This is an optimization exercise on Yosys and OpenROAD, whose aim is small area and a short achievable clock period, not a production implementation.
RTL that was checked went through simulation tests only; none was proved equivalent to the original.
Some runs may be left out. An edit can pass the tests and still lose a function that they never use.
Only the layout flow was run in runs 1 and 11; the RTL was not checked for function there.
The clock port is modelled as an ideal driver; clocking choices that lean on that would not hold on a real chip.

## flow/design.v in outline (module list and top-level ports)
// module fa: 8 lines
// module fpu_mul: 1047 lines
// module add_cmp24: 254 lines
// module carry_pfx: 19 lines
// module round_sel: 11 lines
module fpu_mul( input         CLK,
                input         RESET,
                input         EN,
                input  [31:0] A,
                input  [31:0] B,
                output [31:0] Z );
  // ...
==> flow/flow/run.sh <==
#!/bin/bash
# Layout flow: the standard flow (standard.sh, the ORFS make targets) with
#  - the port buffers that ORFS inserts on every input and output made with
#    sky130_fd_sc_hd__buf_1 (BUFFER_PORTS_ARGS) instead of the default choice.
# Synthesis, floorplan, placement, CTS and routing are otherwise unchanged.
# Each ORFS step writes its full log under orfs/logs/; make's own output goes
# to standard.log here.
set -euo pipefail
MARGIN=$(cat flow/margin.txt 2>/dev/null || echo 6)
BUF=$(cat flow/portbuf.txt 2>/dev/null || echo sky130_fd_sc_hd__buf_1)
sed -E "s/SETUP_SLACK_MARGIN=[0-9.+-]+/SETUP_SLACK_MARGIN=${MARGIN} 'BUFFER_PORTS_ARGS=-buffer_cell ${BUF}'/" standard.sh > standard_margin.sh
grep -q "SETUP_SLACK_MARGIN=${MARGIN} " standard_margin.sh
bash standard_margin.sh > standard.log 2>&1
==> flow/flow/margin.txt <==
6.3
==> flow/standard.sh <==
#!/bin/bash
# synth_recipe.tcl (not shown) runs the flow's synth.tcl, then flattens the netlist and writes it again
# the make line also repeats each setting of config.mk as NAME=value (left out here)
make -C /OpenROAD-flow-scripts/flow DESIGN_CONFIG=/design/flow/config.mk WORK_HOME=/design/flow/orfs CLKGATE_MAP_FILE= SYNTH_SCRIPT=/design/flow/synth_recipe.tcl "${@:-finish}"
==> flow/config.mk <==
export PLATFORM = sky130hd
export DESIGN_NAME = fpu_mul
export DESIGN_NICKNAME = fpu_mul
export VERILOG_FILES = /design/flow/design.v
export SDC_FILE = /design/flow/constraint.sdc
export NUM_CORES = 4
export LEC_CHECK = 0
export ABC_AREA = 1
export CAP_MARGIN = 20
export CORE_MARGIN = 2
export CORE_UTILIZATION = 55
export SETUP_SLACK_MARGIN = 5
export SLEW_MARGIN = 20
export SYNTH_HIERARCHICAL = 1
export TNS_END_PERCENT = 10
==> flow/constraint.sdc <==
create_clock -name core_clock -period 10.0 [get_ports {CLK}]
set_input_delay 2.0000 -clock core_clock [delete_from_list [all_inputs] [get_ports {CLK}]]
set_output_delay 2.0000 -clock core_clock [all_outputs]
set_load 0.01 [all_outputs]
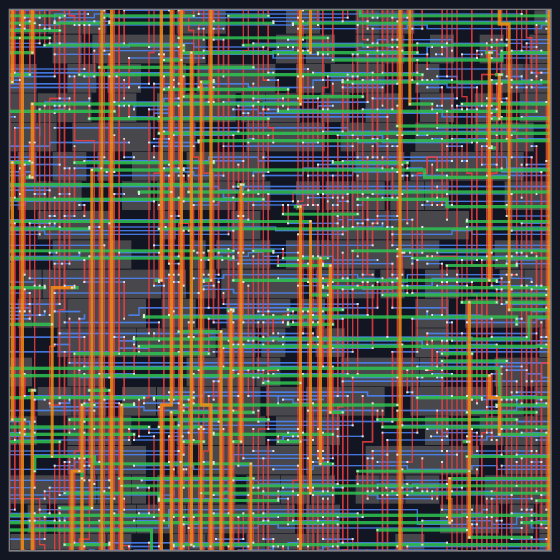
Figure 1: run 1, a small window of the routed layout.
Region (72, 110) to (122, 160) um. Cells in gray, sequential cells in the stronger gray; small squares are vias.
| color | layer |
|---|---|
| green | met3 |
| orange | met4 |
| red | met2 |
| blue | met1 |
most frequent: xor2_1 (51), o22ai_1 (48), fa_1 (26)
cells with their middle in the window: 176
sequential cells in the window: 0

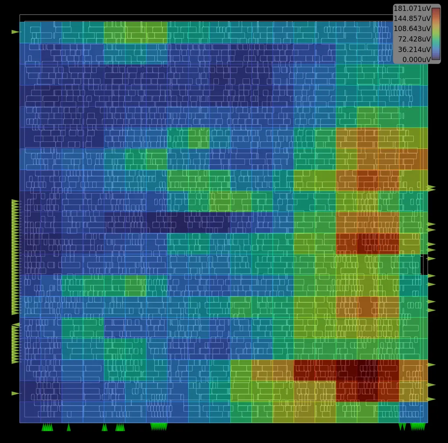
Figure 2: run 1, static IR drop.

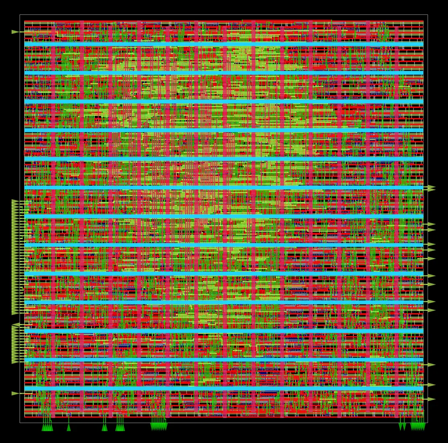
Figure 3: run 1, final layout.
Final Cell Area: 22400 um2
Die W: 194 um
Die H: 194 um

==> reports/results.tsv, run 1 <==
metric	value	unit
Initial DRC Count	2027	
Yosys cell types	40	
max-slew violation count	0	
CP Data Arrival Time	4.16	ns
Num CTS Buffers	17	
CP Capture Type	flop	
Clock Path Buffers	2	
Final setup violation count	0	
Setup Skew	0.0168	ns
reg2reg path depth	8	
crit start category	flop	
synthesized area	19800	um2
M2 GR Usage	50.1	%
Hold Vio Cnt, Final	0	
worst setup path class	reg -> reg	
Sink Count	181	
All-Layer GR Usage	33.7	%
Antenna Cells	0	
Post-synth EDFFs	9	
CTS tree	yes	
first-pass GRT wire length	97.4	mm
post-synthesis register bit count	181	
Top FF cell, synth	dfxtp_1	
synth cell count leaders	288 x xor2_1, 273 x o22ai_1, 264 x fa_1	
I/O Buffers	98	
antenna violations before repair	0	
Site Rows	69	
Final Cycle Share	38.3	%
Root Buffer	clkbuf_16	
post-route setup TNS	0	ns
Core Box Area	35500	um2
WP data required	10.34	ns
GR Overflow Total	0	
remaining antenna violation count	0	
vias in the first global route	17030	
initial core utilization	55.7	%
met3 Usage GRT	9.85	%
post-synth top area share	26.8	%
Post-layout nets	2780	
RSZ-0062 raised after global routing	yes	
worst hold path type	reg -> reg	
dpl hpwl	43.0	mm
sequential share of the synthesized area	18.8	%
Achievable Freq	261	MHz
Clock Latency Late Sink	0.46	ns
GRT busiest layer	met2	
outcome	no timing/DRC/antenna violations	
Final Util	63.0	%
cell count after synthesis	2251	
Die ar.	37400	um2
met1 Track Usage GR	45.7	%
Max Cap Viol	0	
area delta synth->final	13.2	%
Synth Net Count	2694	
top cells by area, synth	fa_1 27%, dfxtp_1 17%, xor2_1 13%	
synth warn	7	
syn avg cell area	8.78	um2
# IOs	99	
Hold Path Stages	0	
# H-tree levels	4	
filler instances	3071	
gpl congestion	0.954	
routed length per instance	23.0	um
setup slack, reg-to-reg	6.17	ns
layout cells sized above 1	14.4	%
via count	17295	
clk slew on worst S/H paths	0.08	ns
most numerous cell in the Yosys netlist	xor2_1	
largest net degree at the start of global routing	80	
1st-pass router iterations	6	
Remaining DRCs	0	
final wirelength	64.5	mm
ys async rst share	0	%
worst-path maximum fanout	25	
actual slew at the worst max-slew pin	1.05	ns
Vias per Instance	6.15	
Slew Limit Headroom	29.8	%
cell taking the most area after synthesis	fa_1	
Final Critical Period	3.83	ns
[run 1: cell families after synthesis]
logic type	synth area share [%]
compound gates	15.1
xor+xnor	13.5
fa+ha+maj	33.9
buf+inv	7.68
flops	18.8
simple gates	11.1
[run 1: stage by stage]
step	hold slack, ns	cell area, um2	instances	worst slack [ns]
finish	0.343	22400	2811	6.17
global route	0.349	22400	2811	6.11
CTS	0.345	21600	2767	6.11
detailed placement	0.327	20300	2676	5.47
global placement	0.326	20300	2676	5.57
floorplan	0.323	19800	2251	6.32
[run 1: per-layer routing]
metal	vias up	wire, um	share of wire, %
met1	8345	26600	41
li1	7650	-	-
met4	0	3250	5.0
met5	-	0	0
met2	1068	27100	42
met3	232	7550	12
[run 1: layout make-up]
class                   count  area, um2  area share [%]
clock buffers              18        439            1.96
well taps                 461        577            2.58
inverters                 232       1030            4.60
clock inverters            14        230            1.03
repair inverters           22        145           0.649
multi-input cells        1676      14700            65.9
flip-flops and latches    181       3820            17.1
repair buffers            207       1380            6.17
[run 1: cell usage in the layout, fill, tap and decap left out, drive strengths merged]
master,instances
nand2,267
clkinv,16
a21boi,1
o211ai,12
buf,204
nor2,115
nor4,12
fa,264
o2111ai,5
inv,210
and3,1
a21oi,101
a211oi,1
nor3,12
xnor2,16
xor2,288
clkinvlp,39
clkbuf,21
nand4,17
a41oi,1
o22ai,273
a31oi,1
ha,112
nand3,49
o21ai,110
edfxtp,9
dfxtp,172
o21bai,3
bufinv,3
or2,15
[run 1: critical path, stage by stage, from the launching register on]
cell	delay [ns]
dfxtp_1	0.31
buf_4	0.44
inv_1	0.28
xor2_1	0.23
fa_1	0.56
fa_1	0.47
fa_1	0.45
fa_1	0.54
fa_1	0.41
[run 1: timing repair]
item                       4_1_cts  5_1_grt
resized for setup               98       98
setup buffers                   41       39
pin swaps                        0       14
hold buffers                     0        0
setup endpoints to repair       86       72
cloned                          18        5
hold endpoints to repair         0        0
Figure 4. Cells by drive strength (run 1).
Scale: 2 px per um.
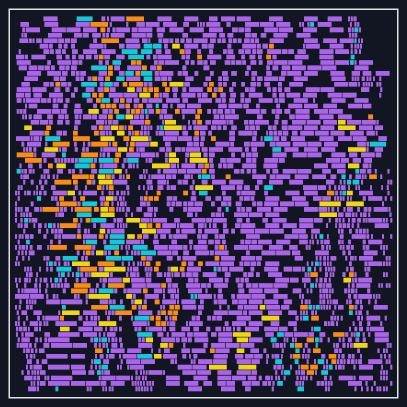

## Run 2: what changed since run 1
--- a/flow/design.v
+++ b/flow/design.v
@@ -1023,12 +1023,10 @@
 wire [24:0] C = {X[23:0] & Y[23:0], 1'b0};
 wire m, r0;    
 round_sel u_rnd (.x22(x22), .y22(y22), .s0(S[0]), .st(st2), .c22(c22), .m(m), .r0(r0));
-wire [23:0] T0, T1;    
-add_cmp24 u_cmp (.a(S[24:1]), .b(C[24:1]), .s0(T0), .s1(T1));
-wire [22:0] F0 = T0[23] ? T0[22:0] : {T0[21:0], r0};
-wire [22:0] F1 = T1[23] ? T1[22:0] : {T1[21:0], r0};
-wire [22:0] f = m ? F1 : F0;
-wire r24 = m ? T1[23] : T0[23];
+wire [23:0] T;    
+add_cin24 u_add (.a(S[24:1]), .b(C[24:1]), .ci(m), .s(T));
+wire [22:0] f = T[23] ? T[22:0] : {T[21:0], r0};
+wire r24 = T[23];
 wire [9:0] e2 = {1'b0, es2} - 10'd127;
 wire [9:0] e2p = {1'b0, es2} - 10'd126;
 wire zero_a = e2[9] | zero2,  inf_a = (e2[9:8] == 2'b01);
@@ -1053,10 +1051,10 @@
 end
 assign Z = {zs_r, {8{fi_r}} | ({8{kz_r}} & ze_r), {23{km_r}} & zm_r};
 endmodule
-module add_cmp24( input  [23:0] a,
+module add_cin24( input  [23:0] a,
                   input  [23:0] b,
-                  output [23:0] s0,
-                  output [23:0] s1 );
+                  input         ci,
+                  output [23:0] s );
 wire [23:0] p = a ^ b;
 wire [23:0] g = a & b;
 wire [23:0] G1, P1;
@@ -1304,8 +1302,7 @@
 assign P5[22] = P4[22] & P4[15];
 assign G5[23] = G4[23] | (P4[23] & G4[15]);
 assign P5[23] = P4[23] & P4[15];
-assign s0 = p ^ {G5[22:0], 1'b0};
-assign s1 = p ^ {G5[22:0] | P5[22:0], 1'b1};
+assign s = p ^ {G5[22:0] | (P5[22:0] & {23{ci}}), ci};
 endmodule
 module carry_pfx
                  ( input  [5:0] a,
==> flow/flow/margin.txt (replaced) <==
6.2
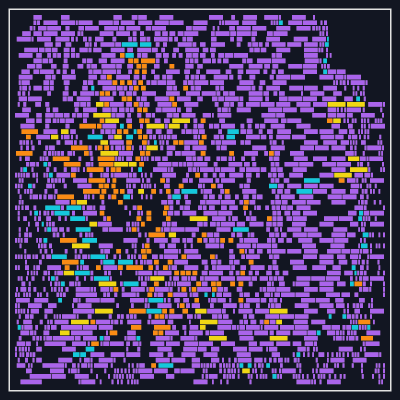
Figure 5: run 2, cells by drive strength.
Scale: 2 px per um.
| color | size | cells | share |
|---|---|---|---|
| purple | drive 1 or less | 1918 | 87% |
| yellow | drive 6 and up | 40 | 1.8% |
| cyan | drive 2 | 78 | 3.5% |
| orange | drive 3 to 4 | 169 | 7.7% |
Final Cell Area: 21200 um2
area delta synth->final: 11.2%

==> run 2 against run 1 <==
Critical path type unchanged. Setup slack got worse by 0.026 ns. Area after synthesis decreased by 3.7%. Final cell count decreased by 5.4%. Still clean. Via count decreased by 7.8%. Sequential cell count unchanged.
==> reports/results.tsv, run 2 <==
metric	value	unit	change
outcome	no timing/DRC/antenna violations		
most common cell after layout, fill and taps aside	xor2_1		
vias in the first global route	15876		-6.8%
top cells by area, synth	fa_1 27%, dfxtp_1 18%, xor2_1 13%		
I/O Buffers	98		unchanged
Root Buffer	clkbuf_16		
Die ar.	36100	um2	-3.6%
largest net degree at the start of global routing	56		-30%
fin worst setup slack	6.15	ns	-0.0263 ns
gpl congestion	0.934		-2.1%
max-slew violation count	0		unchanged
Vias per Instance	6.00		-2.5%
most frequent cells in the layout	286 x xor2_1, 279 x nand2_1, 255 x fa_1, 246 x o22ai_1, 171 x inv_1		
Synth Net Count	2552		-5.3%
Post-layout nets	2630		-5.4%
Clock Latency Late Sink	0.47	ns	about the same
Core Box Area	34300	um2	-3.4%
CP Data Arrival Time	4.19	ns	+0.03 ns
syn avg cell area	9.00	um2	+2.6%
Top FF cell, synth	dfxtp_1		
final wirelength	61.0	mm	-5.4%
Slew Limit Headroom	31.5	%	+1.7 points
Die W	190	um	-1.8%
Num CTS Buffers	17		unchanged
worst setup path class	reg -> reg		
ys async rst share	0	%	unchanged
All-Layer GR Usage	34.5	%	+0.84 points
worst hold path type	reg -> reg		
Setup Skew	0.0139	ns	-0.00293 ns
remaining antenna violation count	0		unchanged
clk slew on worst S/H paths	0.08	ns	about the same
actual slew at the worst max-slew pin	1.03	ns	-0.0250 ns
RSZ-0062 raised after global routing	yes		
reg2reg path depth	8		unchanged
Clock Path Buffers	2		unchanged
antenna violations before repair	1		+1
Yosys cell types	47		+18%
initial core utilization	55.5	%	-0.18 points
Antenna Cells	0		unchanged
routed length per instance	22.9	um	about the same
synthesized area	19000	um2	-3.7%
setup slack, reg-to-reg	6.15	ns	-0.03 ns
CP Capture Type	flop		
filler instances	3060		-0.36%
synth warn	7		unchanged
Site Rows	68		-1.4%
Initial DRC Count	1724		-15%
cell taking the most area after synthesis	fa_1		
CTS tree	yes		
Hold Path Stages	0		unchanged
Sink Count	181		unchanged
Max Cap Viol	0		unchanged
1st-pass router iterations	6		unchanged
via count	15952		-7.8%
Remaining DRCs	0		unchanged
most numerous cell in the Yosys netlist	xor2_1		
first-pass GRT wire length	93.4	mm	-4.1%
post-synthesis register bit count	181		unchanged
GR Overflow Total	0		unchanged
cell count after synthesis	2114		-6.1%
layout cells sized above 1	13.0	%	-1.4 points
Final Cycle Share	38.5	%	+0.26 points
Hold Vio Cnt, Final	0		unchanged
Final setup violation count	0		unchanged
Final Critical Period	3.85	ns	+0.0263 ns
worst-path maximum fanout	25		unchanged
post-route setup TNS	0	ns	unchanged
Post-Place Setup Slack	5.53	ns	+0.0622 ns
crit start category	flop		
WP data required	10.34	ns	about the same
synth cell count leaders	289 x xor2_1, 280 x nand2_1, 260 x fa_1		
post-synth top area share	27.4	%	+0.60 points
Post-synth EDFFs	9		unchanged
# H-tree levels	4		unchanged
dpl hpwl	40.2	mm	-6.5%
Die H	190	um	-1.8%
Achievable Freq	259	MHz	-0.68%
# IOs	99		unchanged
sequential share of the synthesized area	19.5	%	+0.72 points
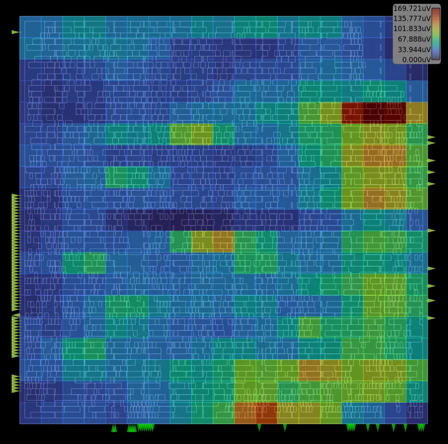
Figure 6: run 2, static IR drop.

[run 2: routing by layer]
metal  global-route usage (%)  wire (um)  part of all wire [%]
met4                     18.3       3720                   6.1
met2                     49.7      25600                    42
met3                     9.67       6840                    11
met1                     47.2      24900                    41
met5                        0         13                 0.021
[run 2: timing repair]
| action | CTS | global route |
|---|---|---|
| cloned | 22 | 0 |
| resized for setup | 66 | 76 |
| buffers inserted | 45 | 23 |
| hold buffers | 0 | 0 |
| endpoints found under the setup margin | 47 | 89 |
| pin swaps | 0 | 7 |
[run 2: layout make-up]
cell class / count / area (um2) / area share (%)
clock inverter: 14 / 156 / 0.739
timing repair inverter: 22 / 155 / 0.733
sequential: 181 / 3800 / 17.9
multi-input combinational: 1558 / 13900 / 65.8
clock buffer: 18 / 439 / 2.08
timing repair buffer: 195 / 1170 / 5.54
tap: 455 / 569 / 2.69
inverter: 217 / 956 / 4.52
[run 2: worst max-delay path: stages, from the launching register on]
cell,delay [ns]
dfxtp_1,0.31
buf_4,0.45
inv_1,0.26
xor2_1,0.26
fa_1,0.51
fa_1,0.51
fa_1,0.47
fa_1,0.52
fa_1,0.41
[run 2: cell families after synthesis]
| kind of cell | count (synthesis) | synth area share, % |
|---|---|---|
| compound gates | 441 | 13.7 |
| xor+xnor | 305 | 14.0 |
| fa+ha+maj | 371 | 34.7 |
| buf+inv | 375 | 7.75 |
| flops | 181 | 19.5 |
| simple gates | 441 | 10.3 |
[run 2: per-stage QoR]
| step | instance area, um2 | hold WS [ns] | util, % | cells |
|---|---|---|---|---|
| floorplan | 19000 | 0.323 | - | 2114 |
| finish | 21200 | 0.345 | 61.7 | 2660 |
| global route | 21200 | 0.351 | 61.7 | 2660 |
| global placement | 19500 | 0.324 | 56.9 | 2537 |
| detailed placement | 19500 | 0.327 | 57.0 | 2538 |
| CTS | 20800 | 0.346 | 60.6 | 2637 |
Figure 7. Clock wires, drivers and flops (run 2).
Scale: 2 px per um.
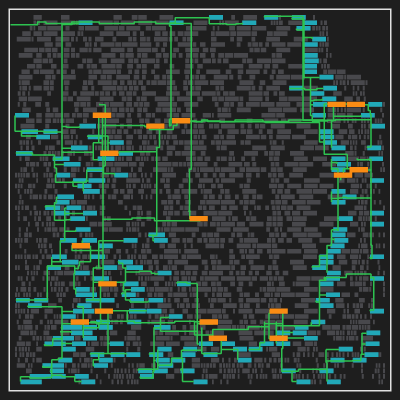

## Run 3: what changed since run 2
==> flow/flow/margin.txt (replaced) <==
6.3
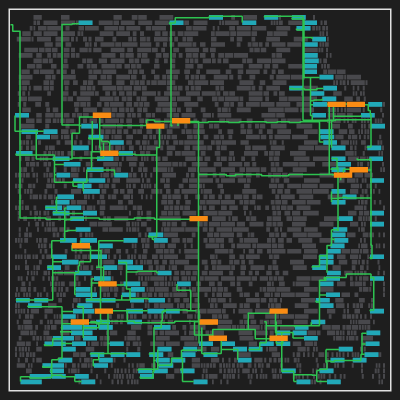
Figure 8: run 3, clock wires, drivers and flops.
Scale: 2 px per um.
[orange] cells driving clock nets | count: 17
[green] clock wires | length: 2840 um
[cyan] flip-flops | count: 181
routed clock nets: 18
Clock Latency Late Sink: 0.47 ns
Setup Skew: 0.0170 ns

==> run 3 against run 2 <==
Global-route usage is 0.37 points higher. Wire length up 1.3%. Still clean on timing, DRC and antenna. First-iteration DRC count grew 4.8%. Clock skew is 0.0031 ns higher. Non-clock buffer count up 19. Via count is 1.2% higher. Sequential cell count stayed put. Setup slack improved by 0.086 ns. Final cell count increased by 0.79%.
==> reports/results.tsv, run 3 <==
metric	value	unit	change
synth warn	7		unchanged
Die H	190	um	unchanged
Vias per Instance	6.02		+0.45%
ys async rst share	0	%	unchanged
Final Util	62.9	%	+1.2 points
top cells by area, synth	fa_1 27%, dfxtp_1 18%, xor2_1 13%		
CP Capture Type	flop		
most common cell after layout, fill and taps aside	xor2_1		
most numerous cell in the Yosys netlist	xor2_1		
GRT busiest layer	met2		
dpl cells	2538		unchanged
Remaining DRCs	0		unchanged
worst setup path class	reg -> reg		
dpl cell area	19500	um2	unchanged
Slew Limit Headroom	30.0	%	-1.4 points
via count	16151		+1.2%
actual slew at the worst max-slew pin	1.05	ns	+0.0217 ns
post-synthesis register bit count	181		unchanged
Final setup violation count	0		unchanged
All-Layer GR Usage	34.9	%	+0.37 points
Die ar.	36100	um2	unchanged
gpl congestion	0.934		unchanged
max-slew violation count	0		unchanged
synth cell count leaders	289 x xor2_1, 280 x nand2_1, 260 x fa_1		
sequential share of the synthesized area	19.5	%	unchanged
Antenna Cells	0		unchanged
Post-layout nets	2651		+0.80%
synthesized area	19000	um2	unchanged
vias in the first global route	15954		+0.49%
setup slack, reg-to-reg	6.23	ns	+0.09 ns
Initial DRC Count	1807		+4.8%
Achievable Freq	265	MHz	+2.3%
met3 Usage GRT	9.76	%	+0.092 points
crit start category	flop		
worst hold path type	reg -> reg		
cell taking the most area after synthesis	fa_1		
post-route setup TNS	0	ns	unchanged
syn avg cell area	9.00	um2	unchanged
Max Cap Viol	0		unchanged
1st-pass router iterations	8		+2
M2 GR Usage	50.0	%	+0.25 points
Num CTS Buffers	17		unchanged
# IOs	99		unchanged
largest net degree at the start of global routing	56		unchanged
# H-tree levels	4		unchanged
Top FF cell, synth	dfxtp_1		
Final Critical Period	3.77	ns	-0.0860 ns
Final Cycle Share	37.7	%	-0.86 points
area delta synth->final	13.3	%	
reg2reg path depth	8		unchanged
dpl hpwl	40.2	mm	unchanged
met1 Track Usage GR	47.4	%	+0.25 points
clk slew on worst S/H paths	0.08	ns	about the same
remaining antenna violation count	0		unchanged
initial core utilization	55.5	%	unchanged
layout cells sized above 1	15.5	%	+2.5 points
most frequent cells in the layout	284 x xor2_1, 279 x nand2_1, 236 x fa_1, 233 x o22ai_1, 171 x inv_1		
Clock Path Buffers	2		unchanged
worst-path maximum fanout	25		unchanged
Sink Count	181		unchanged
CTS tree	yes		
RSZ-0062 raised after global routing	yes		
Site Rows	68		unchanged
WP data required	10.34	ns	about the same
Min Hold Slack	0.345	ns	-0.00000300 ns
Synth Net Count	2552		unchanged
Core Box Area	34300	um2	unchanged
antenna violations before repair	1		unchanged
GR Overflow Total	0		unchanged
I/O Buffers	98		unchanged
post-synth top area share	27.4	%	unchanged
Final Cell Area	21600	um2	+1.9%
Hold Vio Cnt, Final	0		unchanged
final cell count without fillers	2681		+0.79%
routed length per instance	23.1	um	+0.55%
outcome	no timing/DRC/antenna violations		
first-pass GRT wire length	94.2	mm	+0.86%
Post-synth EDFFs	9		unchanged
Yosys cell types	47		unchanged
final wirelength	61.8	mm	+1.3%
Hold Path Stages	0		unchanged
Root Buffer	clkbuf_16		
hold_buf cts	0		unchanged
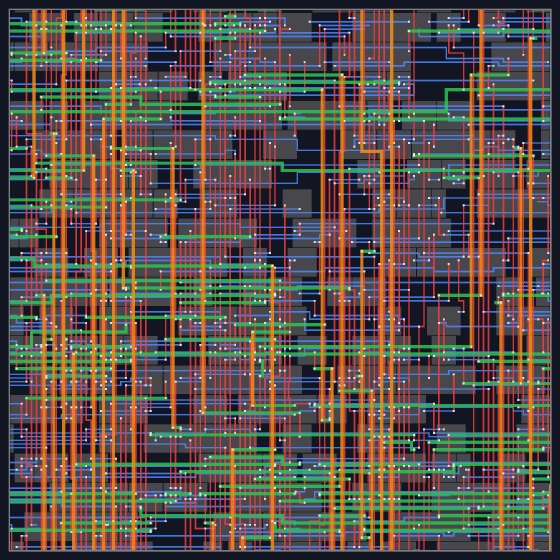
Figure 9: run 3, a small window of the routed layout.
Region (70, 108) to (120, 158) um. Cells in gray, sequential cells in the stronger gray; small squares are vias.
| color | layer |
|---|---|
| red | met2 |
| orange | met4 |
| green | met3 |
| blue | met1 |
sequential cells in the window: 0
cells with their middle in the window: 161
most frequent: xor2_1 (50), o22ai_1 (34), fa_1 (24)

[run 3: cell counts after synthesis]
Identical to the previous run, type by type.
[run 3: through the flow]
step	worst slack (ns)
after floorplan	6.32
after global placement	5.61
after detailed placement	5.53
after CTS	6.19
after global routing	6.06
final	6.23
[run 3: final cells by class]
cell class,count,area [um2]
Clock buffer,18,439
Timing Repair inverter,24,165
Multi-Input combinational cell,1558,14100
Clock inverter,14,156
Timing Repair Buffer,214,1360
Fill cell,3038,12700
Tap cell,455,569
Sequential cell,181,3820
Inverter,217,987
[run 3: critical path: stages (launching register included)]
cell,delay [ns]
dfxtp_1,0.31
buf_4,0.43
inv_1,0.26
xor2_1,0.23
fa_1,0.56
fa_1,0.45
fa_1,0.44
fa_1,0.54
fa_1,0.41
[run 3: kinds of logic after synthesis]
family,count (synthesis),synth area share (%)
compound gates,441,13.7
xor+xnor,305,14.0
fa+ha+maj,371,34.7
buf+inv,375,7.75
flops,181,19.5
simple gates,441,10.3
[run 3: routing by layer]
metal | wire length [um] | part of all wire [%]
met5 | 13 | 0.021
met4 | 4030 | 6.5
met3 | 6960 | 11
met2 | 25700 | 42
met1 | 25100 | 41
[run 3: what timing repair did]
item / CTS / global route
cloned: 22 / 2
buffers inserted: 64 / 23
pin swaps: 0 / 17
setup endpoints to repair: 93 / 101
gates resized for setup: 105 / 93
hold endpoints to repair: 0 / 0
Figure 10. Selected gate families (run 3).
Scale: 3 px per um.
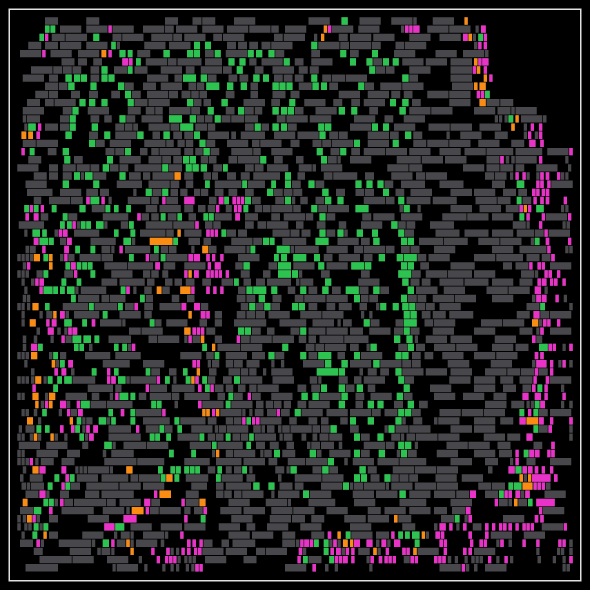

## Run 4: what changed since run 3
==> flow/flow/run.sh (replaced) <==
#!/bin/bash
# Layout flow: the standard flow (standard.sh, the ORFS make targets) with
#  - the port buffers that ORFS inserts on every input and output made with
#    sky130_fd_sc_hd__buf_1 (BUFFER_PORTS_ARGS) instead of the default choice;
#  - a POST_CTS hook (flow/skew.tcl) that clocks the second pipeline register,
#    which has no port connections, through one extra clock buffer per
#    clock-tree leaf (useful skew between internal register stages only).
# Synthesis, floorplan, placement, CTS and routing are otherwise unchanged.
# Each ORFS step writes its full log under orfs/logs/; make's own output goes
# to standard.log here.
set -euo pipefail
MARGIN=$(cat flow/margin.txt 2>/dev/null || echo 6)
BUF=$(cat flow/portbuf.txt 2>/dev/null || echo sky130_fd_sc_hd__buf_1)
HOOK=$(pwd)/flow/skew.tcl
export R2_SKEW_BUF=$(cat flow/skewbuf.txt 2>/dev/null || echo sky130_fd_sc_hd__clkbuf_2)
sed -E "s#SETUP_SLACK_MARGIN=[0-9.+-]+#SETUP_SLACK_MARGIN=${MARGIN} 'BUFFER_PORTS_ARGS=-buffer_cell ${BUF}' POST_CTS_TCL=${HOOK}#" standard.sh > standard_flow.sh
grep -q "SETUP_SLACK_MARGIN=${MARGIN} " standard_flow.sh
bash standard_flow.sh > standard.log 2>&1
==> flow/flow/margin.txt (replaced) <==
6.5
==> flow/flow/skew.tcl (new file) <==
# POST_CTS hook: give the second pipeline register (hA, hB, cl2, st2, es2:
# registers whose inputs and outputs are all internal, no port and no reset
# in their fan-in or fan-out) its
# clock through one extra clock buffer per clock-tree leaf, so it is clocked a
# little later than the first and third registers.  This moves slack from the
# stage after it to the stage before it.  Registers that take inputs from the
# ports or drive the output ports keep their clock unchanged.
set block [ord::get_db_block]
set db [ord::get_db]
set bufname [expr {[info exists ::env(R2_SKEW_BUF)] ? $::env(R2_SKEW_BUF) : "sky130_fd_sc_hd__clkbuf_2"}]
set master [$db findMaster $bufname]
set pat {^(hA|hB|cl2|st2|es2)(\\|\[|\$)}
array set groups {}
foreach inst [$block getInsts] {
  set name [$inst getName]
  if {![regexp $pat $name]} continue
  set it [$inst findITerm CLK]
  if {$it eq "NULL" || $it eq ""} continue
  set net [$it getNet]
  if {$net eq "NULL" || $net eq ""} continue
  lappend groups([$net getName]) $inst
}
set k 0
set total 0
foreach netname [lsort [array names groups]] {
  set net [$block findNet $netname]
  set insts $groups($netname)
  set sx 0; set sy 0
  foreach i $insts {
    set bb [$i getBBox]
    set sx [expr {$sx + ([$bb xMin] + [$bb xMax]) / 2}]
    set sy [expr {$sy + ([$bb yMin] + [$bb yMax]) / 2}]
  }
  set n [llength $insts]
  set cx [expr {$sx / $n}]; set cy [expr {$sy / $n}]
  set buf [odb::dbInst_create $block $master "r2skew_buf_$k"]
  set nn [odb::dbNet_create $block "r2skew_net_$k"]
  $nn setSigType CLOCK
  [$buf findITerm A] connect $net
  [$buf findITerm X] connect $nn
  foreach i $insts {
    set it [$i findITerm CLK]
    $it disconnect
    $it connect $nn
  }
  $buf setLocation $cx $cy
  $buf setPlacementStatus PLACED
  incr k
  incr total $n
}
puts "r2skew: inserted $k $bufname buffers for $total registers"
global_connect
detailed_placement
check_placement -verbose
estimate_parasitics -placement
report_checks -path_delay max -format end -group_path_count 5
==> flow/flow/skewbuf.txt (new file) <==
sky130_fd_sc_hd__clkbuf_8
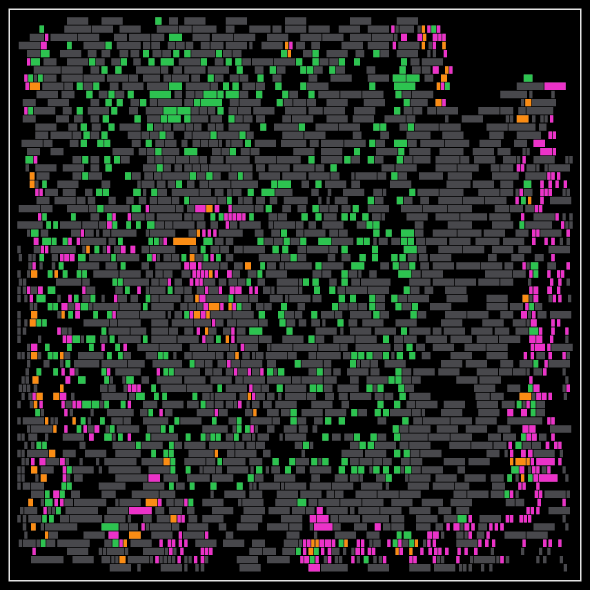
Figure 11: run 4, selected gate families.
Scale: 3 px per um.
| color | family | cells |
|---|---|---|
| magenta | NAND gates | 354 |
| orange | NOR gates | 74 |
| green | inverting AOI/OAI gates | 440 |
most common cell after layout, fill and taps aside: xor2_1
final cell count without fillers: 2741

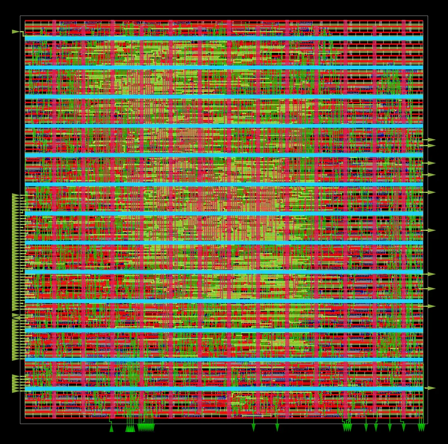
Figure 12: run 4, final layout.
Final Util: 66.2%
Die H: 190 um

==> run 4 against run 3 <==
Sequential cell count is the same. First-iteration DRC count grew 14%. Clock skew grew 0.14 ns. Register-to-register slack gained 0.12 ns. Area after synthesis is the same. Still clean on timing, DRC and antenna. Die area is the same. Utilization grew 3.3 points.
==> reports/results.tsv, run 4 <==
metric	value	unit	change
outcome	no timing/DRC/antenna violations		
Final Cell Area	22700	um2	+5.2%
setup slack, reg-to-reg	6.35	ns	+0.12 ns
area delta synth->final	19.2	%	
dpl cell area	19500	um2	-0.12%
I/O Buffers	98		unchanged
# IOs	99		unchanged
largest family of logic cells by synthesized area	adder cells		
first-pass GRT wire length	99.7	mm	+5.8%
GR Overflow Total	0		unchanged
CP Capture Type	flop		
routed length per instance	24.0	um	+4.2%
filler instances	2832		-6.8%
Top FF cell, synth	dfxtp_1		
most frequent CP cell	fa_1		
Achievable Freq	274	MHz	+3.4%
Synth Net Count	2552		unchanged
WP data required	10.46	ns	+0.12 ns
Hold Vio Cnt, Final	0		unchanged
1st-pass router iterations	10		+2
synthesized area	19000	um2	unchanged
Yosys cell types	47		unchanged
via count	16796		+4.0%
sequential share of the synthesized area	19.5	%	unchanged
Seq. cell area	3850	um2	+0.75%
area of the multi-input gates	14400	um2	+2.6%
CP bufs+invs	2		unchanged
Antenna Cells	0		unchanged
Die ar.	36100	um2	unchanged
Worst path slowest cell	fa_1		
critical path's top delay family	adder cells		
clk slew on worst S/H paths	0.07	ns	about the same
Slew Limit Headroom	34.3	%	+4.3 points
Adder-Cell Fraction of Synth Area	34.7	%	unchanged
max-slew violation count	0		unchanged
most numerous cell in the Yosys netlist	xor2_1		
Final setup violation count	0		unchanged
worst-path maximum fanout	25		unchanged
worst setup path class	reg -> reg		
Sink Count	181		unchanged
Core Box Area	34300	um2	unchanged
dpl hpwl	39.5	mm	-1.7%
crit start category	flop		
post-synthesis register bit count	181		unchanged
initial core utilization	55.5	%	unchanged
remaining antenna violation count	0		unchanged
ys async rst share	0	%	unchanged
post-synth top area share	27.4	%	unchanged
post-route setup TNS	0	ns	unchanged
gpl congestion	0.961		+2.9%
vias in the first global route	16729		+4.9%
All-Layer GR Usage	37.0	%	+2.2 points
Final Critical Period	3.65	ns	-0.122 ns
CTS tree	yes		
Max Cap Viol	0		unchanged
synth cell count leaders	289 x xor2_1, 280 x nand2_1, 260 x fa_1		
Post-synth EDFFs	9		unchanged
top cells by area, synth	fa_1 27%, dfxtp_1 18%, xor2_1 13%		
Initial DRC Count	2052		+14%
Final Cycle Share	36.5	%	-1.2 points
syn avg cell area	9.00	um2	unchanged
Crit path largest cell delay	0.55	ns	about the same
most frequent cells in the layout	276 x xor2_1, 273 x nand2_1, 228 x o22ai_1, 223 x fa_1, 168 x inv_1		
cell taking the most area after synthesis	fa_1		
multiplexer share of the synthesized area	0	%	unchanged
Hold Path Stages	0		unchanged
Remaining DRCs	0		unchanged
reg2reg path depth	8		unchanged
Compound-Gate Fraction of Synth Area	13.7	%	unchanged
Site Rows	68		unchanged
xor/xnor share of the synthesized area	14.0	%	unchanged
Clock Latency Late Sink	0.60	ns	+0.13 ns
synth warn	7		unchanged
final wirelength	65.9	mm	+6.5%
Setup Skew	0.157	ns	+0.140 ns
Post-layout nets	2712		+2.3%
largest net degree at the start of global routing	54		-3.6%
simple-gate share of the synthesized area	10.3	%	unchanged
==> run 4: cell counts after synthesis <==
No cell type changed its count.
==> run 4: through the flow <==
stage / instances / hold slack (ns) / setup WS [ns]
6_report: 2741 / 0.211 / 6.35
3_3_place_gp: 2533 / 0.324 / 5.59
3_5_place_dp: 2533 / 0.328 / 5.54
5_1_grt: 2741 / 0.213 / 6.29
2_1_floorplan: 2114 / 0.323 / 6.49
==> run 4: area by class of cell, without the clock buffers <==
cell class                      instances  share of cell area (%)
Timing Repair Buffer                  258                    8.31
Tap cell                              455                    2.51
Buffer                                 12                   0.728
Clock inverter                         12                   0.496
Multi-Input combinational cell       1559                    63.6
Inverter                              217                    4.55
Timing Repair inverter                 28                   0.866
Sequential cell                       181                    17.0
==> run 4: layer usage <==
| metal | track usage [%] | vias up | share of wire (%) |
|---|---|---|---|
| met5 | 0 | - | 0 |
| met4 | 23.5 | 0 | 7.5 |
| met3 | 12.9 | 347 | 13 |
| met2 | 51.6 | 1160 | 41 |
| met1 | 48.9 | 7991 | 39 |
| li1 | - | 7298 | - |
==> run 4: cells by family after synthesis <==
group / Yosys count
buf+inv: 375
fa+ha+maj: 371
xor+xnor: 305
compound gates: 441
flops: 181
simple gates: 441
Figure 13. A small window of the routed layout (run 4).
Region (70, 108) to (120, 158) um. Cells in gray, sequential cells in the stronger gray; small squares are vias.
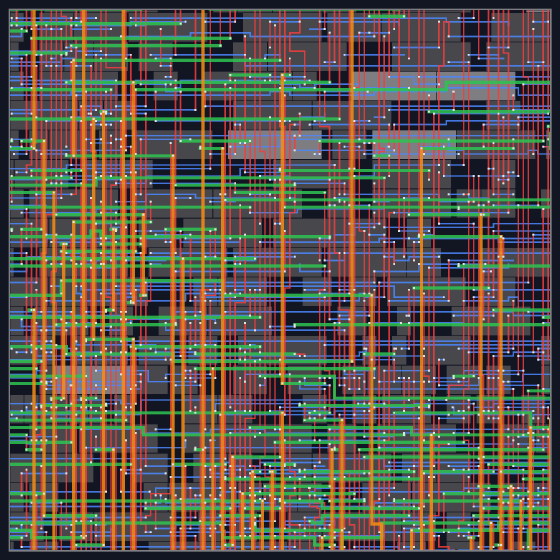

## Run 5: what changed since run 4
==> flow/flow/margin.txt (replaced) <==
6.2
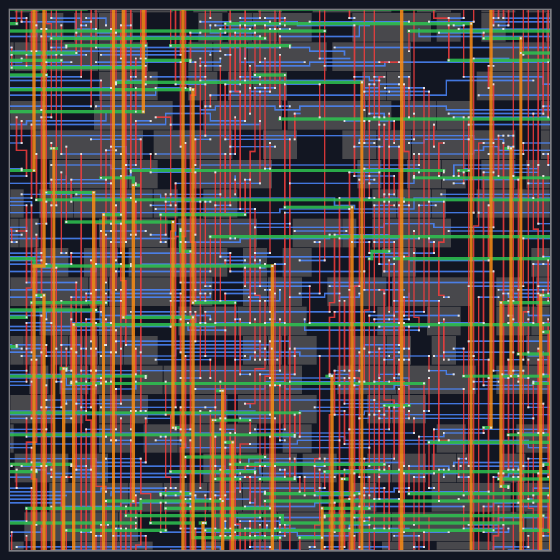
Figure 14: run 5, a small window of the routed layout.
Region (70, 108) to (120, 158) um. Cells in gray, sequential cells in the stronger gray; small squares are vias.
| color | layer |
|---|---|
| blue | met1 |
| green | met3 |
| orange | met4 |
| red | met2 |
most frequent: xor2_1 (51), o22ai_1 (39), fa_1 (28)
sequential cells in the window: 0
cells with their middle in the window: 159

==> run 5 against run 4 <==
Critical path type unchanged. Sequential cell count stayed put. Synthesized cell count unchanged. Setup slack lost 0.12 ns. Global-route usage decreased by 2.4 points. Via count fell by 4.1%. Utilization shrank 4.2 points. Critical path depth rose by 1. Final cell count down 2.7%. Largest cell class unchanged. Cell area shrank 6.4%. Maximum frequency decreased by 3.2%.
==> reports/results.tsv, run 5 <==
metric	value	unit	change
most numerous cell in the Yosys netlist	xor2_1		
ys async rst share	0	%	unchanged
post-synth top area share	27.4	%	unchanged
crit start category	flop		
syn avg cell area	9.00	um2	unchanged
synthesized area	19000	um2	unchanged
Crit path largest cell delay	0.53	ns	-0.02 ns
Core Box Area	34300	um2	unchanged
Initial DRC Count	1725		-16%
Post-layout nets	2638		-2.7%
first-pass GRT wire length	93.9	mm	-5.8%
largest net degree at the start of global routing	56		+3.7%
via count	16110		-4.1%
Remaining DRCs	0		unchanged
Final Critical Period	3.77	ns	+0.122 ns
outcome	no timing/DRC/antenna violations		
most common cell after layout, fill and taps aside	xor2_1		
Slew Limit Headroom	32.0	%	-2.3 points
post-synthesis register bit count	181		unchanged
Vias per Instance	6.04		
Final Cell Area	21200	um2	-6.4%
Max Cap Viol	0		unchanged
area delta synth->final	11.6	%	
gpl congestion	0.934		-2.8%
Synth Net Count	2552		unchanged
layout cells sized above 1	12.9	%	
top cells by area, synth	fa_1 27%, dfxtp_1 18%, xor2_1 13%		
Site Rows	68		unchanged
actual slew at the worst max-slew pin	1.02	ns	
Setup Skew	0.171	ns	+0.0132 ns
CP Data Arrival Time	4.24	ns	
All-Layer GR Usage	34.7	%	-2.4 points
CP Capture Type	flop		
Die ar.	36100	um2	unchanged
worst hold path type	reg -> reg		
post-route setup TNS	0	ns	unchanged
Die W	190	um	
Max Used Layer	met5		
fin worst setup slack	6.23	ns	-0.122 ns
CTS tree	yes		
most frequent CP cell	fa_1		
reg2reg path depth	9		+1
Hold Path Stages	0		unchanged
I/O Buffers	98		unchanged
WP data required	10.48	ns	+0.02 ns
setup slack, reg-to-reg	6.23	ns	-0.12 ns
Sink Count	181		unchanged
antenna violations before repair	1		
Post-synth EDFFs	9		unchanged
GR Overflow Total	0		unchanged
worst-path maximum fanout	7		-72%
synth cell count leaders	289 x xor2_1, 280 x nand2_1, 260 x fa_1		
vias in the first global route	15958		-4.6%
sequential share of the synthesized area	19.5	%	unchanged
Clock Latency Late Sink	0.60	ns	about the same
Die H	190	um	unchanged
Final Cycle Share	37.7	%	+1.2 points
Hold Vio Cnt, Final	0		unchanged
synth warn	7		unchanged
met2 wire len	25.7	mm	-4.4%
# IOs	99		unchanged
dpl hpwl	40.2	mm	+1.7%
cell taking the most area after synthesis	fa_1		
final cell count without fillers	2668		-2.7%
Worst path slowest cell	fa_1		
Post-Place Setup Slack	5.53	ns	-0.00969 ns
M1 WL	25.2	mm	-1.6%
initial core utilization	55.5	%	unchanged
dpl cells	2538		+0.20%
remaining antenna violation count	0		unchanged
clk slew on worst S/H paths	0.09	ns	+0.02 ns
CP cell instances	clkinvlp_4, buf_4, o21ai_0, xor2_1, fa_1, fa_1, fa_1, fa_1, fa_1		
dpl cell area	19500	um2	+0.12%
most frequent cells in the layout	288 x xor2_1, 278 x nand2_1, 260 x fa_1, 248 x o22ai_1, 171 x inv_1		
metal3 WL	6.81	mm	-20%
Achievable Freq	265	MHz	-3.2%
1st-pass router iterations	5		-5
final wirelength	61.4	mm	-6.7%
cell count after synthesis	2114		
Top FF cell, synth	dfxtp_1		
worst setup path class	reg -> reg		
routed length per instance	23.0	um	-4.2%
Antenna Cells	0		unchanged
RSZ-0062 raised after global routing	yes		
max-slew violation count	0		unchanged
Final setup violation count	0		unchanged
Yosys cell types	47		unchanged
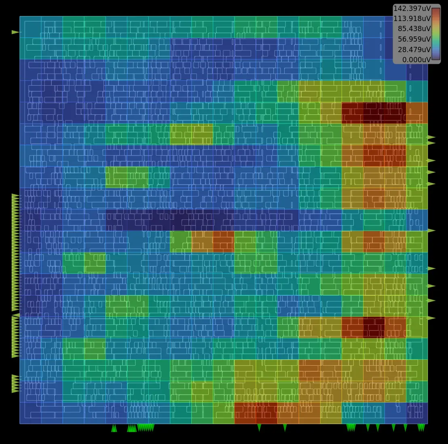
Figure 15: run 5, static IR drop.

==> run 5: cell type report, without the clock buffers <==
cell class                      count  area (um2)
Buffer                             12         165
Clock inverter                     14         156
Fill cell                        3051       13100
Inverter                          217         953
Multi-Input combinational cell   1558       13900
Sequential cell                   181        3770
Tap cell                          455         569
Timing Repair Buffer              191        1140
Timing Repair inverter             22         155
==> run 5: cell families (layout without fill, tap and decap cells) <==
group	after synthesis	after routing	synth area share, %
adder cells (fa/ha/maj)	371	371	34.7
AND/OR/NAND/NOR	441	441	10.3
buffers and inverters	375	474	7.75
AO/OA/AOI/OAI	441	441	13.7
XOR/XNOR	305	305	14.0
flip-flops	181	181	19.5
==> run 5: per-stage QoR <==
| step | utilization (%) | hold slack, ns |
|---|---|---|
| 2_1_floorplan | - | 0.323 |
| 3_3_place_gp | 56.9 | 0.324 |
| 3_5_place_dp | 57.0 | 0.327 |
| 5_1_grt | 61.9 | 0.209 |
| 6_report | 61.9 | 0.215 |
==> run 5: metal layers <==
layer / global-route usage [%] / up-vias
met5: 0 / -
met4: 18.8 / 2
met3: 9.35 / 239
met2: 50.1 / 1004
met1: 47.3 / 7698
li1: - / 7167
==> run 5: critical path: cells and delay by family, from the launching register on <==
family	cells	cell delay (ns)
AOI/OAI and AO/OA	1	0.28
xor gates and xnor gates	1	0.22
adders and majority gates	5	2.39
buffers and inverters	2	0.43
DFF	1	0.45
Figure 16. Selected gate families (run 5).
Scale: 3 px per um.
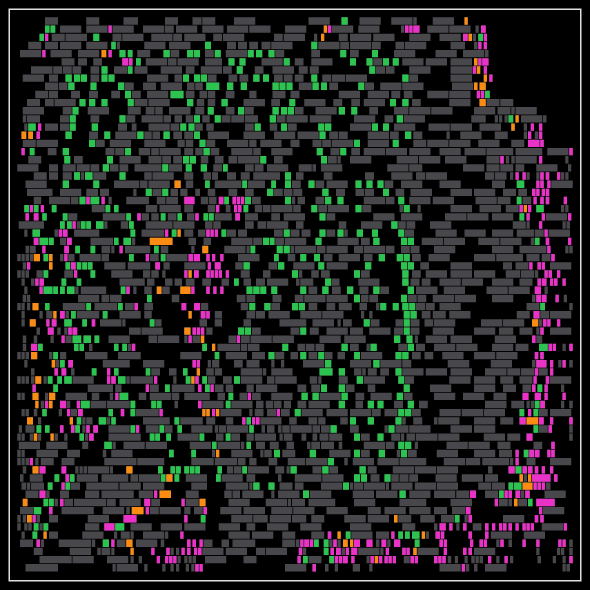

## Run 6: what changed since run 5
==> flow/flow/margin.txt (replaced) <==
6.35
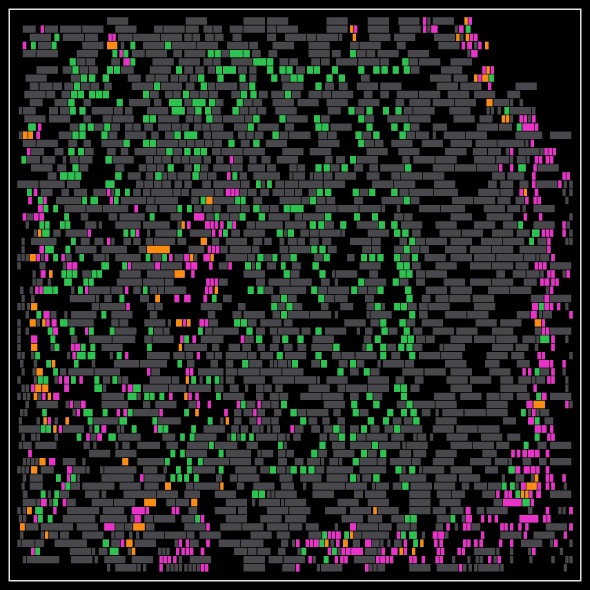
Figure 17: run 6, selected gate families.
Scale: 3 px per um.
| color | family | cells |
|---|---|---|
| green | inverting AOI/OAI gates | 440 |
| orange | NOR gates | 74 |
| magenta | NAND gates | 353 |
final cell count without fillers: 2717
fraction of area in multi-input gates: 63.6%

==> run 6 against run 5 <==
Synthesized cell count unchanged. Die area unchanged. Wire length rose by 2.6%. Sequential cell count stayed put. Cell area grew 3.4%. Area after synthesis unchanged. First-iteration DRC count rose by 21%. Global-route usage rose by 0.60 points. Critical path type unchanged. Sequential share of layout area is 0.34 points lower. Highest routed layer is now met4. Final cell count increased by 1.8%.
==> reports/results.tsv, run 6 <==
metric	value	unit	change
most numerous cell in the Yosys netlist	xor2_1		
CTS tree	yes		
Yosys cell types	47		unchanged
area of the multi-input gates	14000	um2	+0.62%
synth cell count leaders	289 x xor2_1, 280 x nand2_1, 260 x fa_1		
sequential share of the synthesized area	19.5	%	unchanged
initial core utilization	55.5	%	unchanged
CP cell instances	buf_4, inv_1, xor2_1, fa_1, fa_1, fa_1, fa_1, fa_1		
Setup Skew	0.165	ns	-0.00572 ns
Hold Vio Cnt, Final	0		unchanged
Post-layout nets	2687		+1.9%
worst setup path class	reg -> reg		
Slew Limit Headroom	30.1	%	-1.9 points
cell taking the most area after synthesis	fa_1		
filler instances	2922		-4.2%
worst-path maximum fanout	25		+18
cell count after synthesis	2114		unchanged
setup slack, reg-to-reg	6.36	ns	+0.12 ns
Hold Path Stages	0		unchanged
syn avg cell area	9.00	um2	unchanged
Post-synth EDFFs	9		unchanged
Die H	190	um	unchanged
reg2reg path depth	8		-1
WP data required	10.49	ns	about the same
GR Overflow Total	0		unchanged
crit start category	flop		
Core Box Area	34300	um2	unchanged
clk slew on worst S/H paths	0.09	ns	about the same
post-synthesis register bit count	181		unchanged
Antenna Cells	0		unchanged
Final setup violation count	0		unchanged
All-Layer GR Usage	35.3	%	+0.60 points
max-slew violation count	0		unchanged
Max Cap Viol	0		unchanged
outcome	no timing/DRC/antenna violations		
Post-Place Setup Slack	5.56	ns	+0.0249 ns
Final Util	64.0	%	+2.1 points
synth warn	7		unchanged
final wirelength	63.0	mm	+2.6%
Remaining DRCs	0		unchanged
CP Capture Type	flop		
Achievable Freq	274	MHz	+3.4%
Top FF cell, synth	dfxtp_1		
area delta synth->final	15.4	%	
Vias per Instance	6.08		+0.72%
most frequent cells in the layout	288 x xor2_1, 278 x nand2_1, 254 x fa_1, 243 x o22ai_1, 169 x inv_1		
Final Cycle Share	36.4	%	-1.2 points
ys async rst share	0	%	unchanged
most frequent CP cell	fa_1		
I/O Buffers	98		unchanged
Seq. cell area	3830	um2	+1.4%
RSZ-0062 raised after global routing	yes		
top cells by area, synth	fa_1 27%, dfxtp_1 18%, xor2_1 13%		
Clock Latency Late Sink	0.61	ns	about the same
Initial DRC Count	2085		+21%
Worst path slowest cell	fa_1		
Site Rows	68		unchanged
Crit path largest cell delay	0.56	ns	+0.03 ns
Die ar.	36100	um2	unchanged
via count	16524		+2.6%
most common cell after layout, fill and taps aside	xor2_1		
actual slew at the worst max-slew pin	1.05	ns	+0.0287 ns
largest net degree at the start of global routing	70		+25%
dpl cell area	19500	um2	about the same
CP Data Arrival Time	4.14	ns	-0.10 ns
dpl hpwl	40.3	mm	+0.29%
remaining antenna violation count	0		unchanged
vias in the first global route	16001		+0.27%
routed length per instance	23.2	um	+0.76%
layout cells sized above 1	16.2	%	+3.3 points
Synth Net Count	2552		unchanged
synthesized area	19000	um2	unchanged
worst hold path type	reg -> reg		
Final Critical Period	3.64	ns	-0.123 ns
gpl congestion	0.985		+5.4%
first-pass GRT wire length	95.2	mm	+1.4%
1st-pass router iterations	10		+5
Die W	190	um	unchanged
Sink Count	181		unchanged
post-synth top area share	27.4	%	unchanged
post-route setup TNS	0	ns	unchanged
antenna violations before repair	0		-1
# IOs	99		unchanged
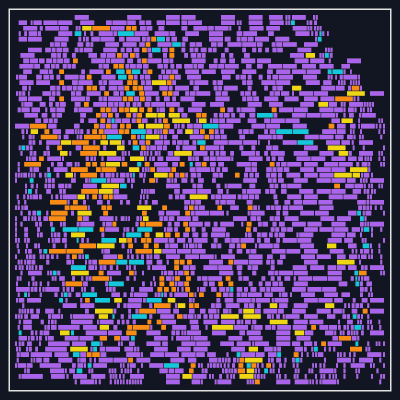
Figure 18: run 6, cells by drive strength.
Scale: 2 px per um.
| color | size | cells | share |
|---|---|---|---|
| orange | drive 3 to 4 | 211 | 9.3% |
| yellow | drive 6 and up | 71 | 3.1% |
| cyan | drive 2 | 85 | 3.8% |
| purple | drive 1 or less | 1895 | 84% |
fin worst setup slack: 6.36 ns
Final Cell Area: 21900 um2

[run 6: cell counts after synthesis]
No cell type changed its count.
[run 6: critical path, delay by kind of cell, from the launching register on]
family | cells | cell delay (ns)
flip-flops | 1 | 0.32
XOR/XNOR | 1 | 0.23
adder cells (fa/ha/maj) | 5 | 2.40
buffers and inverters | 2 | 0.71
[run 6: cells by family after synthesis]
| group | share of synthesized area, % |
|---|---|
| AO/OA/AOI/OAI | 13.7 |
| XOR/XNOR | 14.0 |
| adder cells (fa/ha/maj) | 34.7 |
| buffers and inverters | 7.75 |
| flip-flops | 19.5 |
| AND/OR/NAND/NOR | 10.3 |
[run 6: final cells by class, without the clock buffers]
cell class,count,share of cell area (%)
inverters,217,4.46
plain buffers,12,0.752
repair inverters,21,0.695
repair buffers,241,7.60
clock inverters,14,0.849
well taps,455,2.59
multi-input cells,1558,63.6
flip-flops and latches,181,17.4
[run 6: per-stage QoR]
| stage | hold WS (ns) | instances |
|---|---|---|
| 6_report | 0.213 | 2717 |
| 5_1_grt | 0.210 | 2717 |
| 3_5_place_dp | 0.327 | 2540 |
| 3_3_place_gp | 0.324 | 2540 |
| 2_1_floorplan | 0.323 | 2114 |
[run 6: routing by layer]
metal | vias up | global-route usage, % | routed length, um
met4 | 0 | 17.6 | 3980
li1 | 7268 | - | -
met3 | 281 | 8.52 | 7170
met1 | 7849 | 48.6 | 25400
met5 | - | 0 | 0
met2 | 1126 | 51.9 | 26500
Figure 19. Final layout (run 6).
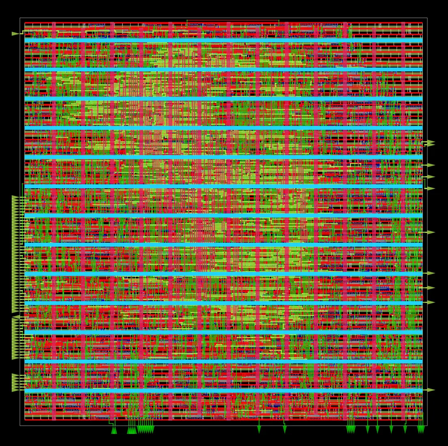

## Run 7: what changed since run 6
--- a/flow/design.v
+++ b/flow/design.v
@@ -1018,15 +1018,21 @@
 wire c22;    
 carry_pfx u_c22 (.a(hA[21:16]), .b(hB[21:16]), .ci(cl2), .co(c22));
 wire x22 = hA[22], y22 = hB[22];
+wire p22 = x22 ^ y22 ^ c22;
+wire c23 = (x22 & y22) | (c22 & (x22 ^ y22));
 wire [24:0] X = hA[47:23], Y = hB[47:23];
 wire [24:0] S = X ^ Y;
 wire [24:0] C = {X[23:0] & Y[23:0], 1'b0};
-wire m, r0;    
-round_sel u_rnd (.x22(x22), .y22(y22), .s0(S[0]), .st(st2), .c22(c22), .m(m), .r0(r0));
-wire [23:0] T;    
-add_cin24 u_add (.a(S[24:1]), .b(C[24:1]), .ci(m), .s(T));
-wire [22:0] f = T[23] ? T[22:0] : {T[21:0], r0};
-wire r24 = T[23];
+wire p23 = S[0] ^ c23;
+wire up = p22 & (p23 | st2);
+wire m = (S[0] & c23) | (up & (S[0] ^ c23));
+wire [23:0] T0, T1;    
+add_cmp24 u_cmp (.a(S[24:1]), .b(C[24:1]), .s0(T0), .s1(T1));
+wire r0 = p23 ^ up;
+wire [22:0] F0 = T0[23] ? T0[22:0] : {T0[21:0], r0};
+wire [22:0] F1 = T1[23] ? T1[22:0] : {T1[21:0], r0};
+wire [22:0] f = m ? F1 : F0;
+wire r24 = m ? T1[23] : T0[23];
 wire [9:0] e2 = {1'b0, es2} - 10'd127;
 wire [9:0] e2p = {1'b0, es2} - 10'd126;
 wire zero_a = e2[9] | zero2,  inf_a = (e2[9:8] == 2'b01);
@@ -1051,10 +1057,10 @@
 end
 assign Z = {zs_r, {8{fi_r}} | ({8{kz_r}} & ze_r), {23{km_r}} & zm_r};
 endmodule
-module add_cin24( input  [23:0] a,
+module add_cmp24( input  [23:0] a,
                   input  [23:0] b,
-                  input         ci,
-                  output [23:0] s );
+                  output [23:0] s0,
+                  output [23:0] s1 );
 wire [23:0] p = a ^ b;
 wire [23:0] g = a & b;
 wire [23:0] G1, P1;
@@ -1302,35 +1308,19 @@
 assign P5[22] = P4[22] & P4[15];
 assign G5[23] = G4[23] | (P4[23] & G4[15]);
 assign P5[23] = P4[23] & P4[15];
-assign s = p ^ {G5[22:0] | (P5[22:0] & {23{ci}}), ci};
+assign s0 = p ^ {G5[22:0], 1'b0};
+assign s1 = p ^ {G5[22:0] | P5[22:0], 1'b1};
 endmodule
 module carry_pfx
                  ( input  [5:0] a,
                    input  [5:0] b,
                    input          ci,
                    output         co );
-wire [5:0] g = a & b;
-wire [5:0] p = a | b;
-wire Gl1_0 = g[1] | (p[1] & g[0]);
-wire Pl1_0 = p[1] & p[0];
-wire Gl1_1 = g[3] | (p[3] & g[2]);
-wire Pl1_1 = p[3] & p[2];
-wire Gl1_2 = g[5] | (p[5] & g[4]);
-wire Pl1_2 = p[5] & p[4];
-wire Gl2_0 = Gl1_1 | (Pl1_1 & Gl1_0);
-wire Pl2_0 = Pl1_1 & Pl1_0;
-wire Gl3_0 = Gl1_2 | (Pl1_2 & Gl2_0);
-wire Pl3_0 = Pl1_2 & Pl2_0;
-assign co = Gl3_0 | (Pl3_0 & ci);
-endmodule
-module round_sel( input  x22, y22, s0, st, c22,
-                  output m, r0 );
-wire p22_0 = x22 ^ y22,        p22_1 = ~(x22 ^ y22);
-wire c23_0 = x22 & y22,        c23_1 = x22 | y22;
-wire p23_0 = s0 ^ c23_0,       p23_1 = s0 ^ c23_1;
-wire up_0  = p22_0 & (p23_0 | st), up_1 = p22_1 & (p23_1 | st);
-wire m_0 = (s0 & c23_0) | (up_0 & (s0 ^ c23_0));
-wire m_1 = (s0 & c23_1) | (up_1 & (s0 ^ c23_1));
-assign m  = c22 ? m_1 : m_0;
-assign r0 = c22 ? (p23_1 ^ up_1) : (p23_0 ^ up_0);
+wire [6:0] c;
+assign c[0] = ci;
+genvar i;
+generate for (i = 0; i < 6; i = i + 1) begin : cc
+  assign c[i+1] = (a[i] & b[i]) | ((a[i] | b[i]) & c[i]);
+end endgenerate
+assign co = c[6];
 endmodule
==> flow/flow/margin.txt (replaced) <==
6.3
==> flow/flow/skewbuf.txt (replaced) <==
sky130_fd_sc_hd__clkbuf_4
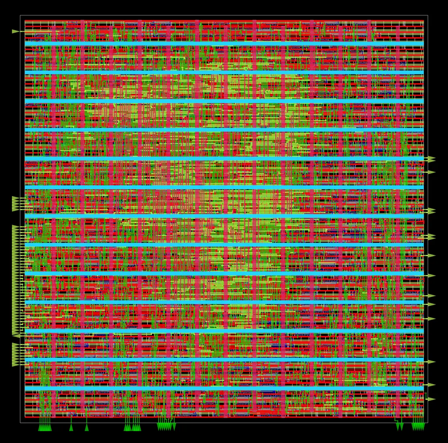
Figure 20: run 7, final layout.
final cell count without fillers: 2773
# IOs: 99
Die ar.: 37200 um2

==> run 7 against run 6 <==
Die area rose by 3.1%. Cell area fell by 0.41%. Global-route usage down 0.45 points. Maximum frequency fell by 2.5%. Highest routed layer unchanged. Hold slack got worse by 0.033 ns. Wire length grew 0.93%. Area after synthesis up 3.2%. Clock skew up 0.017 ns. Critical path type unchanged.
==> reports/results.tsv, run 7 <==
metric	value	unit	change
outcome	no timing/DRC/antenna violations		
CP Capture Type	flop		
actual slew at the worst max-slew pin	1.05	ns	+0.00617 ns
Post-synth EDFFs	9		unchanged
antenna violations before repair	0		unchanged
Setup Skew	0.182	ns	+0.0168 ns
WP data required	10.49	ns	about the same
most numerous cell in the Yosys netlist	xor2_1		
Critical Path Stages	11		+3
synth cell count leaders	289 x xor2_1, 272 x o22ai_1, 264 x fa_1		
Final Cycle Share	37.4	%	+0.95 points
Die H	193	um	+1.6%
initial core utilization	55.5	%	about the same
Yosys cell types	45		-4.3%
largest net degree at the start of global routing	82		+17%
ys async rst share	0	%	unchanged
routed length per instance	22.9	um	-1.1%
post-synthesis register bit count	181		unchanged
Synth Net Count	2665		+4.4%
Clock Latency Late Sink	0.63	ns	+0.02 ns
Vias per Instance	6.11		+0.45%
clk slew on worst S/H paths	0.08	ns	about the same
1st-pass router iterations	6		-4
top cells by area, synth	fa_1 27%, dfxtp_1 18%, xor2_1 13%		
most frequent CP cell	fa_1		
via count	16941		+2.5%
Achievable Freq	267	MHz	-2.5%
Core Box Area	35400	um2	+3.2%
cell taking the most area after synthesis	fa_1		
Remaining DRCs	0		unchanged
Slew Limit Headroom	29.7	%	-0.41 points
I/O Buffers	98		unchanged
max-slew violation count	0		unchanged
Initial DRC Count	1775		-15%
final wirelength	63.6	mm	+0.93%
first-pass GRT wire length	96.9	mm	+1.7%
Final Critical Period	3.74	ns	+0.0950 ns
cell count after synthesis	2225		+5.3%
Top FF cell, synth	dfxtp_1		
worst setup path class	reg -> reg		
CTS tree	yes		
Post-layout nets	2739		+1.9%
Max Cap Viol	0		unchanged
vias in the first global route	16554		+3.5%
most common cell after layout, fill and taps aside	xor2_1		
Die W	193	um	+1.6%
GR Overflow Total	0		unchanged
Sink Count	181		unchanged
All-Layer GR Usage	34.8	%	-0.45 points
worst hold path type	reg -> reg		
Hold Path Stages	0		unchanged
most frequent cells in the layout	289 x xor2_1, 271 x o22ai_1, 260 x fa_1, 242 x nand2_1, 179 x inv_1		
sequential share of the synthesized area	18.9	%	-0.60 points
setup slack, reg-to-reg	6.26	ns	-0.10 ns
Post-Place Setup Slack	5.45	ns	-0.109 ns
CP bufs+invs	1		-1
reg2reg path depth	11		+3
crit start category	flop		
remaining antenna violation count	0		unchanged
Final setup violation count	0		unchanged
post-synth top area share	26.9	%	-0.44 points
RSZ-0062 raised after global routing	yes		
dpl hpwl	42.5	mm	+5.5%
critical path's top delay family	adder cells		
layout cells sized above 1	13.0	%	-3.2 points
CP Data Arrival Time	4.23	ns	+0.09 ns
CP cell instances	clkinvlp_2, o22ai_1, xor2_1, fa_1, fa_1, fa_1, ha_1, a21oi_1, o21ai_0, a21oi_1, nand2_1		
worst-path maximum fanout	12		-52%
Hold Vio Cnt, Final	0		unchanged
post-route setup TNS	0	ns	unchanged
Crit path largest cell delay	0.58	ns	+0.02 ns
synthesized area	19600	um2	+3.2%
synth warn	7		unchanged
dpl cells	2652		+4.4%
gpl congestion	0.923		-6.3%
Worst path slowest cell	clkinvlp_2		
Antenna Cells	0		unchanged
Site Rows	69		+1.5%
syn avg cell area	8.82	um2	-2.0%
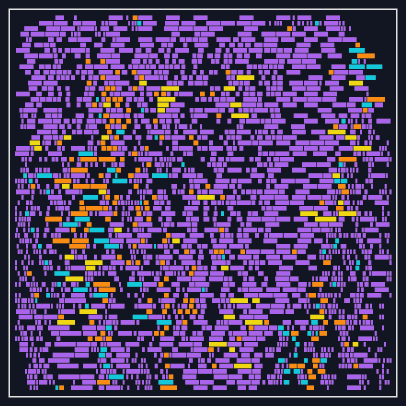
Figure 21: run 7, cells by drive strength.
Scale: 2 px per um.
| color | size | cells | share |
|---|---|---|---|
| purple | drive 1 or less | 2012 | 87% |
| yellow | drive 6 and up | 44 | 1.9% |
| cyan | drive 2 | 82 | 3.5% |
| orange | drive 3 to 4 | 174 | 7.5% |
Final Cell Area: 21900 um2
fin worst setup slack: 6.26 ns
area delta synth->final: 11.3%

-- run 7: cell count changes after synthesis, moves of 5 or more --
cell | previous run | this run
o21ai_0 | 60 | 107
nor2_1 | 43 | 100
o22ai_1 | 251 | 272
nand3_1 | 43 | 38
nand2_1 | 280 | 246
nand3_2 | 3 | 9
clkbuf_1 | 107 | 117
buf_2 | 30 | 25
nand2_4 | 0 | 7
-- run 7: layer usage --
layer / global-route usage [%] / routed length (um) / up-vias
met1: 47.5 / 26200 / 8111
met2: 50.9 / 26700 / 997
met4: 19.7 / 4140 / 0
met3: 8.20 / 6590 / 271
met5: 0 / 0 / -
li1: - / - / 7562
-- run 7: kinds of logic (layout without fill, tap and decap cells) --
family                     count (synthesis)  in the layout  share of synthesized area (%)
AOI/OAI and AO/OA                        509            509                           15.2
and+or+nand+nor                          473            475                           10.9
buffers and inverters                    384            469                           7.52
adders and majority gates                373            373                           33.9
xor gates and xnor gates                 305            305                           13.6
DFF                                      181            181                           18.9
-- run 7: metrics by stage --
| step | hold WS [ns] | utilization (%) | area [um2] |
|---|---|---|---|
| after global routing | 0.176 | 61.8 | 21900 |
| after detailed placement | 0.327 | 57.0 | 20200 |
| final | 0.180 | 61.8 | 21900 |
| after global placement | 0.325 | 57.0 | 20200 |
| after floorplan | 0.323 | - | 19600 |
-- run 7: area by class of cell, without the clock buffers --
type                            count  area, um2
Multi-Input combinational cell   1662      14600
Fill cell                        3130      13500
Sequential cell                   181       3790
Timing Repair Buffer              182       1050
Inverter                          221        975
Tap cell                          461        577
Clock inverter                     13        180
Timing Repair inverter             21        138
Buffer                             13       97.6
Figure 22. Selected gate families (run 7).
Scale: 3 px per um.
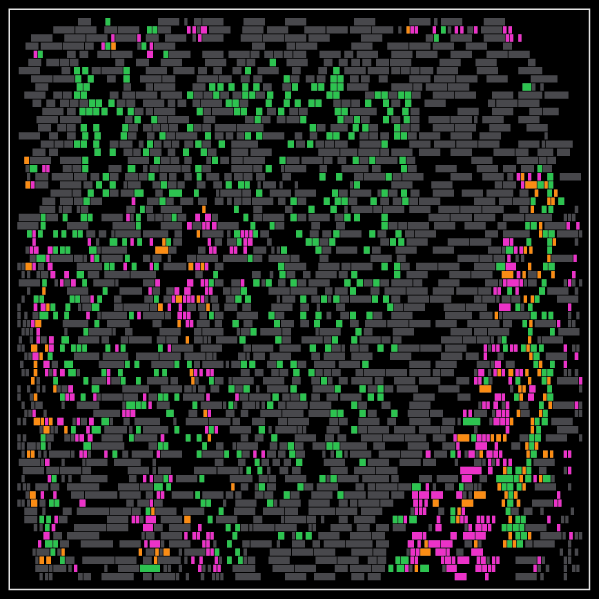

## Run 8: what changed since run 7
==> flow/flow/skewbuf.txt (replaced) <==
sky130_fd_sc_hd__clkbuf_8
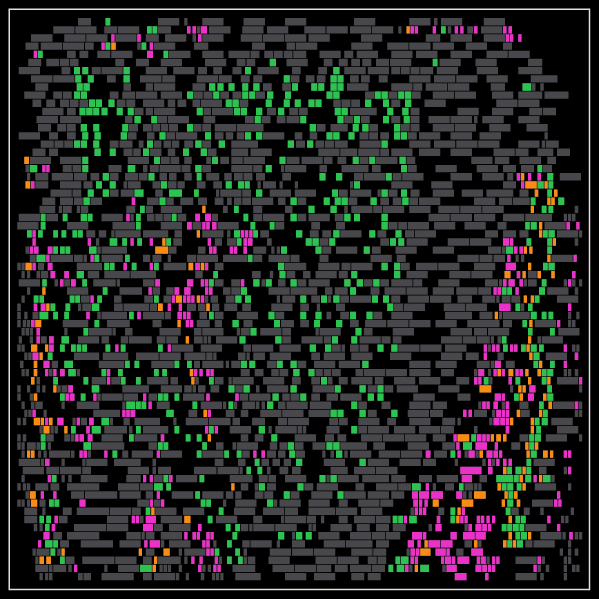
Figure 23: run 8, selected gate families.
Scale: 3 px per um.
| color | family | cells |
|---|---|---|
| magenta | NAND gates | 327 |
| orange | NOR gates | 129 |
| green | inverting AOI/OAI gates | 508 |
final cell count without fillers: 2772
fraction of area in multi-input gates: 66.5%

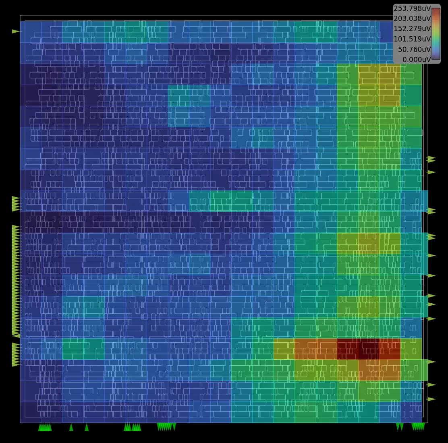
Figure 24: run 8, static IR drop.

==> run 8 against run 7 <==
Cell area about the same. Largest cell class unchanged. Critical path depth unchanged. Final cell count about the same. Highest routed layer unchanged.
==> reports/results.tsv, run 8 <==
metric	value	unit	change
Final Cell Area	21900	um2	about the same
Post-layout nets	2738		-0.037%
Initial DRC Count	1968		+11%
Top FF cell, synth	dfxtp_1		
Post-synth EDFFs	9		unchanged
Critical Path Stages	11		unchanged
critical path's top delay family	adder cells		
most numerous cell in the Yosys netlist	xor2_1		
final wirelength	63.8	mm	+0.25%
layout cells sized above 1	12.8	%	-0.21 points
initial core utilization	55.5	%	unchanged
routed length per instance	23.0	um	+0.29%
dpl hpwl	42.5	mm	unchanged
simple-gate share of the synthesized area	10.9	%	unchanged
Min Hold Slack	0.205	ns	+0.0252 ns
Crit path largest cell delay	0.56	ns	-0.02 ns
top cells by area, synth	fa_1 27%, dfxtp_1 18%, xor2_1 13%		
RSZ-0062 raised after global routing	yes		
max-slew violation count	0		unchanged
Slew Limit Headroom	33.7	%	+4.1 points
Compound-Gate Fraction of Synth Area	15.2	%	unchanged
Final Cycle Share	37.5	%	+0.055 points
post-synthesis register bit count	181		unchanged
synth warn	7		unchanged
CP Data Arrival Time	4.22	ns	about the same
worst setup path class	reg -> reg		
cell count after synthesis	2225		unchanged
Die ar.	37200	um2	unchanged
outcome	no timing/DRC/antenna violations		
largest net degree at the start of global routing	82		unchanged
WP data required	10.47	ns	-0.02 ns
vias in the first global route	16571		+0.10%
Adder-Cell Fraction of Synth Area	33.9	%	unchanged
worst-path maximum fanout	25		+13
ys async rst share	0	%	unchanged
Synth Net Count	2665		unchanged
remaining antenna violation count	0		unchanged
crit start category	flop		
met2 wire len	26.5	mm	-0.46%
via count	16908		-0.19%
CP bufs+invs	2		+1
CP Capture Type	flop		
# IOs	99		unchanged
metal3 WL	7.03	mm	+6.7%
setup slack, reg-to-reg	6.25	ns	about the same
largest family of logic cells by synthesized area	adder cells		
Final setup violation count	0		unchanged
cell taking the most area after synthesis	fa_1		
Hold Vio Cnt, Final	0		unchanged
actual slew at the worst max-slew pin	0.993	ns	-0.0607 ns
Site Rows	69		unchanged
Clock Latency Late Sink	0.59	ns	-0.04 ns
Die H	193	um	unchanged
1st-pass router iterations	6		unchanged
M1 WL	26.0	mm	-0.74%
post-synth top area share	26.9	%	unchanged
Sink Count	181		unchanged
All-Layer GR Usage	34.8	%	about the same
Max Cap Viol	0		unchanged
Antenna Cells	0		unchanged
CTS tree	yes		
most frequent cells in the layout	289 x xor2_1, 271 x o22ai_1, 260 x fa_1, 242 x nand2_1, 179 x inv_1		
worst hold path type	reg -> reg		
post-route setup TNS	0	ns	unchanged
most common cell after layout, fill and taps aside	xor2_1		
syn avg cell area	8.82	um2	unchanged
area delta synth->final	11.4	%	about the same
CP cell instances	buf_4, inv_1, xor2_1, fa_1, fa_1, fa_1, ha_1, a21oi_1, o21ai_0, a21oi_1, nand2_1		
gpl congestion	0.923		unchanged
Max Used Layer	met4		
Final Critical Period	3.75	ns	+0.00550 ns
Setup Skew	0.149	ns	-0.0329 ns
antenna violations before repair	0		unchanged
I/O Buffers	98		unchanged
dpl cell area	20200	um2	unchanged
multiplexer share of the synthesized area	0	%	unchanged
dpl cells	2652		unchanged
reg2reg path depth	11		unchanged
most frequent CP cell	fa_1		
Worst path slowest cell	xor2_1		
synthesized area	19600	um2	unchanged
clk slew on worst S/H paths	0.08	ns	about the same
first-pass GRT wire length	97.0	mm	+0.11%
xor/xnor share of the synthesized area	13.6	%	unchanged
Die W	193	um	unchanged
Hold Path Stages	0		unchanged
synth cell count leaders	289 x xor2_1, 272 x o22ai_1, 264 x fa_1		
Remaining DRCs	0		unchanged
Vias per Instance	6.10		-0.16%
GR Overflow Total	0		unchanged
Yosys cell types	45		unchanged
Core Box Area	35400	um2	unchanged
Achievable Freq	267	MHz	-0.15%
sequential share of the synthesized area	18.9	%	unchanged
## run 8: cell counts after synthesis
Identical to the previous run, type by type.
## run 8: metal layers
metal	track usage, %	up-vias
met4	19.9	0
met5	0	-
li1	-	7560
met2	50.8	1041
met3	8.38	269
met1	47.5	8038
## run 8: worst reg2reg max path: cells and delay by family, from the launching register on
kind / cells / cell delay (ns)
DFF: 1 / 0.31
and+or+nand+nor: 1 / 0.07
adders and majority gates: 4 / 1.74
xor gates and xnor gates: 1 / 0.56
AOI/OAI and AO/OA: 3 / 0.39
buffers and inverters: 2 / 0.68
## run 8: layout make-up, without the clock buffers
| class | instances | area (um2) |
|---|---|---|
| buffer | 13 | 179 |
| clock inverter | 13 | 180 |
| fill | 3136 | 13500 |
| inverter | 221 | 972 |
| multi-input combinational | 1662 | 14500 |
| sequential | 181 | 3790 |
| tap | 461 | 577 |
| timing repair buffer | 180 | 1030 |
| timing repair inverter | 22 | 143 |
## run 8: cells by family after synthesis
| family | Yosys count |
|---|---|
| flops | 181 |
| fa+ha+maj | 373 |
| compound gates | 509 |
| buf+inv | 384 |
| xor+xnor | 305 |
| simple gates | 473 |
## run 8: stage by stage
step	worst slack, ns	util, %
after detailed placement	5.45	57.0
after global placement	5.58	57.0
after global routing	6.19	61.8
after floorplan	6.30	-
final	6.25	61.8
Figure 25. Final layout (run 8).
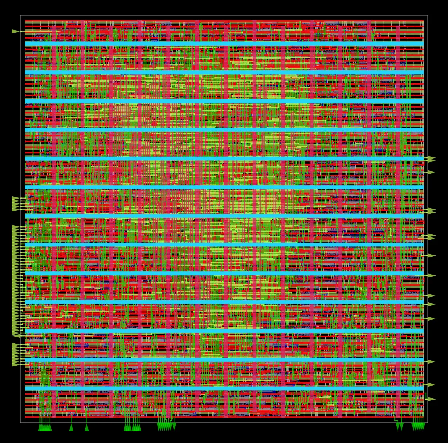

## Run 9: what changed since run 8
==> flow/flow/margin.txt (replaced) <==
6.6
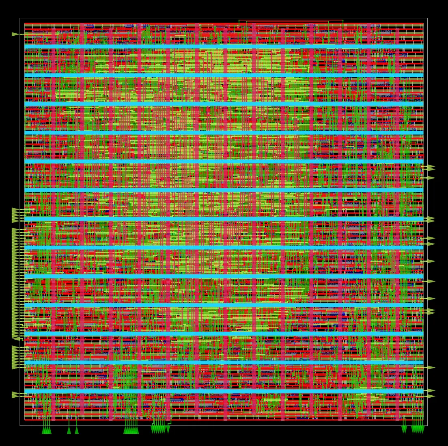
Figure 26: run 9, final layout.
Die W: 193 um
final wirelength: 70.9 mm
Die H: 193 um
Site Rows: 69

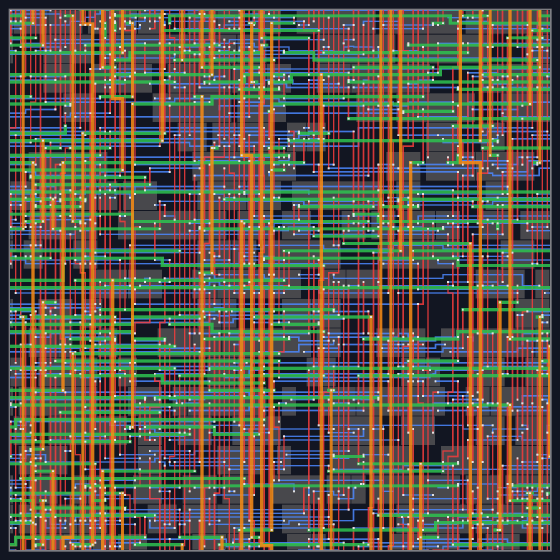
Figure 27: run 9, a small window of the routed layout.
Region (71, 110) to (121, 160) um. Cells in gray, sequential cells in the stronger gray; small squares are vias.
| color | layer |
|---|---|
| blue | met1 |
| red | met2 |
| orange | met4 |
| green | met3 |
sequential cells in the window: 0
cells with their middle in the window: 182
most frequent: xor2_1 (45), o22ai_1 (39), buf_4 (19)

==> run 9 against run 8 <==
Register-to-register slack gained 0.15 ns. Synthesized cell count is the same. Area after synthesis is the same. Critical path type unchanged. Maximum frequency grew 4.3%. Setup slack gained 0.15 ns. Global-route usage grew 2.9 points.
==> reports/results.tsv, run 9 <==
metric	value	unit	change
Yosys cell types	45		unchanged
Antenna Cells	0		unchanged
Top FF cell, synth	dfxtp_1		
most frequent cells in the layout	279 x xor2_1, 242 x o22ai_1, 236 x nand2_1, 225 x fa_1, 172 x inv_1		
Clock Latency Late Sink	0.59	ns	about the same
CP Data Arrival Time	4.12	ns	-0.10 ns
Die ar.	37200	um2	unchanged
dpl cells	2641		-0.41%
cell count after synthesis	2225		unchanged
met3 Usage GRT	11.2	%	+2.8 points
Max Cap Viol	0		unchanged
clk slew on worst S/H paths	0.08	ns	about the same
multiplexer share of the synthesized area	0	%	unchanged
syn avg cell area	8.82	um2	unchanged
WP data required	10.52	ns	+0.05 ns
final cell count without fillers	2857		+3.1%
most numerous cell in the Yosys netlist	xor2_1		
first-pass GRT wire length	103	mm	+6.5%
met1 Track Usage GR	50.2	%	+2.7 points
M2 GR Usage	54.8	%	+4.0 points
initial core utilization	55.5	%	unchanged
Post-layout nets	2823		+3.1%
top cells by area, synth	fa_1 27%, dfxtp_1 18%, xor2_1 13%		
worst hold path type	reg -> reg		
Hold Vio Cnt, Final	0		unchanged
reg2reg path depth	11		unchanged
I/O Buffers	98		unchanged
vias in the first global route	17215		+3.9%
remaining antenna violation count	0		unchanged
Vias per Instance	6.25		+2.5%
Final Critical Period	3.59	ns	-0.154 ns
worst-path maximum fanout	18		-28%
Sink Count	181		unchanged
Slew Limit Headroom	33.4	%	-0.37 points
routed length per instance	24.8	um	+7.8%
All-Layer GR Usage	37.7	%	+2.9 points
Adder-Cell Fraction of Synth Area	33.9	%	unchanged
RSZ-0062 raised after global routing	yes		
via count	17861		+5.6%
antenna violations before repair	1		+1
largest family of logic cells by synthesized area	adder cells		
crit start category	flop		
worst setup path class	reg -> reg		
synth cell count leaders	289 x xor2_1, 272 x o22ai_1, 264 x fa_1		
Core Box Area	35400	um2	unchanged
simple-gate share of the synthesized area	10.9	%	unchanged
Post-synth EDFFs	9		unchanged
area delta synth->final	18.8	%	
synth warn	7		unchanged
Initial DRC Count	1969		+0.051%
max-slew violation count	0		unchanged
largest net degree at the start of global routing	84		+2.4%
dpl hpwl	43.2	mm	+1.5%
GRT busiest layer	met2		
Achievable Freq	278	MHz	+4.3%
Hold Path Stages	0		unchanged
CP Capture Type	flop		
GR Overflow Total	0		unchanged
xor/xnor share of the synthesized area	13.6	%	unchanged
Compound-Gate Fraction of Synth Area	15.2	%	unchanged
post-synth top area share	26.9	%	unchanged
dpl cell area	20200	um2	about the same
setup slack, reg-to-reg	6.41	ns	+0.15 ns
synthesized area	19600	um2	unchanged
Final Cycle Share	35.9	%	-1.5 points
gpl congestion	0.988		+7.0%
Setup Skew	0.163	ns	+0.0139 ns
outcome	no timing/DRC/antenna violations		
CTS tree	yes		
Final setup violation count	0		unchanged
post-synthesis register bit count	181		unchanged
most common cell after layout, fill and taps aside	xor2_1		
1st-pass router iterations	7		+1
sequential share of the synthesized area	18.9	%	unchanged
cell taking the most area after synthesis	fa_1		
# IOs	99		unchanged
Synth Net Count	2665		unchanged
Final Cell Area	23300	um2	+6.6%
post-route setup TNS	0	ns	unchanged
layout cells sized above 1	20.4	%	+7.6 points
Remaining DRCs	0		unchanged
ys async rst share	0	%	unchanged
actual slew at the worst max-slew pin	1.00	ns	+0.00665 ns
## run 9: cell types whose count changed in the layout (fill, tap and decap cells not counted), sizes merged
| cell | previous run | this run |
|---|---|---|
| buf | 179 | 252 |
| clkinv | 19 | 26 |
| clkinvlp | 38 | 45 |
| inv | 198 | 192 |
| clkbuf | 33 | 37 |
## run 9: through the flow
step / util, % / hold slack (ns) / setup WS, ns
6_report: 65.9 / 0.216 / 6.41
5_1_grt: 65.9 / 0.214 / 6.34
2_1_floorplan: - / 0.323 / 6.53
3_5_place_dp: 57.0 / 0.327 / 5.71
3_3_place_gp: 57.0 / 0.325 / 5.75
## run 9: kinds of logic (layout without fill, tap and decap cells)
kind of cell,count (synthesis),count (layout)
AOI/OAI and AO/OA,509,509
and+or+nand+nor,473,475
buffers and inverters,384,553
adders and majority gates,373,373
xor gates and xnor gates,305,305
DFF,181,181
## run 9: worst max-delay path, cell delays in order (launching register included)
cell and delay (ns):
dfxtp_2 0.51, buf_6 0.31, xor2_1 0.28, fa_1 0.50
fa_2 0.39, fa_1 0.52, fa_1 0.46, ha_4 0.30
nand4_1 0.10, nor3_1 0.15, nand2_1 0.07, nand2_1 0.06
## run 9: layout make-up, without the clock buffers
type	count	area (um2)
inverter	221	1110
timing repair inverter	31	220
buffer	12	165
clock inverter	12	114
tap	461	577
sequential	181	3860
timing repair buffer	257	1790
fill	3010	12100
multi-input combinational	1662	15000
## run 9: layer usage
layer	vias up	part of all wire (%)
met3	339	13
met1	8523	39
met4	0	6.9
met5	-	0
met2	1261	41
li1	7738	-
Figure 28. Selected gate families (run 9).
Scale: 3 px per um.
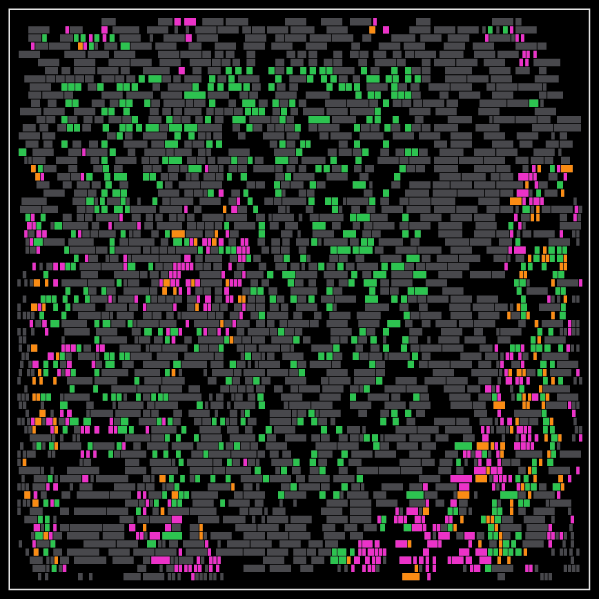

## Run 10: what changed since run 9
==> flow/flow/margin.txt (replaced) <==
6.45
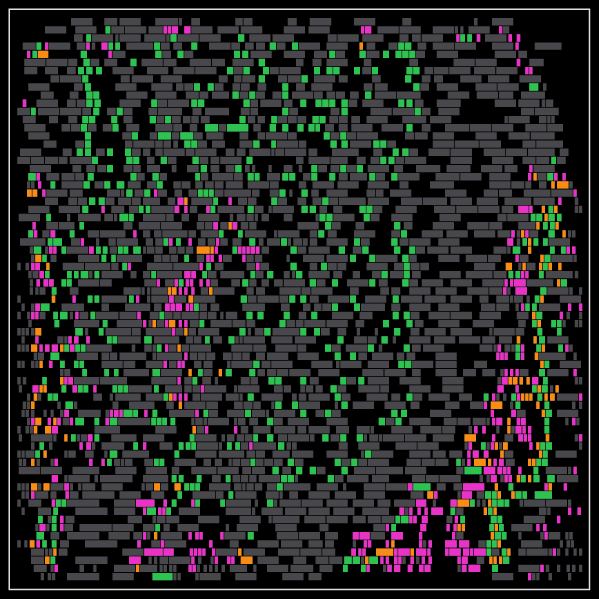
Figure 29: run 10, selected gate families.
Scale: 3 px per um.
| color | family | cells |
|---|---|---|
| green | inverting AOI/OAI gates | 508 |
| orange | NOR gates | 129 |
| magenta | NAND gates | 326 |
final cell count without fillers: 2839
fraction of area in multi-input gates: 64.5%

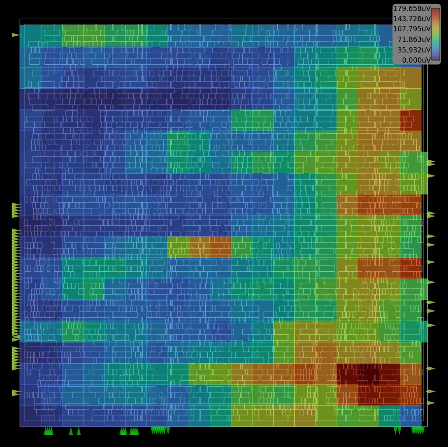
Figure 30: run 10, static IR drop.

==> run 10 against run 9 <==
Area after synthesis unchanged. First-iteration DRC count grew 9.0%. Critical path depth is 3 lower. Synthesized cell count unchanged. Critical endpoint is now hB[34]$_DFF_P_. Highest routed layer is now met5.
==> reports/results.tsv, run 10 <==
metric	value	unit	change
outcome	no timing/DRC/antenna violations		
Hold Path Stages	0		unchanged
Max Cap Viol	0		unchanged
Min Hold Slack	0.206	ns	-0.00979 ns
Setup Skew	0.162	ns	-0.000502 ns
antenna violations before repair	1		unchanged
WP data required	10.47	ns	-0.05 ns
post-synthesis register bit count	181		unchanged
cell taking the most area after synthesis	fa_1		
Synth Net Count	2665		unchanged
Hold Vio Cnt, Final	0		unchanged
syn avg cell area	8.82	um2	unchanged
gpl congestion	0.968		-2.0%
Remaining DRCs	0		unchanged
sequential share of the synthesized area	18.9	%	unchanged
Sink Count	181		unchanged
Top FF cell, synth	dfxtp_1		
dpl hpwl	42.4	mm	-1.7%
worst setup path class	reg -> reg		
post-synth top area share	26.9	%	unchanged
routed length per instance	24.5	um	-1.4%
top cells by area, synth	fa_1 27%, dfxtp_1 18%, xor2_1 13%		
worst-path maximum fanout	25		+7
clk slew on worst S/H paths	0.09	ns	about the same
most common cell after layout, fill and taps aside	xor2_1		
via count	17728		-0.74%
Core Box Area	35400	um2	unchanged
synth cell count leaders	289 x xor2_1, 272 x o22ai_1, 264 x fa_1		
I/O Buffers	98		unchanged
Die W	193	um	unchanged
Clock Latency Late Sink	0.60	ns	about the same
synthesized area	19600	um2	unchanged
CP Capture Type	flop		
GR Overflow Total	0		unchanged
most frequent cells in the layout	282 x xor2_1, 268 x o22ai_1, 247 x fa_1, 239 x nand2_1, 176 x inv_1		
Post-synth EDFFs	9		unchanged
remaining antenna violation count	0		unchanged
largest net degree at the start of global routing	84		unchanged
vias in the first global route	17460		+1.4%
Site Rows	69		unchanged
reg2reg path depth	8		-3
Initial DRC Count	2146		+9.0%
worst hold path type	reg -> reg		
Post-layout nets	2805		-0.64%
crit start category	flop		
synth warn	7		unchanged
cell count after synthesis	2225		unchanged
Achievable Freq	272	MHz	-2.1%
RSZ-0062 raised after global routing	yes		
Final setup violation count	0		unchanged
Vias per Instance	6.24		-0.12%
final wirelength	69.4	mm	-2.0%
Final Critical Period	3.67	ns	+0.0784 ns
Yosys cell types	45		unchanged
Die H	193	um	unchanged
initial core utilization	55.5	%	unchanged
CP Data Arrival Time	4.14	ns	+0.02 ns
1st-pass router iterations	7		unchanged
fin worst setup slack	6.33	ns	-0.0784 ns
first-pass GRT wire length	104	mm	+0.76%
Slew Limit Headroom	30.1	%	-3.3 points
# IOs	99		unchanged
actual slew at the worst max-slew pin	1.05	ns	+0.0484 ns
layout cells sized above 1	17.2	%	-3.3 points
Post-Place Setup Slack	5.56	ns	-0.151 ns
ys async rst share	0	%	unchanged
max-slew violation count	0		unchanged
Die ar.	37200	um2	unchanged
dpl cells	2643		+0.076%
area delta synth->final	16.5	%	
setup slack, reg-to-reg	6.33	ns	-0.08 ns
CTS tree	yes		
post-route setup TNS	0	ns	unchanged
Antenna Cells	0		unchanged
most numerous cell in the Yosys netlist	xor2_1		
Final Cycle Share	36.7	%	+0.78 points
All-Layer GR Usage	37.9	%	+0.17 points
==> run 10: layout make-up, without the clock buffers <==
type	count	area, um2
clock inverters	15	213
repair buffers	241	1640
multi-input cells	1661	14800
well taps	461	577
repair inverters	31	210
flip-flops and latches	181	3840
inverters	221	1060
plain buffers	11	151
fillers	3051	12500
==> run 10: through the flow <==
stage	util [%]	area, um2
3_3_place_gp	56.8	20100
3_5_place_dp	56.8	20100
6_report	64.6	22900
5_1_grt	64.6	22900
2_1_floorplan	-	19700
==> run 10: critical path, cell delays in order (launching register included) <==
cell	delay (ns)
dfxtp_1	0.31
buf_4	0.46
inv_1	0.29
xor2_1	0.23
fa_1	0.52
fa_1	0.44
fa_1	0.45
fa_1	0.53
fa_1	0.43
==> run 10: kinds of logic after synthesis <==
group | count (synthesis) | share of synthesized area [%]
fa+ha+maj | 373 | 33.9
flops | 181 | 18.9
xor+xnor | 305 | 13.6
compound gates | 509 | 15.2
simple gates | 473 | 10.9
buf+inv | 384 | 7.52
==> run 10: routing by layer <==
metal | wire length, um | track usage (%)
met5 | 13 | 0
met3 | 8990 | 12.6
met4 | 4670 | 21.8
met2 | 28800 | 54.4
met1 | 27000 | 50.0
Figure 31. Clock wires, drivers and flops (run 10).
Scale: 2 px per um.
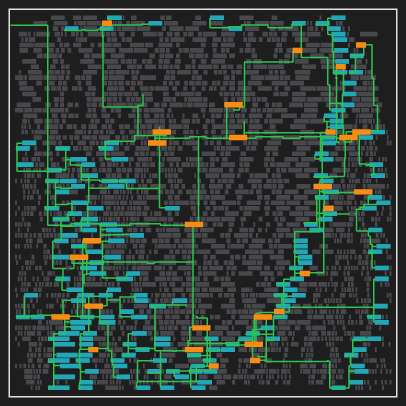

## Run 11: what changed since run 10
--- a/flow/design.v
+++ b/flow/design.v
@@ -952,40 +952,7 @@
 fa u_fa229 (.a(fs121), .b(fc186), .ci(fs187), .s(fs229), .co(fc229));
 fa u_fa230 (.a(fs123), .b(fc187), .ci(fs188), .s(fs230), .co(fc230));
 fa u_fa231 (.a(fs125), .b(fc188), .ci(fs189), .s(fs231), .co(fc231));
-fa u_fa232 (.a(fs127), .b(fc189), .ci(fs190), .s(fs232), .co(fc232));
-fa u_fa233 (.a(fs129), .b(fc190), .ci(fs191), .s(fs233), .co(fc233));
-fa u_fa234 (.a(fs131), .b(fc191), .ci(fs192), .s(fs234), .co(fc234));
-fa u_fa235 (.a(fs133), .b(fc192), .ci(fs193), .s(fs235), .co(fc235));
-fa u_fa236 (.a(fs135), .b(fc193), .ci(fs194), .s(fs236), .co(fc236));
-fa u_fa237 (.a(fs137), .b(fc194), .ci(fs195), .s(fs237), .co(fc237));
-fa u_fa238 (.a(fs139), .b(fc195), .ci(fs196), .s(fs238), .co(fc238));
-fa u_fa239 (.a(fs141), .b(fc196), .ci(fs197), .s(fs239), .co(fc239));
-fa u_fa240 (.a(fs143), .b(fc197), .ci(fs198), .s(fs240), .co(fc240));
-fa u_fa241 (.a(fs145), .b(fc198), .ci(fs199), .s(fs241), .co(fc241));
-fa u_fa242 (.a(fs147), .b(fc199), .ci(fs200), .s(fs242), .co(fc242));
-fa u_fa243 (.a(fs149), .b(fc200), .ci(fs201), .s(fs243), .co(fc243));
-fa u_fa244 (.a(fs151), .b(fc201), .ci(fs202), .s(fs244), .co(fc244));
-fa u_fa245 (.a(fs153), .b(fc202), .ci(fs203), .s(fs245), .co(fc245));
-fa u_fa246 (.a(fs155), .b(fc203), .ci(fs204), .s(fs246), .co(fc246));
-fa u_fa247 (.a(fs157), .b(fc204), .ci(fs205), .s(fs247), .co(fc247));
-fa u_fa248 (.a(fs159), .b(fc205), .ci(fs206), .s(fs248), .co(fc248));
-fa u_fa249 (.a(fs161), .b(fs207), .ci(fc206), .s(fs249), .co(fc249));
-fa u_fa250 (.a(fs163), .b(fc207), .ci(fs208), .s(fs250), .co(fc250));
-fa u_fa251 (.a(fs165), .b(fs209), .ci(fc208), .s(fs251), .co(fc251));
-fa u_fa252 (.a(fc165), .b(fs210), .ci(fc209), .s(fs252), .co(fc252));
-fa u_fa253 (.a(fs169), .b(fc210), .ci(fs211), .s(fs253), .co(fc253));
-fa u_fa254 (.a(fs171), .b(fc211), .ci(fs212), .s(fs254), .co(fc254));
-fa u_fa255 (.a(fs173), .b(fc212), .ci(fs213), .s(fs255), .co(fc255));
-fa u_fa256 (.a(fs175), .b(fc213), .ci(fs214), .s(fs256), .co(fc256));
-fa u_fa257 (.a(fc175), .b(fs215), .ci(fc214), .s(fs257), .co(fc257));
-fa u_fa258 (.a(fc177), .b(fs216), .ci(fc215), .s(fs258), .co(fc258));
-fa u_fa259 (.a(fs179), .b(fs217), .ci(fc216), .s(fs259), .co(fc259));
-fa u_fa260 (.a(fc179), .b(fs218), .ci(fc217), .s(fs260), .co(fc260));
-fa u_fa261 (.a(t11[23]), .b(fs219), .ci(fc218), .s(fs261), .co(fc261));
-fa u_fa262 (.a(hs29), .b(t11[24]), .ci(fc219), .s(fs262), .co(fc262));
-assign hs32 = ~hc29;
-assign hc32 = hc29;
-wire [47:0] rowA = {fc262, fc261, fc260, fc259, fc258, fc257, fc256, fc255, fc254, fc253, fc252, fc251, fc250, fc249, fc248, fc247, fc246, fc245, fc244, fc243, fc242, fc241, fc240, fc239, fc238, fc237, fc236, fc235, fc234, fc233, fc232, fc231, fc230, fc229, fc228, fc227, fc226, fc225, fc224, fc223, fc222, fc221, fc220, hc31, hc30, hs30, t0[1], neg[0]};
+wire [47:0] rowA = {fc262, fc261, fc260, fc259, fc258, fc257, fc256, fc255, fc254, fc253, fc252, fc251, fc250, fc249, fc248, fc247, fc246, fc245, fc244, fc243, fc242, fc241, fc240, fc239, fc238, fc237, fc236, fc235, fc234, fc233, fc232, qc16_0, fc230, fc229, fc228, fc227, fc226, fc225, fc224, fc223, fc222, fc221, fc220, hc31, hc30, hs30, t0[1], neg[0]};
 wire [47:0] rowB = {hs32, fs262, fs261, fs260, fs259, fs258, fs257, fs256, fs255, fs254, fs253, fs252, fs251, fs250, fs249, fs248, fs247, fs246, fs245, fs244, fs243, fs242, fs241, fs240, fs239, fs238, fs237, fs236, fs235, fs234, fs233, fs232, fs231, fs230, fs229, fs228, fs227, fs226, fs225, fs224, fs223, fs222, fs221, fs220, hs31, t1[0], 1'b0, t0[0]};
 wire [16:0] lowsum = {1'b0, rowA[15:0]} + {1'b0, rowB[15:0]};
 wire [22:0] za, zb;
@@ -1005,7 +972,101 @@
 wire sticky1 = ~(|zpair);
 reg        zero2, sign2, cl2, st2;
 reg  [8:0] es2;    
-reg [47:16] hA, hB;
+reg qc16_0;
+reg q16_0;
+reg q16_1;
+reg q16_2;
+reg q17_0;
+reg q17_1;
+reg q17_2;
+reg q18_0;
+reg q18_1;
+reg q18_2;
+reg q19_0;
+reg q19_1;
+reg q19_2;
+reg q20_0;
+reg q20_1;
+reg q20_2;
+reg q21_0;
+reg q21_1;
+reg q21_2;
+reg q22_0;
+reg q22_1;
+reg q22_2;
+reg q23_0;
+reg q23_1;
+reg q23_2;
+reg q24_0;
+reg q24_1;
+reg q24_2;
+reg q25_0;
+reg q25_1;
+reg q25_2;
+reg q26_0;
+reg q26_1;
+reg q26_2;
+reg q27_0;
+reg q27_1;
+reg q27_2;
+reg q28_0;
+reg q28_1;
+reg q28_2;
+reg q29_0;
+reg q29_1;
+reg q29_2;
+reg q30_0;
+reg q30_1;
+reg q30_2;
+reg q31_0;
+reg q31_1;
+reg q31_2;
+reg q32_0;
+reg q32_1;
+reg q32_2;
+reg q33_0;
+reg q33_1;
+reg q33_2;
+reg q34_0;
+reg q34_1;
+reg q34_2;
+reg q35_0;
+reg q35_1;
+reg q35_2;
+reg q36_0;
+reg q36_1;
+reg q36_2;
+reg q37_0;
+reg q37_1;
+reg q37_2;
+reg q38_0;
+reg q38_1;
+reg q38_2;
+reg q39_0;
+reg q39_1;
+reg q39_2;
+reg q40_0;
+reg q40_1;
+reg q40_2;
+reg q41_0;
+reg q41_1;
+reg q41_2;
+reg q42_0;
+reg q42_1;
+reg q42_2;
+reg q43_0;
+reg q43_1;
+reg q43_2;
+reg q44_0;
+reg q44_1;
+reg q44_2;
+reg q45_0;
+reg q45_1;
+reg q45_2;
+reg q46_0;
+reg q46_1;
+reg q46_2;
+reg q47_1;
 always_ff @(posedge CLK) begin
   if (RESET) begin
     zero2 <= 1'b1; sign2 <= 1'b0;
@@ -1013,22 +1074,147 @@
     zero2 <= zero_r; sign2 <= sign_r;
   end
   es2 <= esum_r; cl2 <= lowsum[16]; st2 <= sticky1;
-  hA <= rowA[47:16]; hB <= rowB[47:16];
+  qc16_0 <= fc231;
+  q16_0 <= fs127;
+  q16_1 <= fc189;
+  q16_2 <= fs190;
+  q17_0 <= fs129;
+  q17_1 <= fc190;
+  q17_2 <= fs191;
+  q18_0 <= fs131;
+  q18_1 <= fc191;
+  q18_2 <= fs192;
+  q19_0 <= fs133;
+  q19_1 <= fc192;
+  q19_2 <= fs193;
+  q20_0 <= fs135;
+  q20_1 <= fc193;
+  q20_2 <= fs194;
+  q21_0 <= fs137;
+  q21_1 <= fc194;
+  q21_2 <= fs195;
+  q22_0 <= fs139;
+  q22_1 <= fc195;
+  q22_2 <= fs196;
+  q23_0 <= fs141;
+  q23_1 <= fc196;
+  q23_2 <= fs197;
+  q24_0 <= fs143;
+  q24_1 <= fc197;
+  q24_2 <= fs198;
+  q25_0 <= fs145;
+  q25_1 <= fc198;
+  q25_2 <= fs199;
+  q26_0 <= fs147;
+  q26_1 <= fc199;
+  q26_2 <= fs200;
+  q27_0 <= fs149;
+  q27_1 <= fc200;
+  q27_2 <= fs201;
+  q28_0 <= fs151;
+  q28_1 <= fc201;
+  q28_2 <= fs202;
+  q29_0 <= fs153;
+  q29_1 <= fc202;
+  q29_2 <= fs203;
+  q30_0 <= fs155;
+  q30_1 <= fc203;
+  q30_2 <= fs204;
+  q31_0 <= fs157;
+  q31_1 <= fc204;
+  q31_2 <= fs205;
+  q32_0 <= fs159;
+  q32_1 <= fc205;
+  q32_2 <= fs206;
+  q33_0 <= fs161;
+  q33_1 <= fs207;
+  q33_2 <= fc206;
+  q34_0 <= fs163;
+  q34_1 <= fc207;
+  q34_2 <= fs208;
+  q35_0 <= fs165;
+  q35_1 <= fs209;
+  q35_2 <= fc208;
+  q36_0 <= fc165;
+  q36_1 <= fs210;
+  q36_2 <= fc209;
+  q37_0 <= fs169;
+  q37_1 <= fc210;
+  q37_2 <= fs211;
+  q38_0 <= fs171;
+  q38_1 <= fc211;
+  q38_2 <= fs212;
+  q39_0 <= fs173;
+  q39_1 <= fc212;
+  q39_2 <= fs213;
+  q40_0 <= fs175;
+  q40_1 <= fc213;
+  q40_2 <= fs214;
+  q41_0 <= fc175;
+  q41_1 <= fs215;
+  q41_2 <= fc214;
+  q42_0 <= fc177;
+  q42_1 <= fs216;
+  q42_2 <= fc215;
+  q43_0 <= fs179;
+  q43_1 <= fs217;
+  q43_2 <= fc216;
+  q44_0 <= fc179;
+  q44_1 <= fs218;
+  q44_2 <= fc217;
+  q45_0 <= t11[23];
+  q45_1 <= fs219;
+  q45_2 <= fc218;
+  q46_0 <= hs29;
+  q46_1 <= t11[24];
+  q46_2 <= fc219;
+  q47_1 <= hc29;
 end
+fa u_fa232 (.a(q16_0), .b(q16_1), .ci(q16_2), .s(fs232), .co(fc232));
+fa u_fa233 (.a(q17_0), .b(q17_1), .ci(q17_2), .s(fs233), .co(fc233));
+fa u_fa234 (.a(q18_0), .b(q18_1), .ci(q18_2), .s(fs234), .co(fc234));
+fa u_fa235 (.a(q19_0), .b(q19_1), .ci(q19_2), .s(fs235), .co(fc235));
+fa u_fa236 (.a(q20_0), .b(q20_1), .ci(q20_2), .s(fs236), .co(fc236));
+fa u_fa237 (.a(q21_0), .b(q21_1), .ci(q21_2), .s(fs237), .co(fc237));
+fa u_fa238 (.a(q22_0), .b(q22_1), .ci(q22_2), .s(fs238), .co(fc238));
+fa u_fa239 (.a(q23_0), .b(q23_1), .ci(q23_2), .s(fs239), .co(fc239));
+fa u_fa240 (.a(q24_0), .b(q24_1), .ci(q24_2), .s(fs240), .co(fc240));
+fa u_fa241 (.a(q25_0), .b(q25_1), .ci(q25_2), .s(fs241), .co(fc241));
+fa u_fa242 (.a(q26_0), .b(q26_1), .ci(q26_2), .s(fs242), .co(fc242));
+fa u_fa243 (.a(q27_0), .b(q27_1), .ci(q27_2), .s(fs243), .co(fc243));
+fa u_fa244 (.a(q28_0), .b(q28_1), .ci(q28_2), .s(fs244), .co(fc244));
+fa u_fa245 (.a(q29_0), .b(q29_1), .ci(q29_2), .s(fs245), .co(fc245));
+fa u_fa246 (.a(q30_0), .b(q30_1), .ci(q30_2), .s(fs246), .co(fc246));
+fa u_fa247 (.a(q31_0), .b(q31_1), .ci(q31_2), .s(fs247), .co(fc247));
+fa u_fa248 (.a(q32_0), .b(q32_1), .ci(q32_2), .s(fs248), .co(fc248));
+fa u_fa249 (.a(q33_0), .b(q33_1), .ci(q33_2), .s(fs249), .co(fc249));
+fa u_fa250 (.a(q34_0), .b(q34_1), .ci(q34_2), .s(fs250), .co(fc250));
+fa u_fa251 (.a(q35_0), .b(q35_1), .ci(q35_2), .s(fs251), .co(fc251));
+fa u_fa252 (.a(q36_0), .b(q36_1), .ci(q36_2), .s(fs252), .co(fc252));
+fa u_fa253 (.a(q37_0), .b(q37_1), .ci(q37_2), .s(fs253), .co(fc253));
+fa u_fa254 (.a(q38_0), .b(q38_1), .ci(q38_2), .s(fs254), .co(fc254));
+fa u_fa255 (.a(q39_0), .b(q39_1), .ci(q39_2), .s(fs255), .co(fc255));
+fa u_fa256 (.a(q40_0), .b(q40_1), .ci(q40_2), .s(fs256), .co(fc256));
+fa u_fa257 (.a(q41_0), .b(q41_1), .ci(q41_2), .s(fs257), .co(fc257));
+fa u_fa258 (.a(q42_0), .b(q42_1), .ci(q42_2), .s(fs258), .co(fc258));
+fa u_fa259 (.a(q43_0), .b(q43_1), .ci(q43_2), .s(fs259), .co(fc259));
+fa u_fa260 (.a(q44_0), .b(q44_1), .ci(q44_2), .s(fs260), .co(fc260));
+fa u_fa261 (.a(q45_0), .b(q45_1), .ci(q45_2), .s(fs261), .co(fc261));
+fa u_fa262 (.a(q46_0), .b(q46_1), .ci(q46_2), .s(fs262), .co(fc262));
+assign hs32 = ~q47_1;
+assign hc32 = q47_1;
+wire [47:16] hA = rowA[47:16];
+wire [47:16] hB = rowB[47:16];
 wire c22;    
 carry_pfx u_c22 (.a(hA[21:16]), .b(hB[21:16]), .ci(cl2), .co(c22));
 wire x22 = hA[22], y22 = hB[22];
-wire p22 = x22 ^ y22 ^ c22;
-wire c23 = (x22 & y22) | (c22 & (x22 ^ y22));
 wire [24:0] X = hA[47:23], Y = hB[47:23];
 wire [24:0] S = X ^ Y;
 wire [24:0] C = {X[23:0] & Y[23:0], 1'b0};
-wire p23 = S[0] ^ c23;
-wire up = p22 & (p23 | st2);
-wire m = (S[0] & c23) | (up & (S[0] ^ c23));
+wire m, r0;    
+round_sel u_rnd (.x22(x22), .y22(y22), .s0(S[0]), .st(st2), .c22(c22), .m(m), .r0(r0));
 wire [23:0] T0, T1;    
 add_cmp24 u_cmp (.a(S[24:1]), .b(C[24:1]), .s0(T0), .s1(T1));
-wire r0 = p23 ^ up;
 wire [22:0] F0 = T0[23] ? T0[22:0] : {T0[21:0], r0};
 wire [22:0] F1 = T1[23] ? T1[22:0] : {T1[21:0], r0};
 wire [22:0] f = m ? F1 : F0;
@@ -1316,11 +1502,28 @@
                    input  [5:0] b,
                    input          ci,
                    output         co );
-wire [6:0] c;
-assign c[0] = ci;
-genvar i;
-generate for (i = 0; i < 6; i = i + 1) begin : cc
-  assign c[i+1] = (a[i] & b[i]) | ((a[i] | b[i]) & c[i]);
-end endgenerate
-assign co = c[6];
+wire [5:0] g = a & b;
+wire [5:0] p = a | b;
+wire Gl1_0 = g[1] | (p[1] & g[0]);
+wire Pl1_0 = p[1] & p[0];
+wire Gl1_1 = g[3] | (p[3] & g[2]);
+wire Pl1_1 = p[3] & p[2];
+wire Gl1_2 = g[5] | (p[5] & g[4]);
+wire Pl1_2 = p[5] & p[4];
+wire Gl2_0 = Gl1_1 | (Pl1_1 & Gl1_0);
+wire Pl2_0 = Pl1_1 & Pl1_0;
+wire Gl3_0 = Gl1_2 | (Pl1_2 & Gl2_0);
+wire Pl3_0 = Pl1_2 & Pl2_0;
+assign co = Gl3_0 | (Pl3_0 & ci);
+endmodule
+module round_sel( input  x22, y22, s0, st, c22,
+                  output m, r0 );
+wire p22_0 = x22 ^ y22,        p22_1 = ~(x22 ^ y22);
+wire c23_0 = x22 & y22,        c23_1 = x22 | y22;
+wire p23_0 = s0 ^ c23_0,       p23_1 = s0 ^ c23_1;
+wire up_0  = p22_0 & (p23_0 | st), up_1 = p22_1 & (p23_1 | st);
+wire m_0 = (s0 & c23_0) | (up_0 & (s0 ^ c23_0));
+wire m_1 = (s0 & c23_1) | (up_1 & (s0 ^ c23_1));
+assign m  = c22 ? m_1 : m_0;
+assign r0 = c22 ? (p23_1 ^ up_1) : (p23_0 ^ up_0);
 endmodule
==> flow/flow/run.sh (replaced) <==
#!/bin/bash
# Layout flow: the standard flow (standard.sh, the ORFS make targets) with
#  - the port buffers that ORFS inserts on every input and output made with
#    sky130_fd_sc_hd__buf_1 (BUFFER_PORTS_ARGS) instead of the default choice.
# Synthesis, floorplan, placement, CTS and routing are otherwise unchanged.
# Each ORFS step writes its full log under orfs/logs/; make's own output goes
# to standard.log here.
set -euo pipefail
MARGIN=$(cat flow/margin.txt 2>/dev/null || echo 6)
BUF=$(cat flow/portbuf.txt 2>/dev/null || echo sky130_fd_sc_hd__buf_1)
sed -E "s/SETUP_SLACK_MARGIN=[0-9.+-]+/SETUP_SLACK_MARGIN=${MARGIN} 'BUFFER_PORTS_ARGS=-buffer_cell ${BUF}'/" standard.sh > standard_margin.sh
grep -q "SETUP_SLACK_MARGIN=${MARGIN} " standard_margin.sh
bash standard_margin.sh > standard.log 2>&1
==> flow/flow/margin.txt (replaced) <==
6.6
removed: flow/flow/skew.tcl
removed: flow/flow/skewbuf.txt
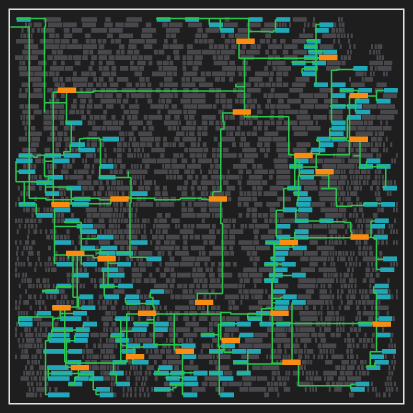
Figure 32: run 11, clock wires, drivers and flops.
Scale: 2 px per um.
[orange] cells driving clock nets | count: 25
[cyan] flip-flops | count: 212
[green] clock wires | length: 3130 um
routed clock nets: 26
Setup Skew: 0.0218 ns
Clock Latency Late Sink: 0.57 ns

==> run 11 against run 10 <==
Highest routed layer unchanged. Utilization is 0.83 points higher. Wire length decreased by 0.84%. Area after synthesis up 3.8%. Critical path depth fell by 1. Die area rose by 3.7%. Setup slack gained 0.062 ns. Maximum frequency up 1.7%.
==> reports/results.tsv, run 11 <==
metric	value	unit	change
synthesized area	20400	um2	+3.8%
post-synth top area share	25.9	%	-0.99 points
dpl hpwl	43.0	mm	+1.4%
Vias per Instance	6.21		-0.52%
cell count after synthesis	2277		+2.3%
Initial DRC Count	1747		-19%
Die W	197	um	+1.8%
area delta synth->final	17.3	%	
Yosys cell types	43		-4.4%
Seq. cell area	4460	um2	+16%
RSZ-0062 raised after global routing	yes		
filler instances	3027		-0.79%
met1 Track Usage GR	47.2	%	-2.9 points
met3 Usage GRT	10.9	%	-1.7 points
CP Data Arrival Time	4.03	ns	-0.11 ns
worst hold path type	reg -> reg		
critical path's top delay family	adder cells		
Max Cap Viol	0		unchanged
cell taking the most area after synthesis	fa_1		
outcome	no timing/DRC/antenna violations		
All-Layer GR Usage	35.7	%	-2.2 points
most numerous cell in the Yosys netlist	xor2_1		
1st-pass router iterations	7		unchanged
initial core utilization	55.8	%	+0.33 points
Final setup violation count	0		unchanged
Die ar.	38600	um2	+3.7%
CP Capture Type	flop		
via count	17754		+0.15%
routed length per instance	24.1	um	-1.5%
Final Critical Period	3.61	ns	-0.0617 ns
first-pass GRT wire length	105	mm	+0.58%
antenna violations before repair	2		+1
largest net degree at the start of global routing	48		-43%
CP bufs+invs	1		-1
final wirelength	68.9	mm	-0.84%
syn avg cell area	8.95	um2	+1.4%
reg2reg path depth	7		-1
worst setup path class	reg -> reg		
Die H	197	um	+1.8%
gpl congestion	0.915		-5.4%
# IOs	99		unchanged
max-slew violation count	0		unchanged
Worst path slowest cell	clkinvlp_2		
GR Overflow Total	0		unchanged
ys async rst share	0	%	unchanged
Final Cell Area	23900	um2	+4.5%
dpl cell area	21000	um2	+4.3%
worst-path maximum fanout	10		-60%
Post-layout nets	2814		+0.32%
CP cell instances	clkinvlp_2, o22ai_1, xor2_1, fa_1, fa_1, fa_1, fa_1		
layout cells sized above 1	17.5	%	+0.35 points
Remaining DRCs	0		unchanged
Final Cycle Share	36.1	%	-0.62 points
remaining antenna violation count	0		unchanged
post-synthesis register bit count	212		+17%
Hold Vio Cnt, Final	0		unchanged
I/O Buffers	98		unchanged
crit start category	flop		
most common cell after layout, fill and taps aside	xor2_1		
actual slew at the worst max-slew pin	1.03	ns	-0.0201 ns
Slew Limit Headroom	31.4	%	+1.3 points
most frequent CP cell	fa_1		
Site Rows	70		+1.4%
Critical Path Stages	7		-1
Synth Net Count	2720		+2.1%
GRT busiest layer	met2		
Hold Path Stages	0		unchanged
area of the multi-input gates	15400	um2	+4.3%
WP data required	10.42	ns	-0.05 ns
Post-synth EDFFs	9		unchanged
Core Box Area	36500	um2	+3.2%
setup slack, reg-to-reg	6.39	ns	+0.06 ns
synth warn	7		unchanged
post-route setup TNS	0	ns	unchanged
Crit path largest cell delay	0.61	ns	+0.08 ns
Achievable Freq	277	MHz	+1.7%
M2 GR Usage	52.2	%	-2.2 points
vias in the first global route	17686		+1.3%
most frequent cells in the layout	282 x xor2_1, 258 x o22ai_1, 254 x fa_1, 234 x nand2_1, 183 x inv_1		
synth cell count leaders	289 x xor2_1, 273 x o22ai_1, 264 x fa_1		
sequential share of the synthesized area	21.3	%	+2.4 points
clk slew on worst S/H paths	0.06	ns	-0.03 ns
CTS tree	yes		
Sink Count	212		+17%
Top FF cell, synth	dfxtp_1		
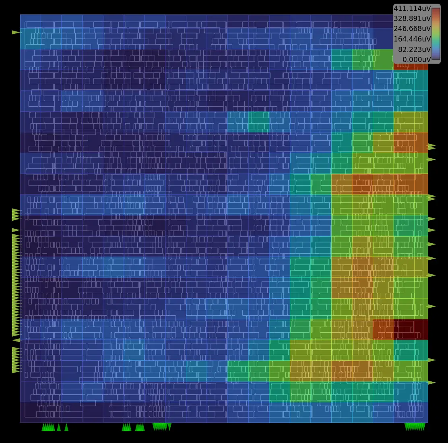
Figure 33: run 11, static IR drop.

## run 11: layer usage
layer | part of all wire (%) | vias to the layer above
li1 | - | 7741
met1 | 40 | 8521
met2 | 41 | 1141
met3 | 12 | 345
met4 | 7.1 | 6
met5 | 0.10 | -
## run 11: what timing repair did
item / in CTS / in global routing
buffers inserted: 53 / 26
endpoints found under the hold margin: 0 / 0
gates resized for setup: 187 / 88
endpoints found under the setup margin: 132 / 115
gates cloned: 24 / 5
pin swaps: 37 / 39
## run 11: through the flow
step	util (%)	instances	hold WS (ns)	setup slack, ns
finish	65.5	2858	0.341	6.39
global route	65.5	2856	0.350	6.27
CTS	63.8	2825	0.343	6.44
detailed placement	57.5	2704	0.329	5.62
global placement	57.5	2704	0.325	5.71
floorplan	-	2277	0.323	6.57
## run 11: cell families (layout without fill, tap and decap cells)
| kind of cell | count (synthesis) | count (layout) | share of synthesized area, % |
|---|---|---|---|
| AOI/OAI and AO/OA | 506 | 506 | 14.6 |
| adders and majority gates | 376 | 376 | 32.8 |
| xor gates and xnor gates | 305 | 305 | 13.1 |
| buffers and inverters | 395 | 503 | 7.45 |
| muxes | 1 | 1 | 0.0552 |
| other | 0 | 2 | 0 |
| DFF | 212 | 212 | 21.3 |
| and+or+nand+nor | 482 | 485 | 10.7 |
## run 11: area by class of cell
type | instances | area share (%)
flip-flops and latches | 212 | 18.7
diodes | 2 | 0.0209
repair inverters | 25 | 0.659
inverters | 231 | 4.71
clock buffers | 28 | 2.66
repair buffers | 203 | 5.58
multi-input cells | 1673 | 64.4
well taps | 468 | 2.45
clock inverters | 16 | 0.879

## what the ideal ports hide
The results above use ideal ports. As a check the final layouts listed here were re-extracted and re-timed, cells and wires unchanged. Step 1 (the two cells are an assumption about what drives the block):
set clk [get_ports {CLK}]
set_driving_cell -lib_cell sky130_fd_sc_hd__clkbuf_16 $clk
set_driving_cell -lib_cell sky130_fd_sc_hd__buf_2 [delete_from_list [all_inputs] $clk]
Step 2 also shifts input and output timing later by t, the mid clock arrival at the registers, as if the neighbouring blocks saw the same clock. Slacks: ideal / step 1 / step 2; pairs: ideal / step 1.
| run | t (ns) | setup slack, ns | hold WS [ns] | clock arrival spread, ns | worst register clock-pin slew, ns |
|---|---|---|---|---|---|
| run 1 | 0.511 | 6.172 / 6.172 / 5.820 | 0.343 / 0.343 / 0.343 | 0.018 / 0.018 | 0.09 / 0.09 |
| run 2 | 0.519 | 6.146 / 6.146 / 5.788 | 0.345 / 0.345 / 0.345 | 0.014 / 0.014 | 0.08 / 0.08 |
| run 3 | 0.516 | 6.232 / 6.232 / 5.789 | 0.345 / 0.345 / 0.345 | 0.017 / 0.017 | 0.09 / 0.09 |
| run 4 | 0.576 | 6.354 / 6.354 / 5.985 | 0.211 / 0.211 / 0.211 | 0.158 / 0.157 | 0.08 / 0.08 |
| run 5 | 0.574 | 6.232 / 6.232 / 5.755 | 0.215 / 0.215 / 0.215 | 0.170 / 0.171 | 0.09 / 0.09 |
| run 6 | 0.581 | 6.355 / 6.355 / 6.011 | 0.213 / 0.213 / 0.213 | 0.165 / 0.165 | 0.09 / 0.09 |
| run 7 | 0.595 | 6.260 / 6.260 / 6.191 | 0.180 / 0.180 / 0.180 | 0.182 / 0.181 | 0.12 / 0.12 |
| run 8 | 0.577 | 6.255 / 6.255 / 6.207 | 0.205 / 0.205 / 0.205 | 0.149 / 0.149 | 0.09 / 0.09 |
| run 9 | 0.569 | 6.408 / 6.408 / 6.016 | 0.216 / 0.216 / 0.216 | 0.163 / 0.163 | 0.08 / 0.08 |
| run 10 | 0.578 | 6.330 / 6.330 / 6.023 | 0.206 / 0.206 / 0.206 | 0.163 / 0.162 | 0.09 / 0.09 |
| run 11 | 0.623 | 6.392 / 6.392 / 6.035 | 0.341 / 0.341 / 0.341 | 0.023 / 0.023 | 0.07 / 0.07 |
After both steps setup and hold are still met in every run listed. For run 5, which loses most, drivers alone change the setup slack by 0.000 ns; drivers and shift together by -0.477 ns.
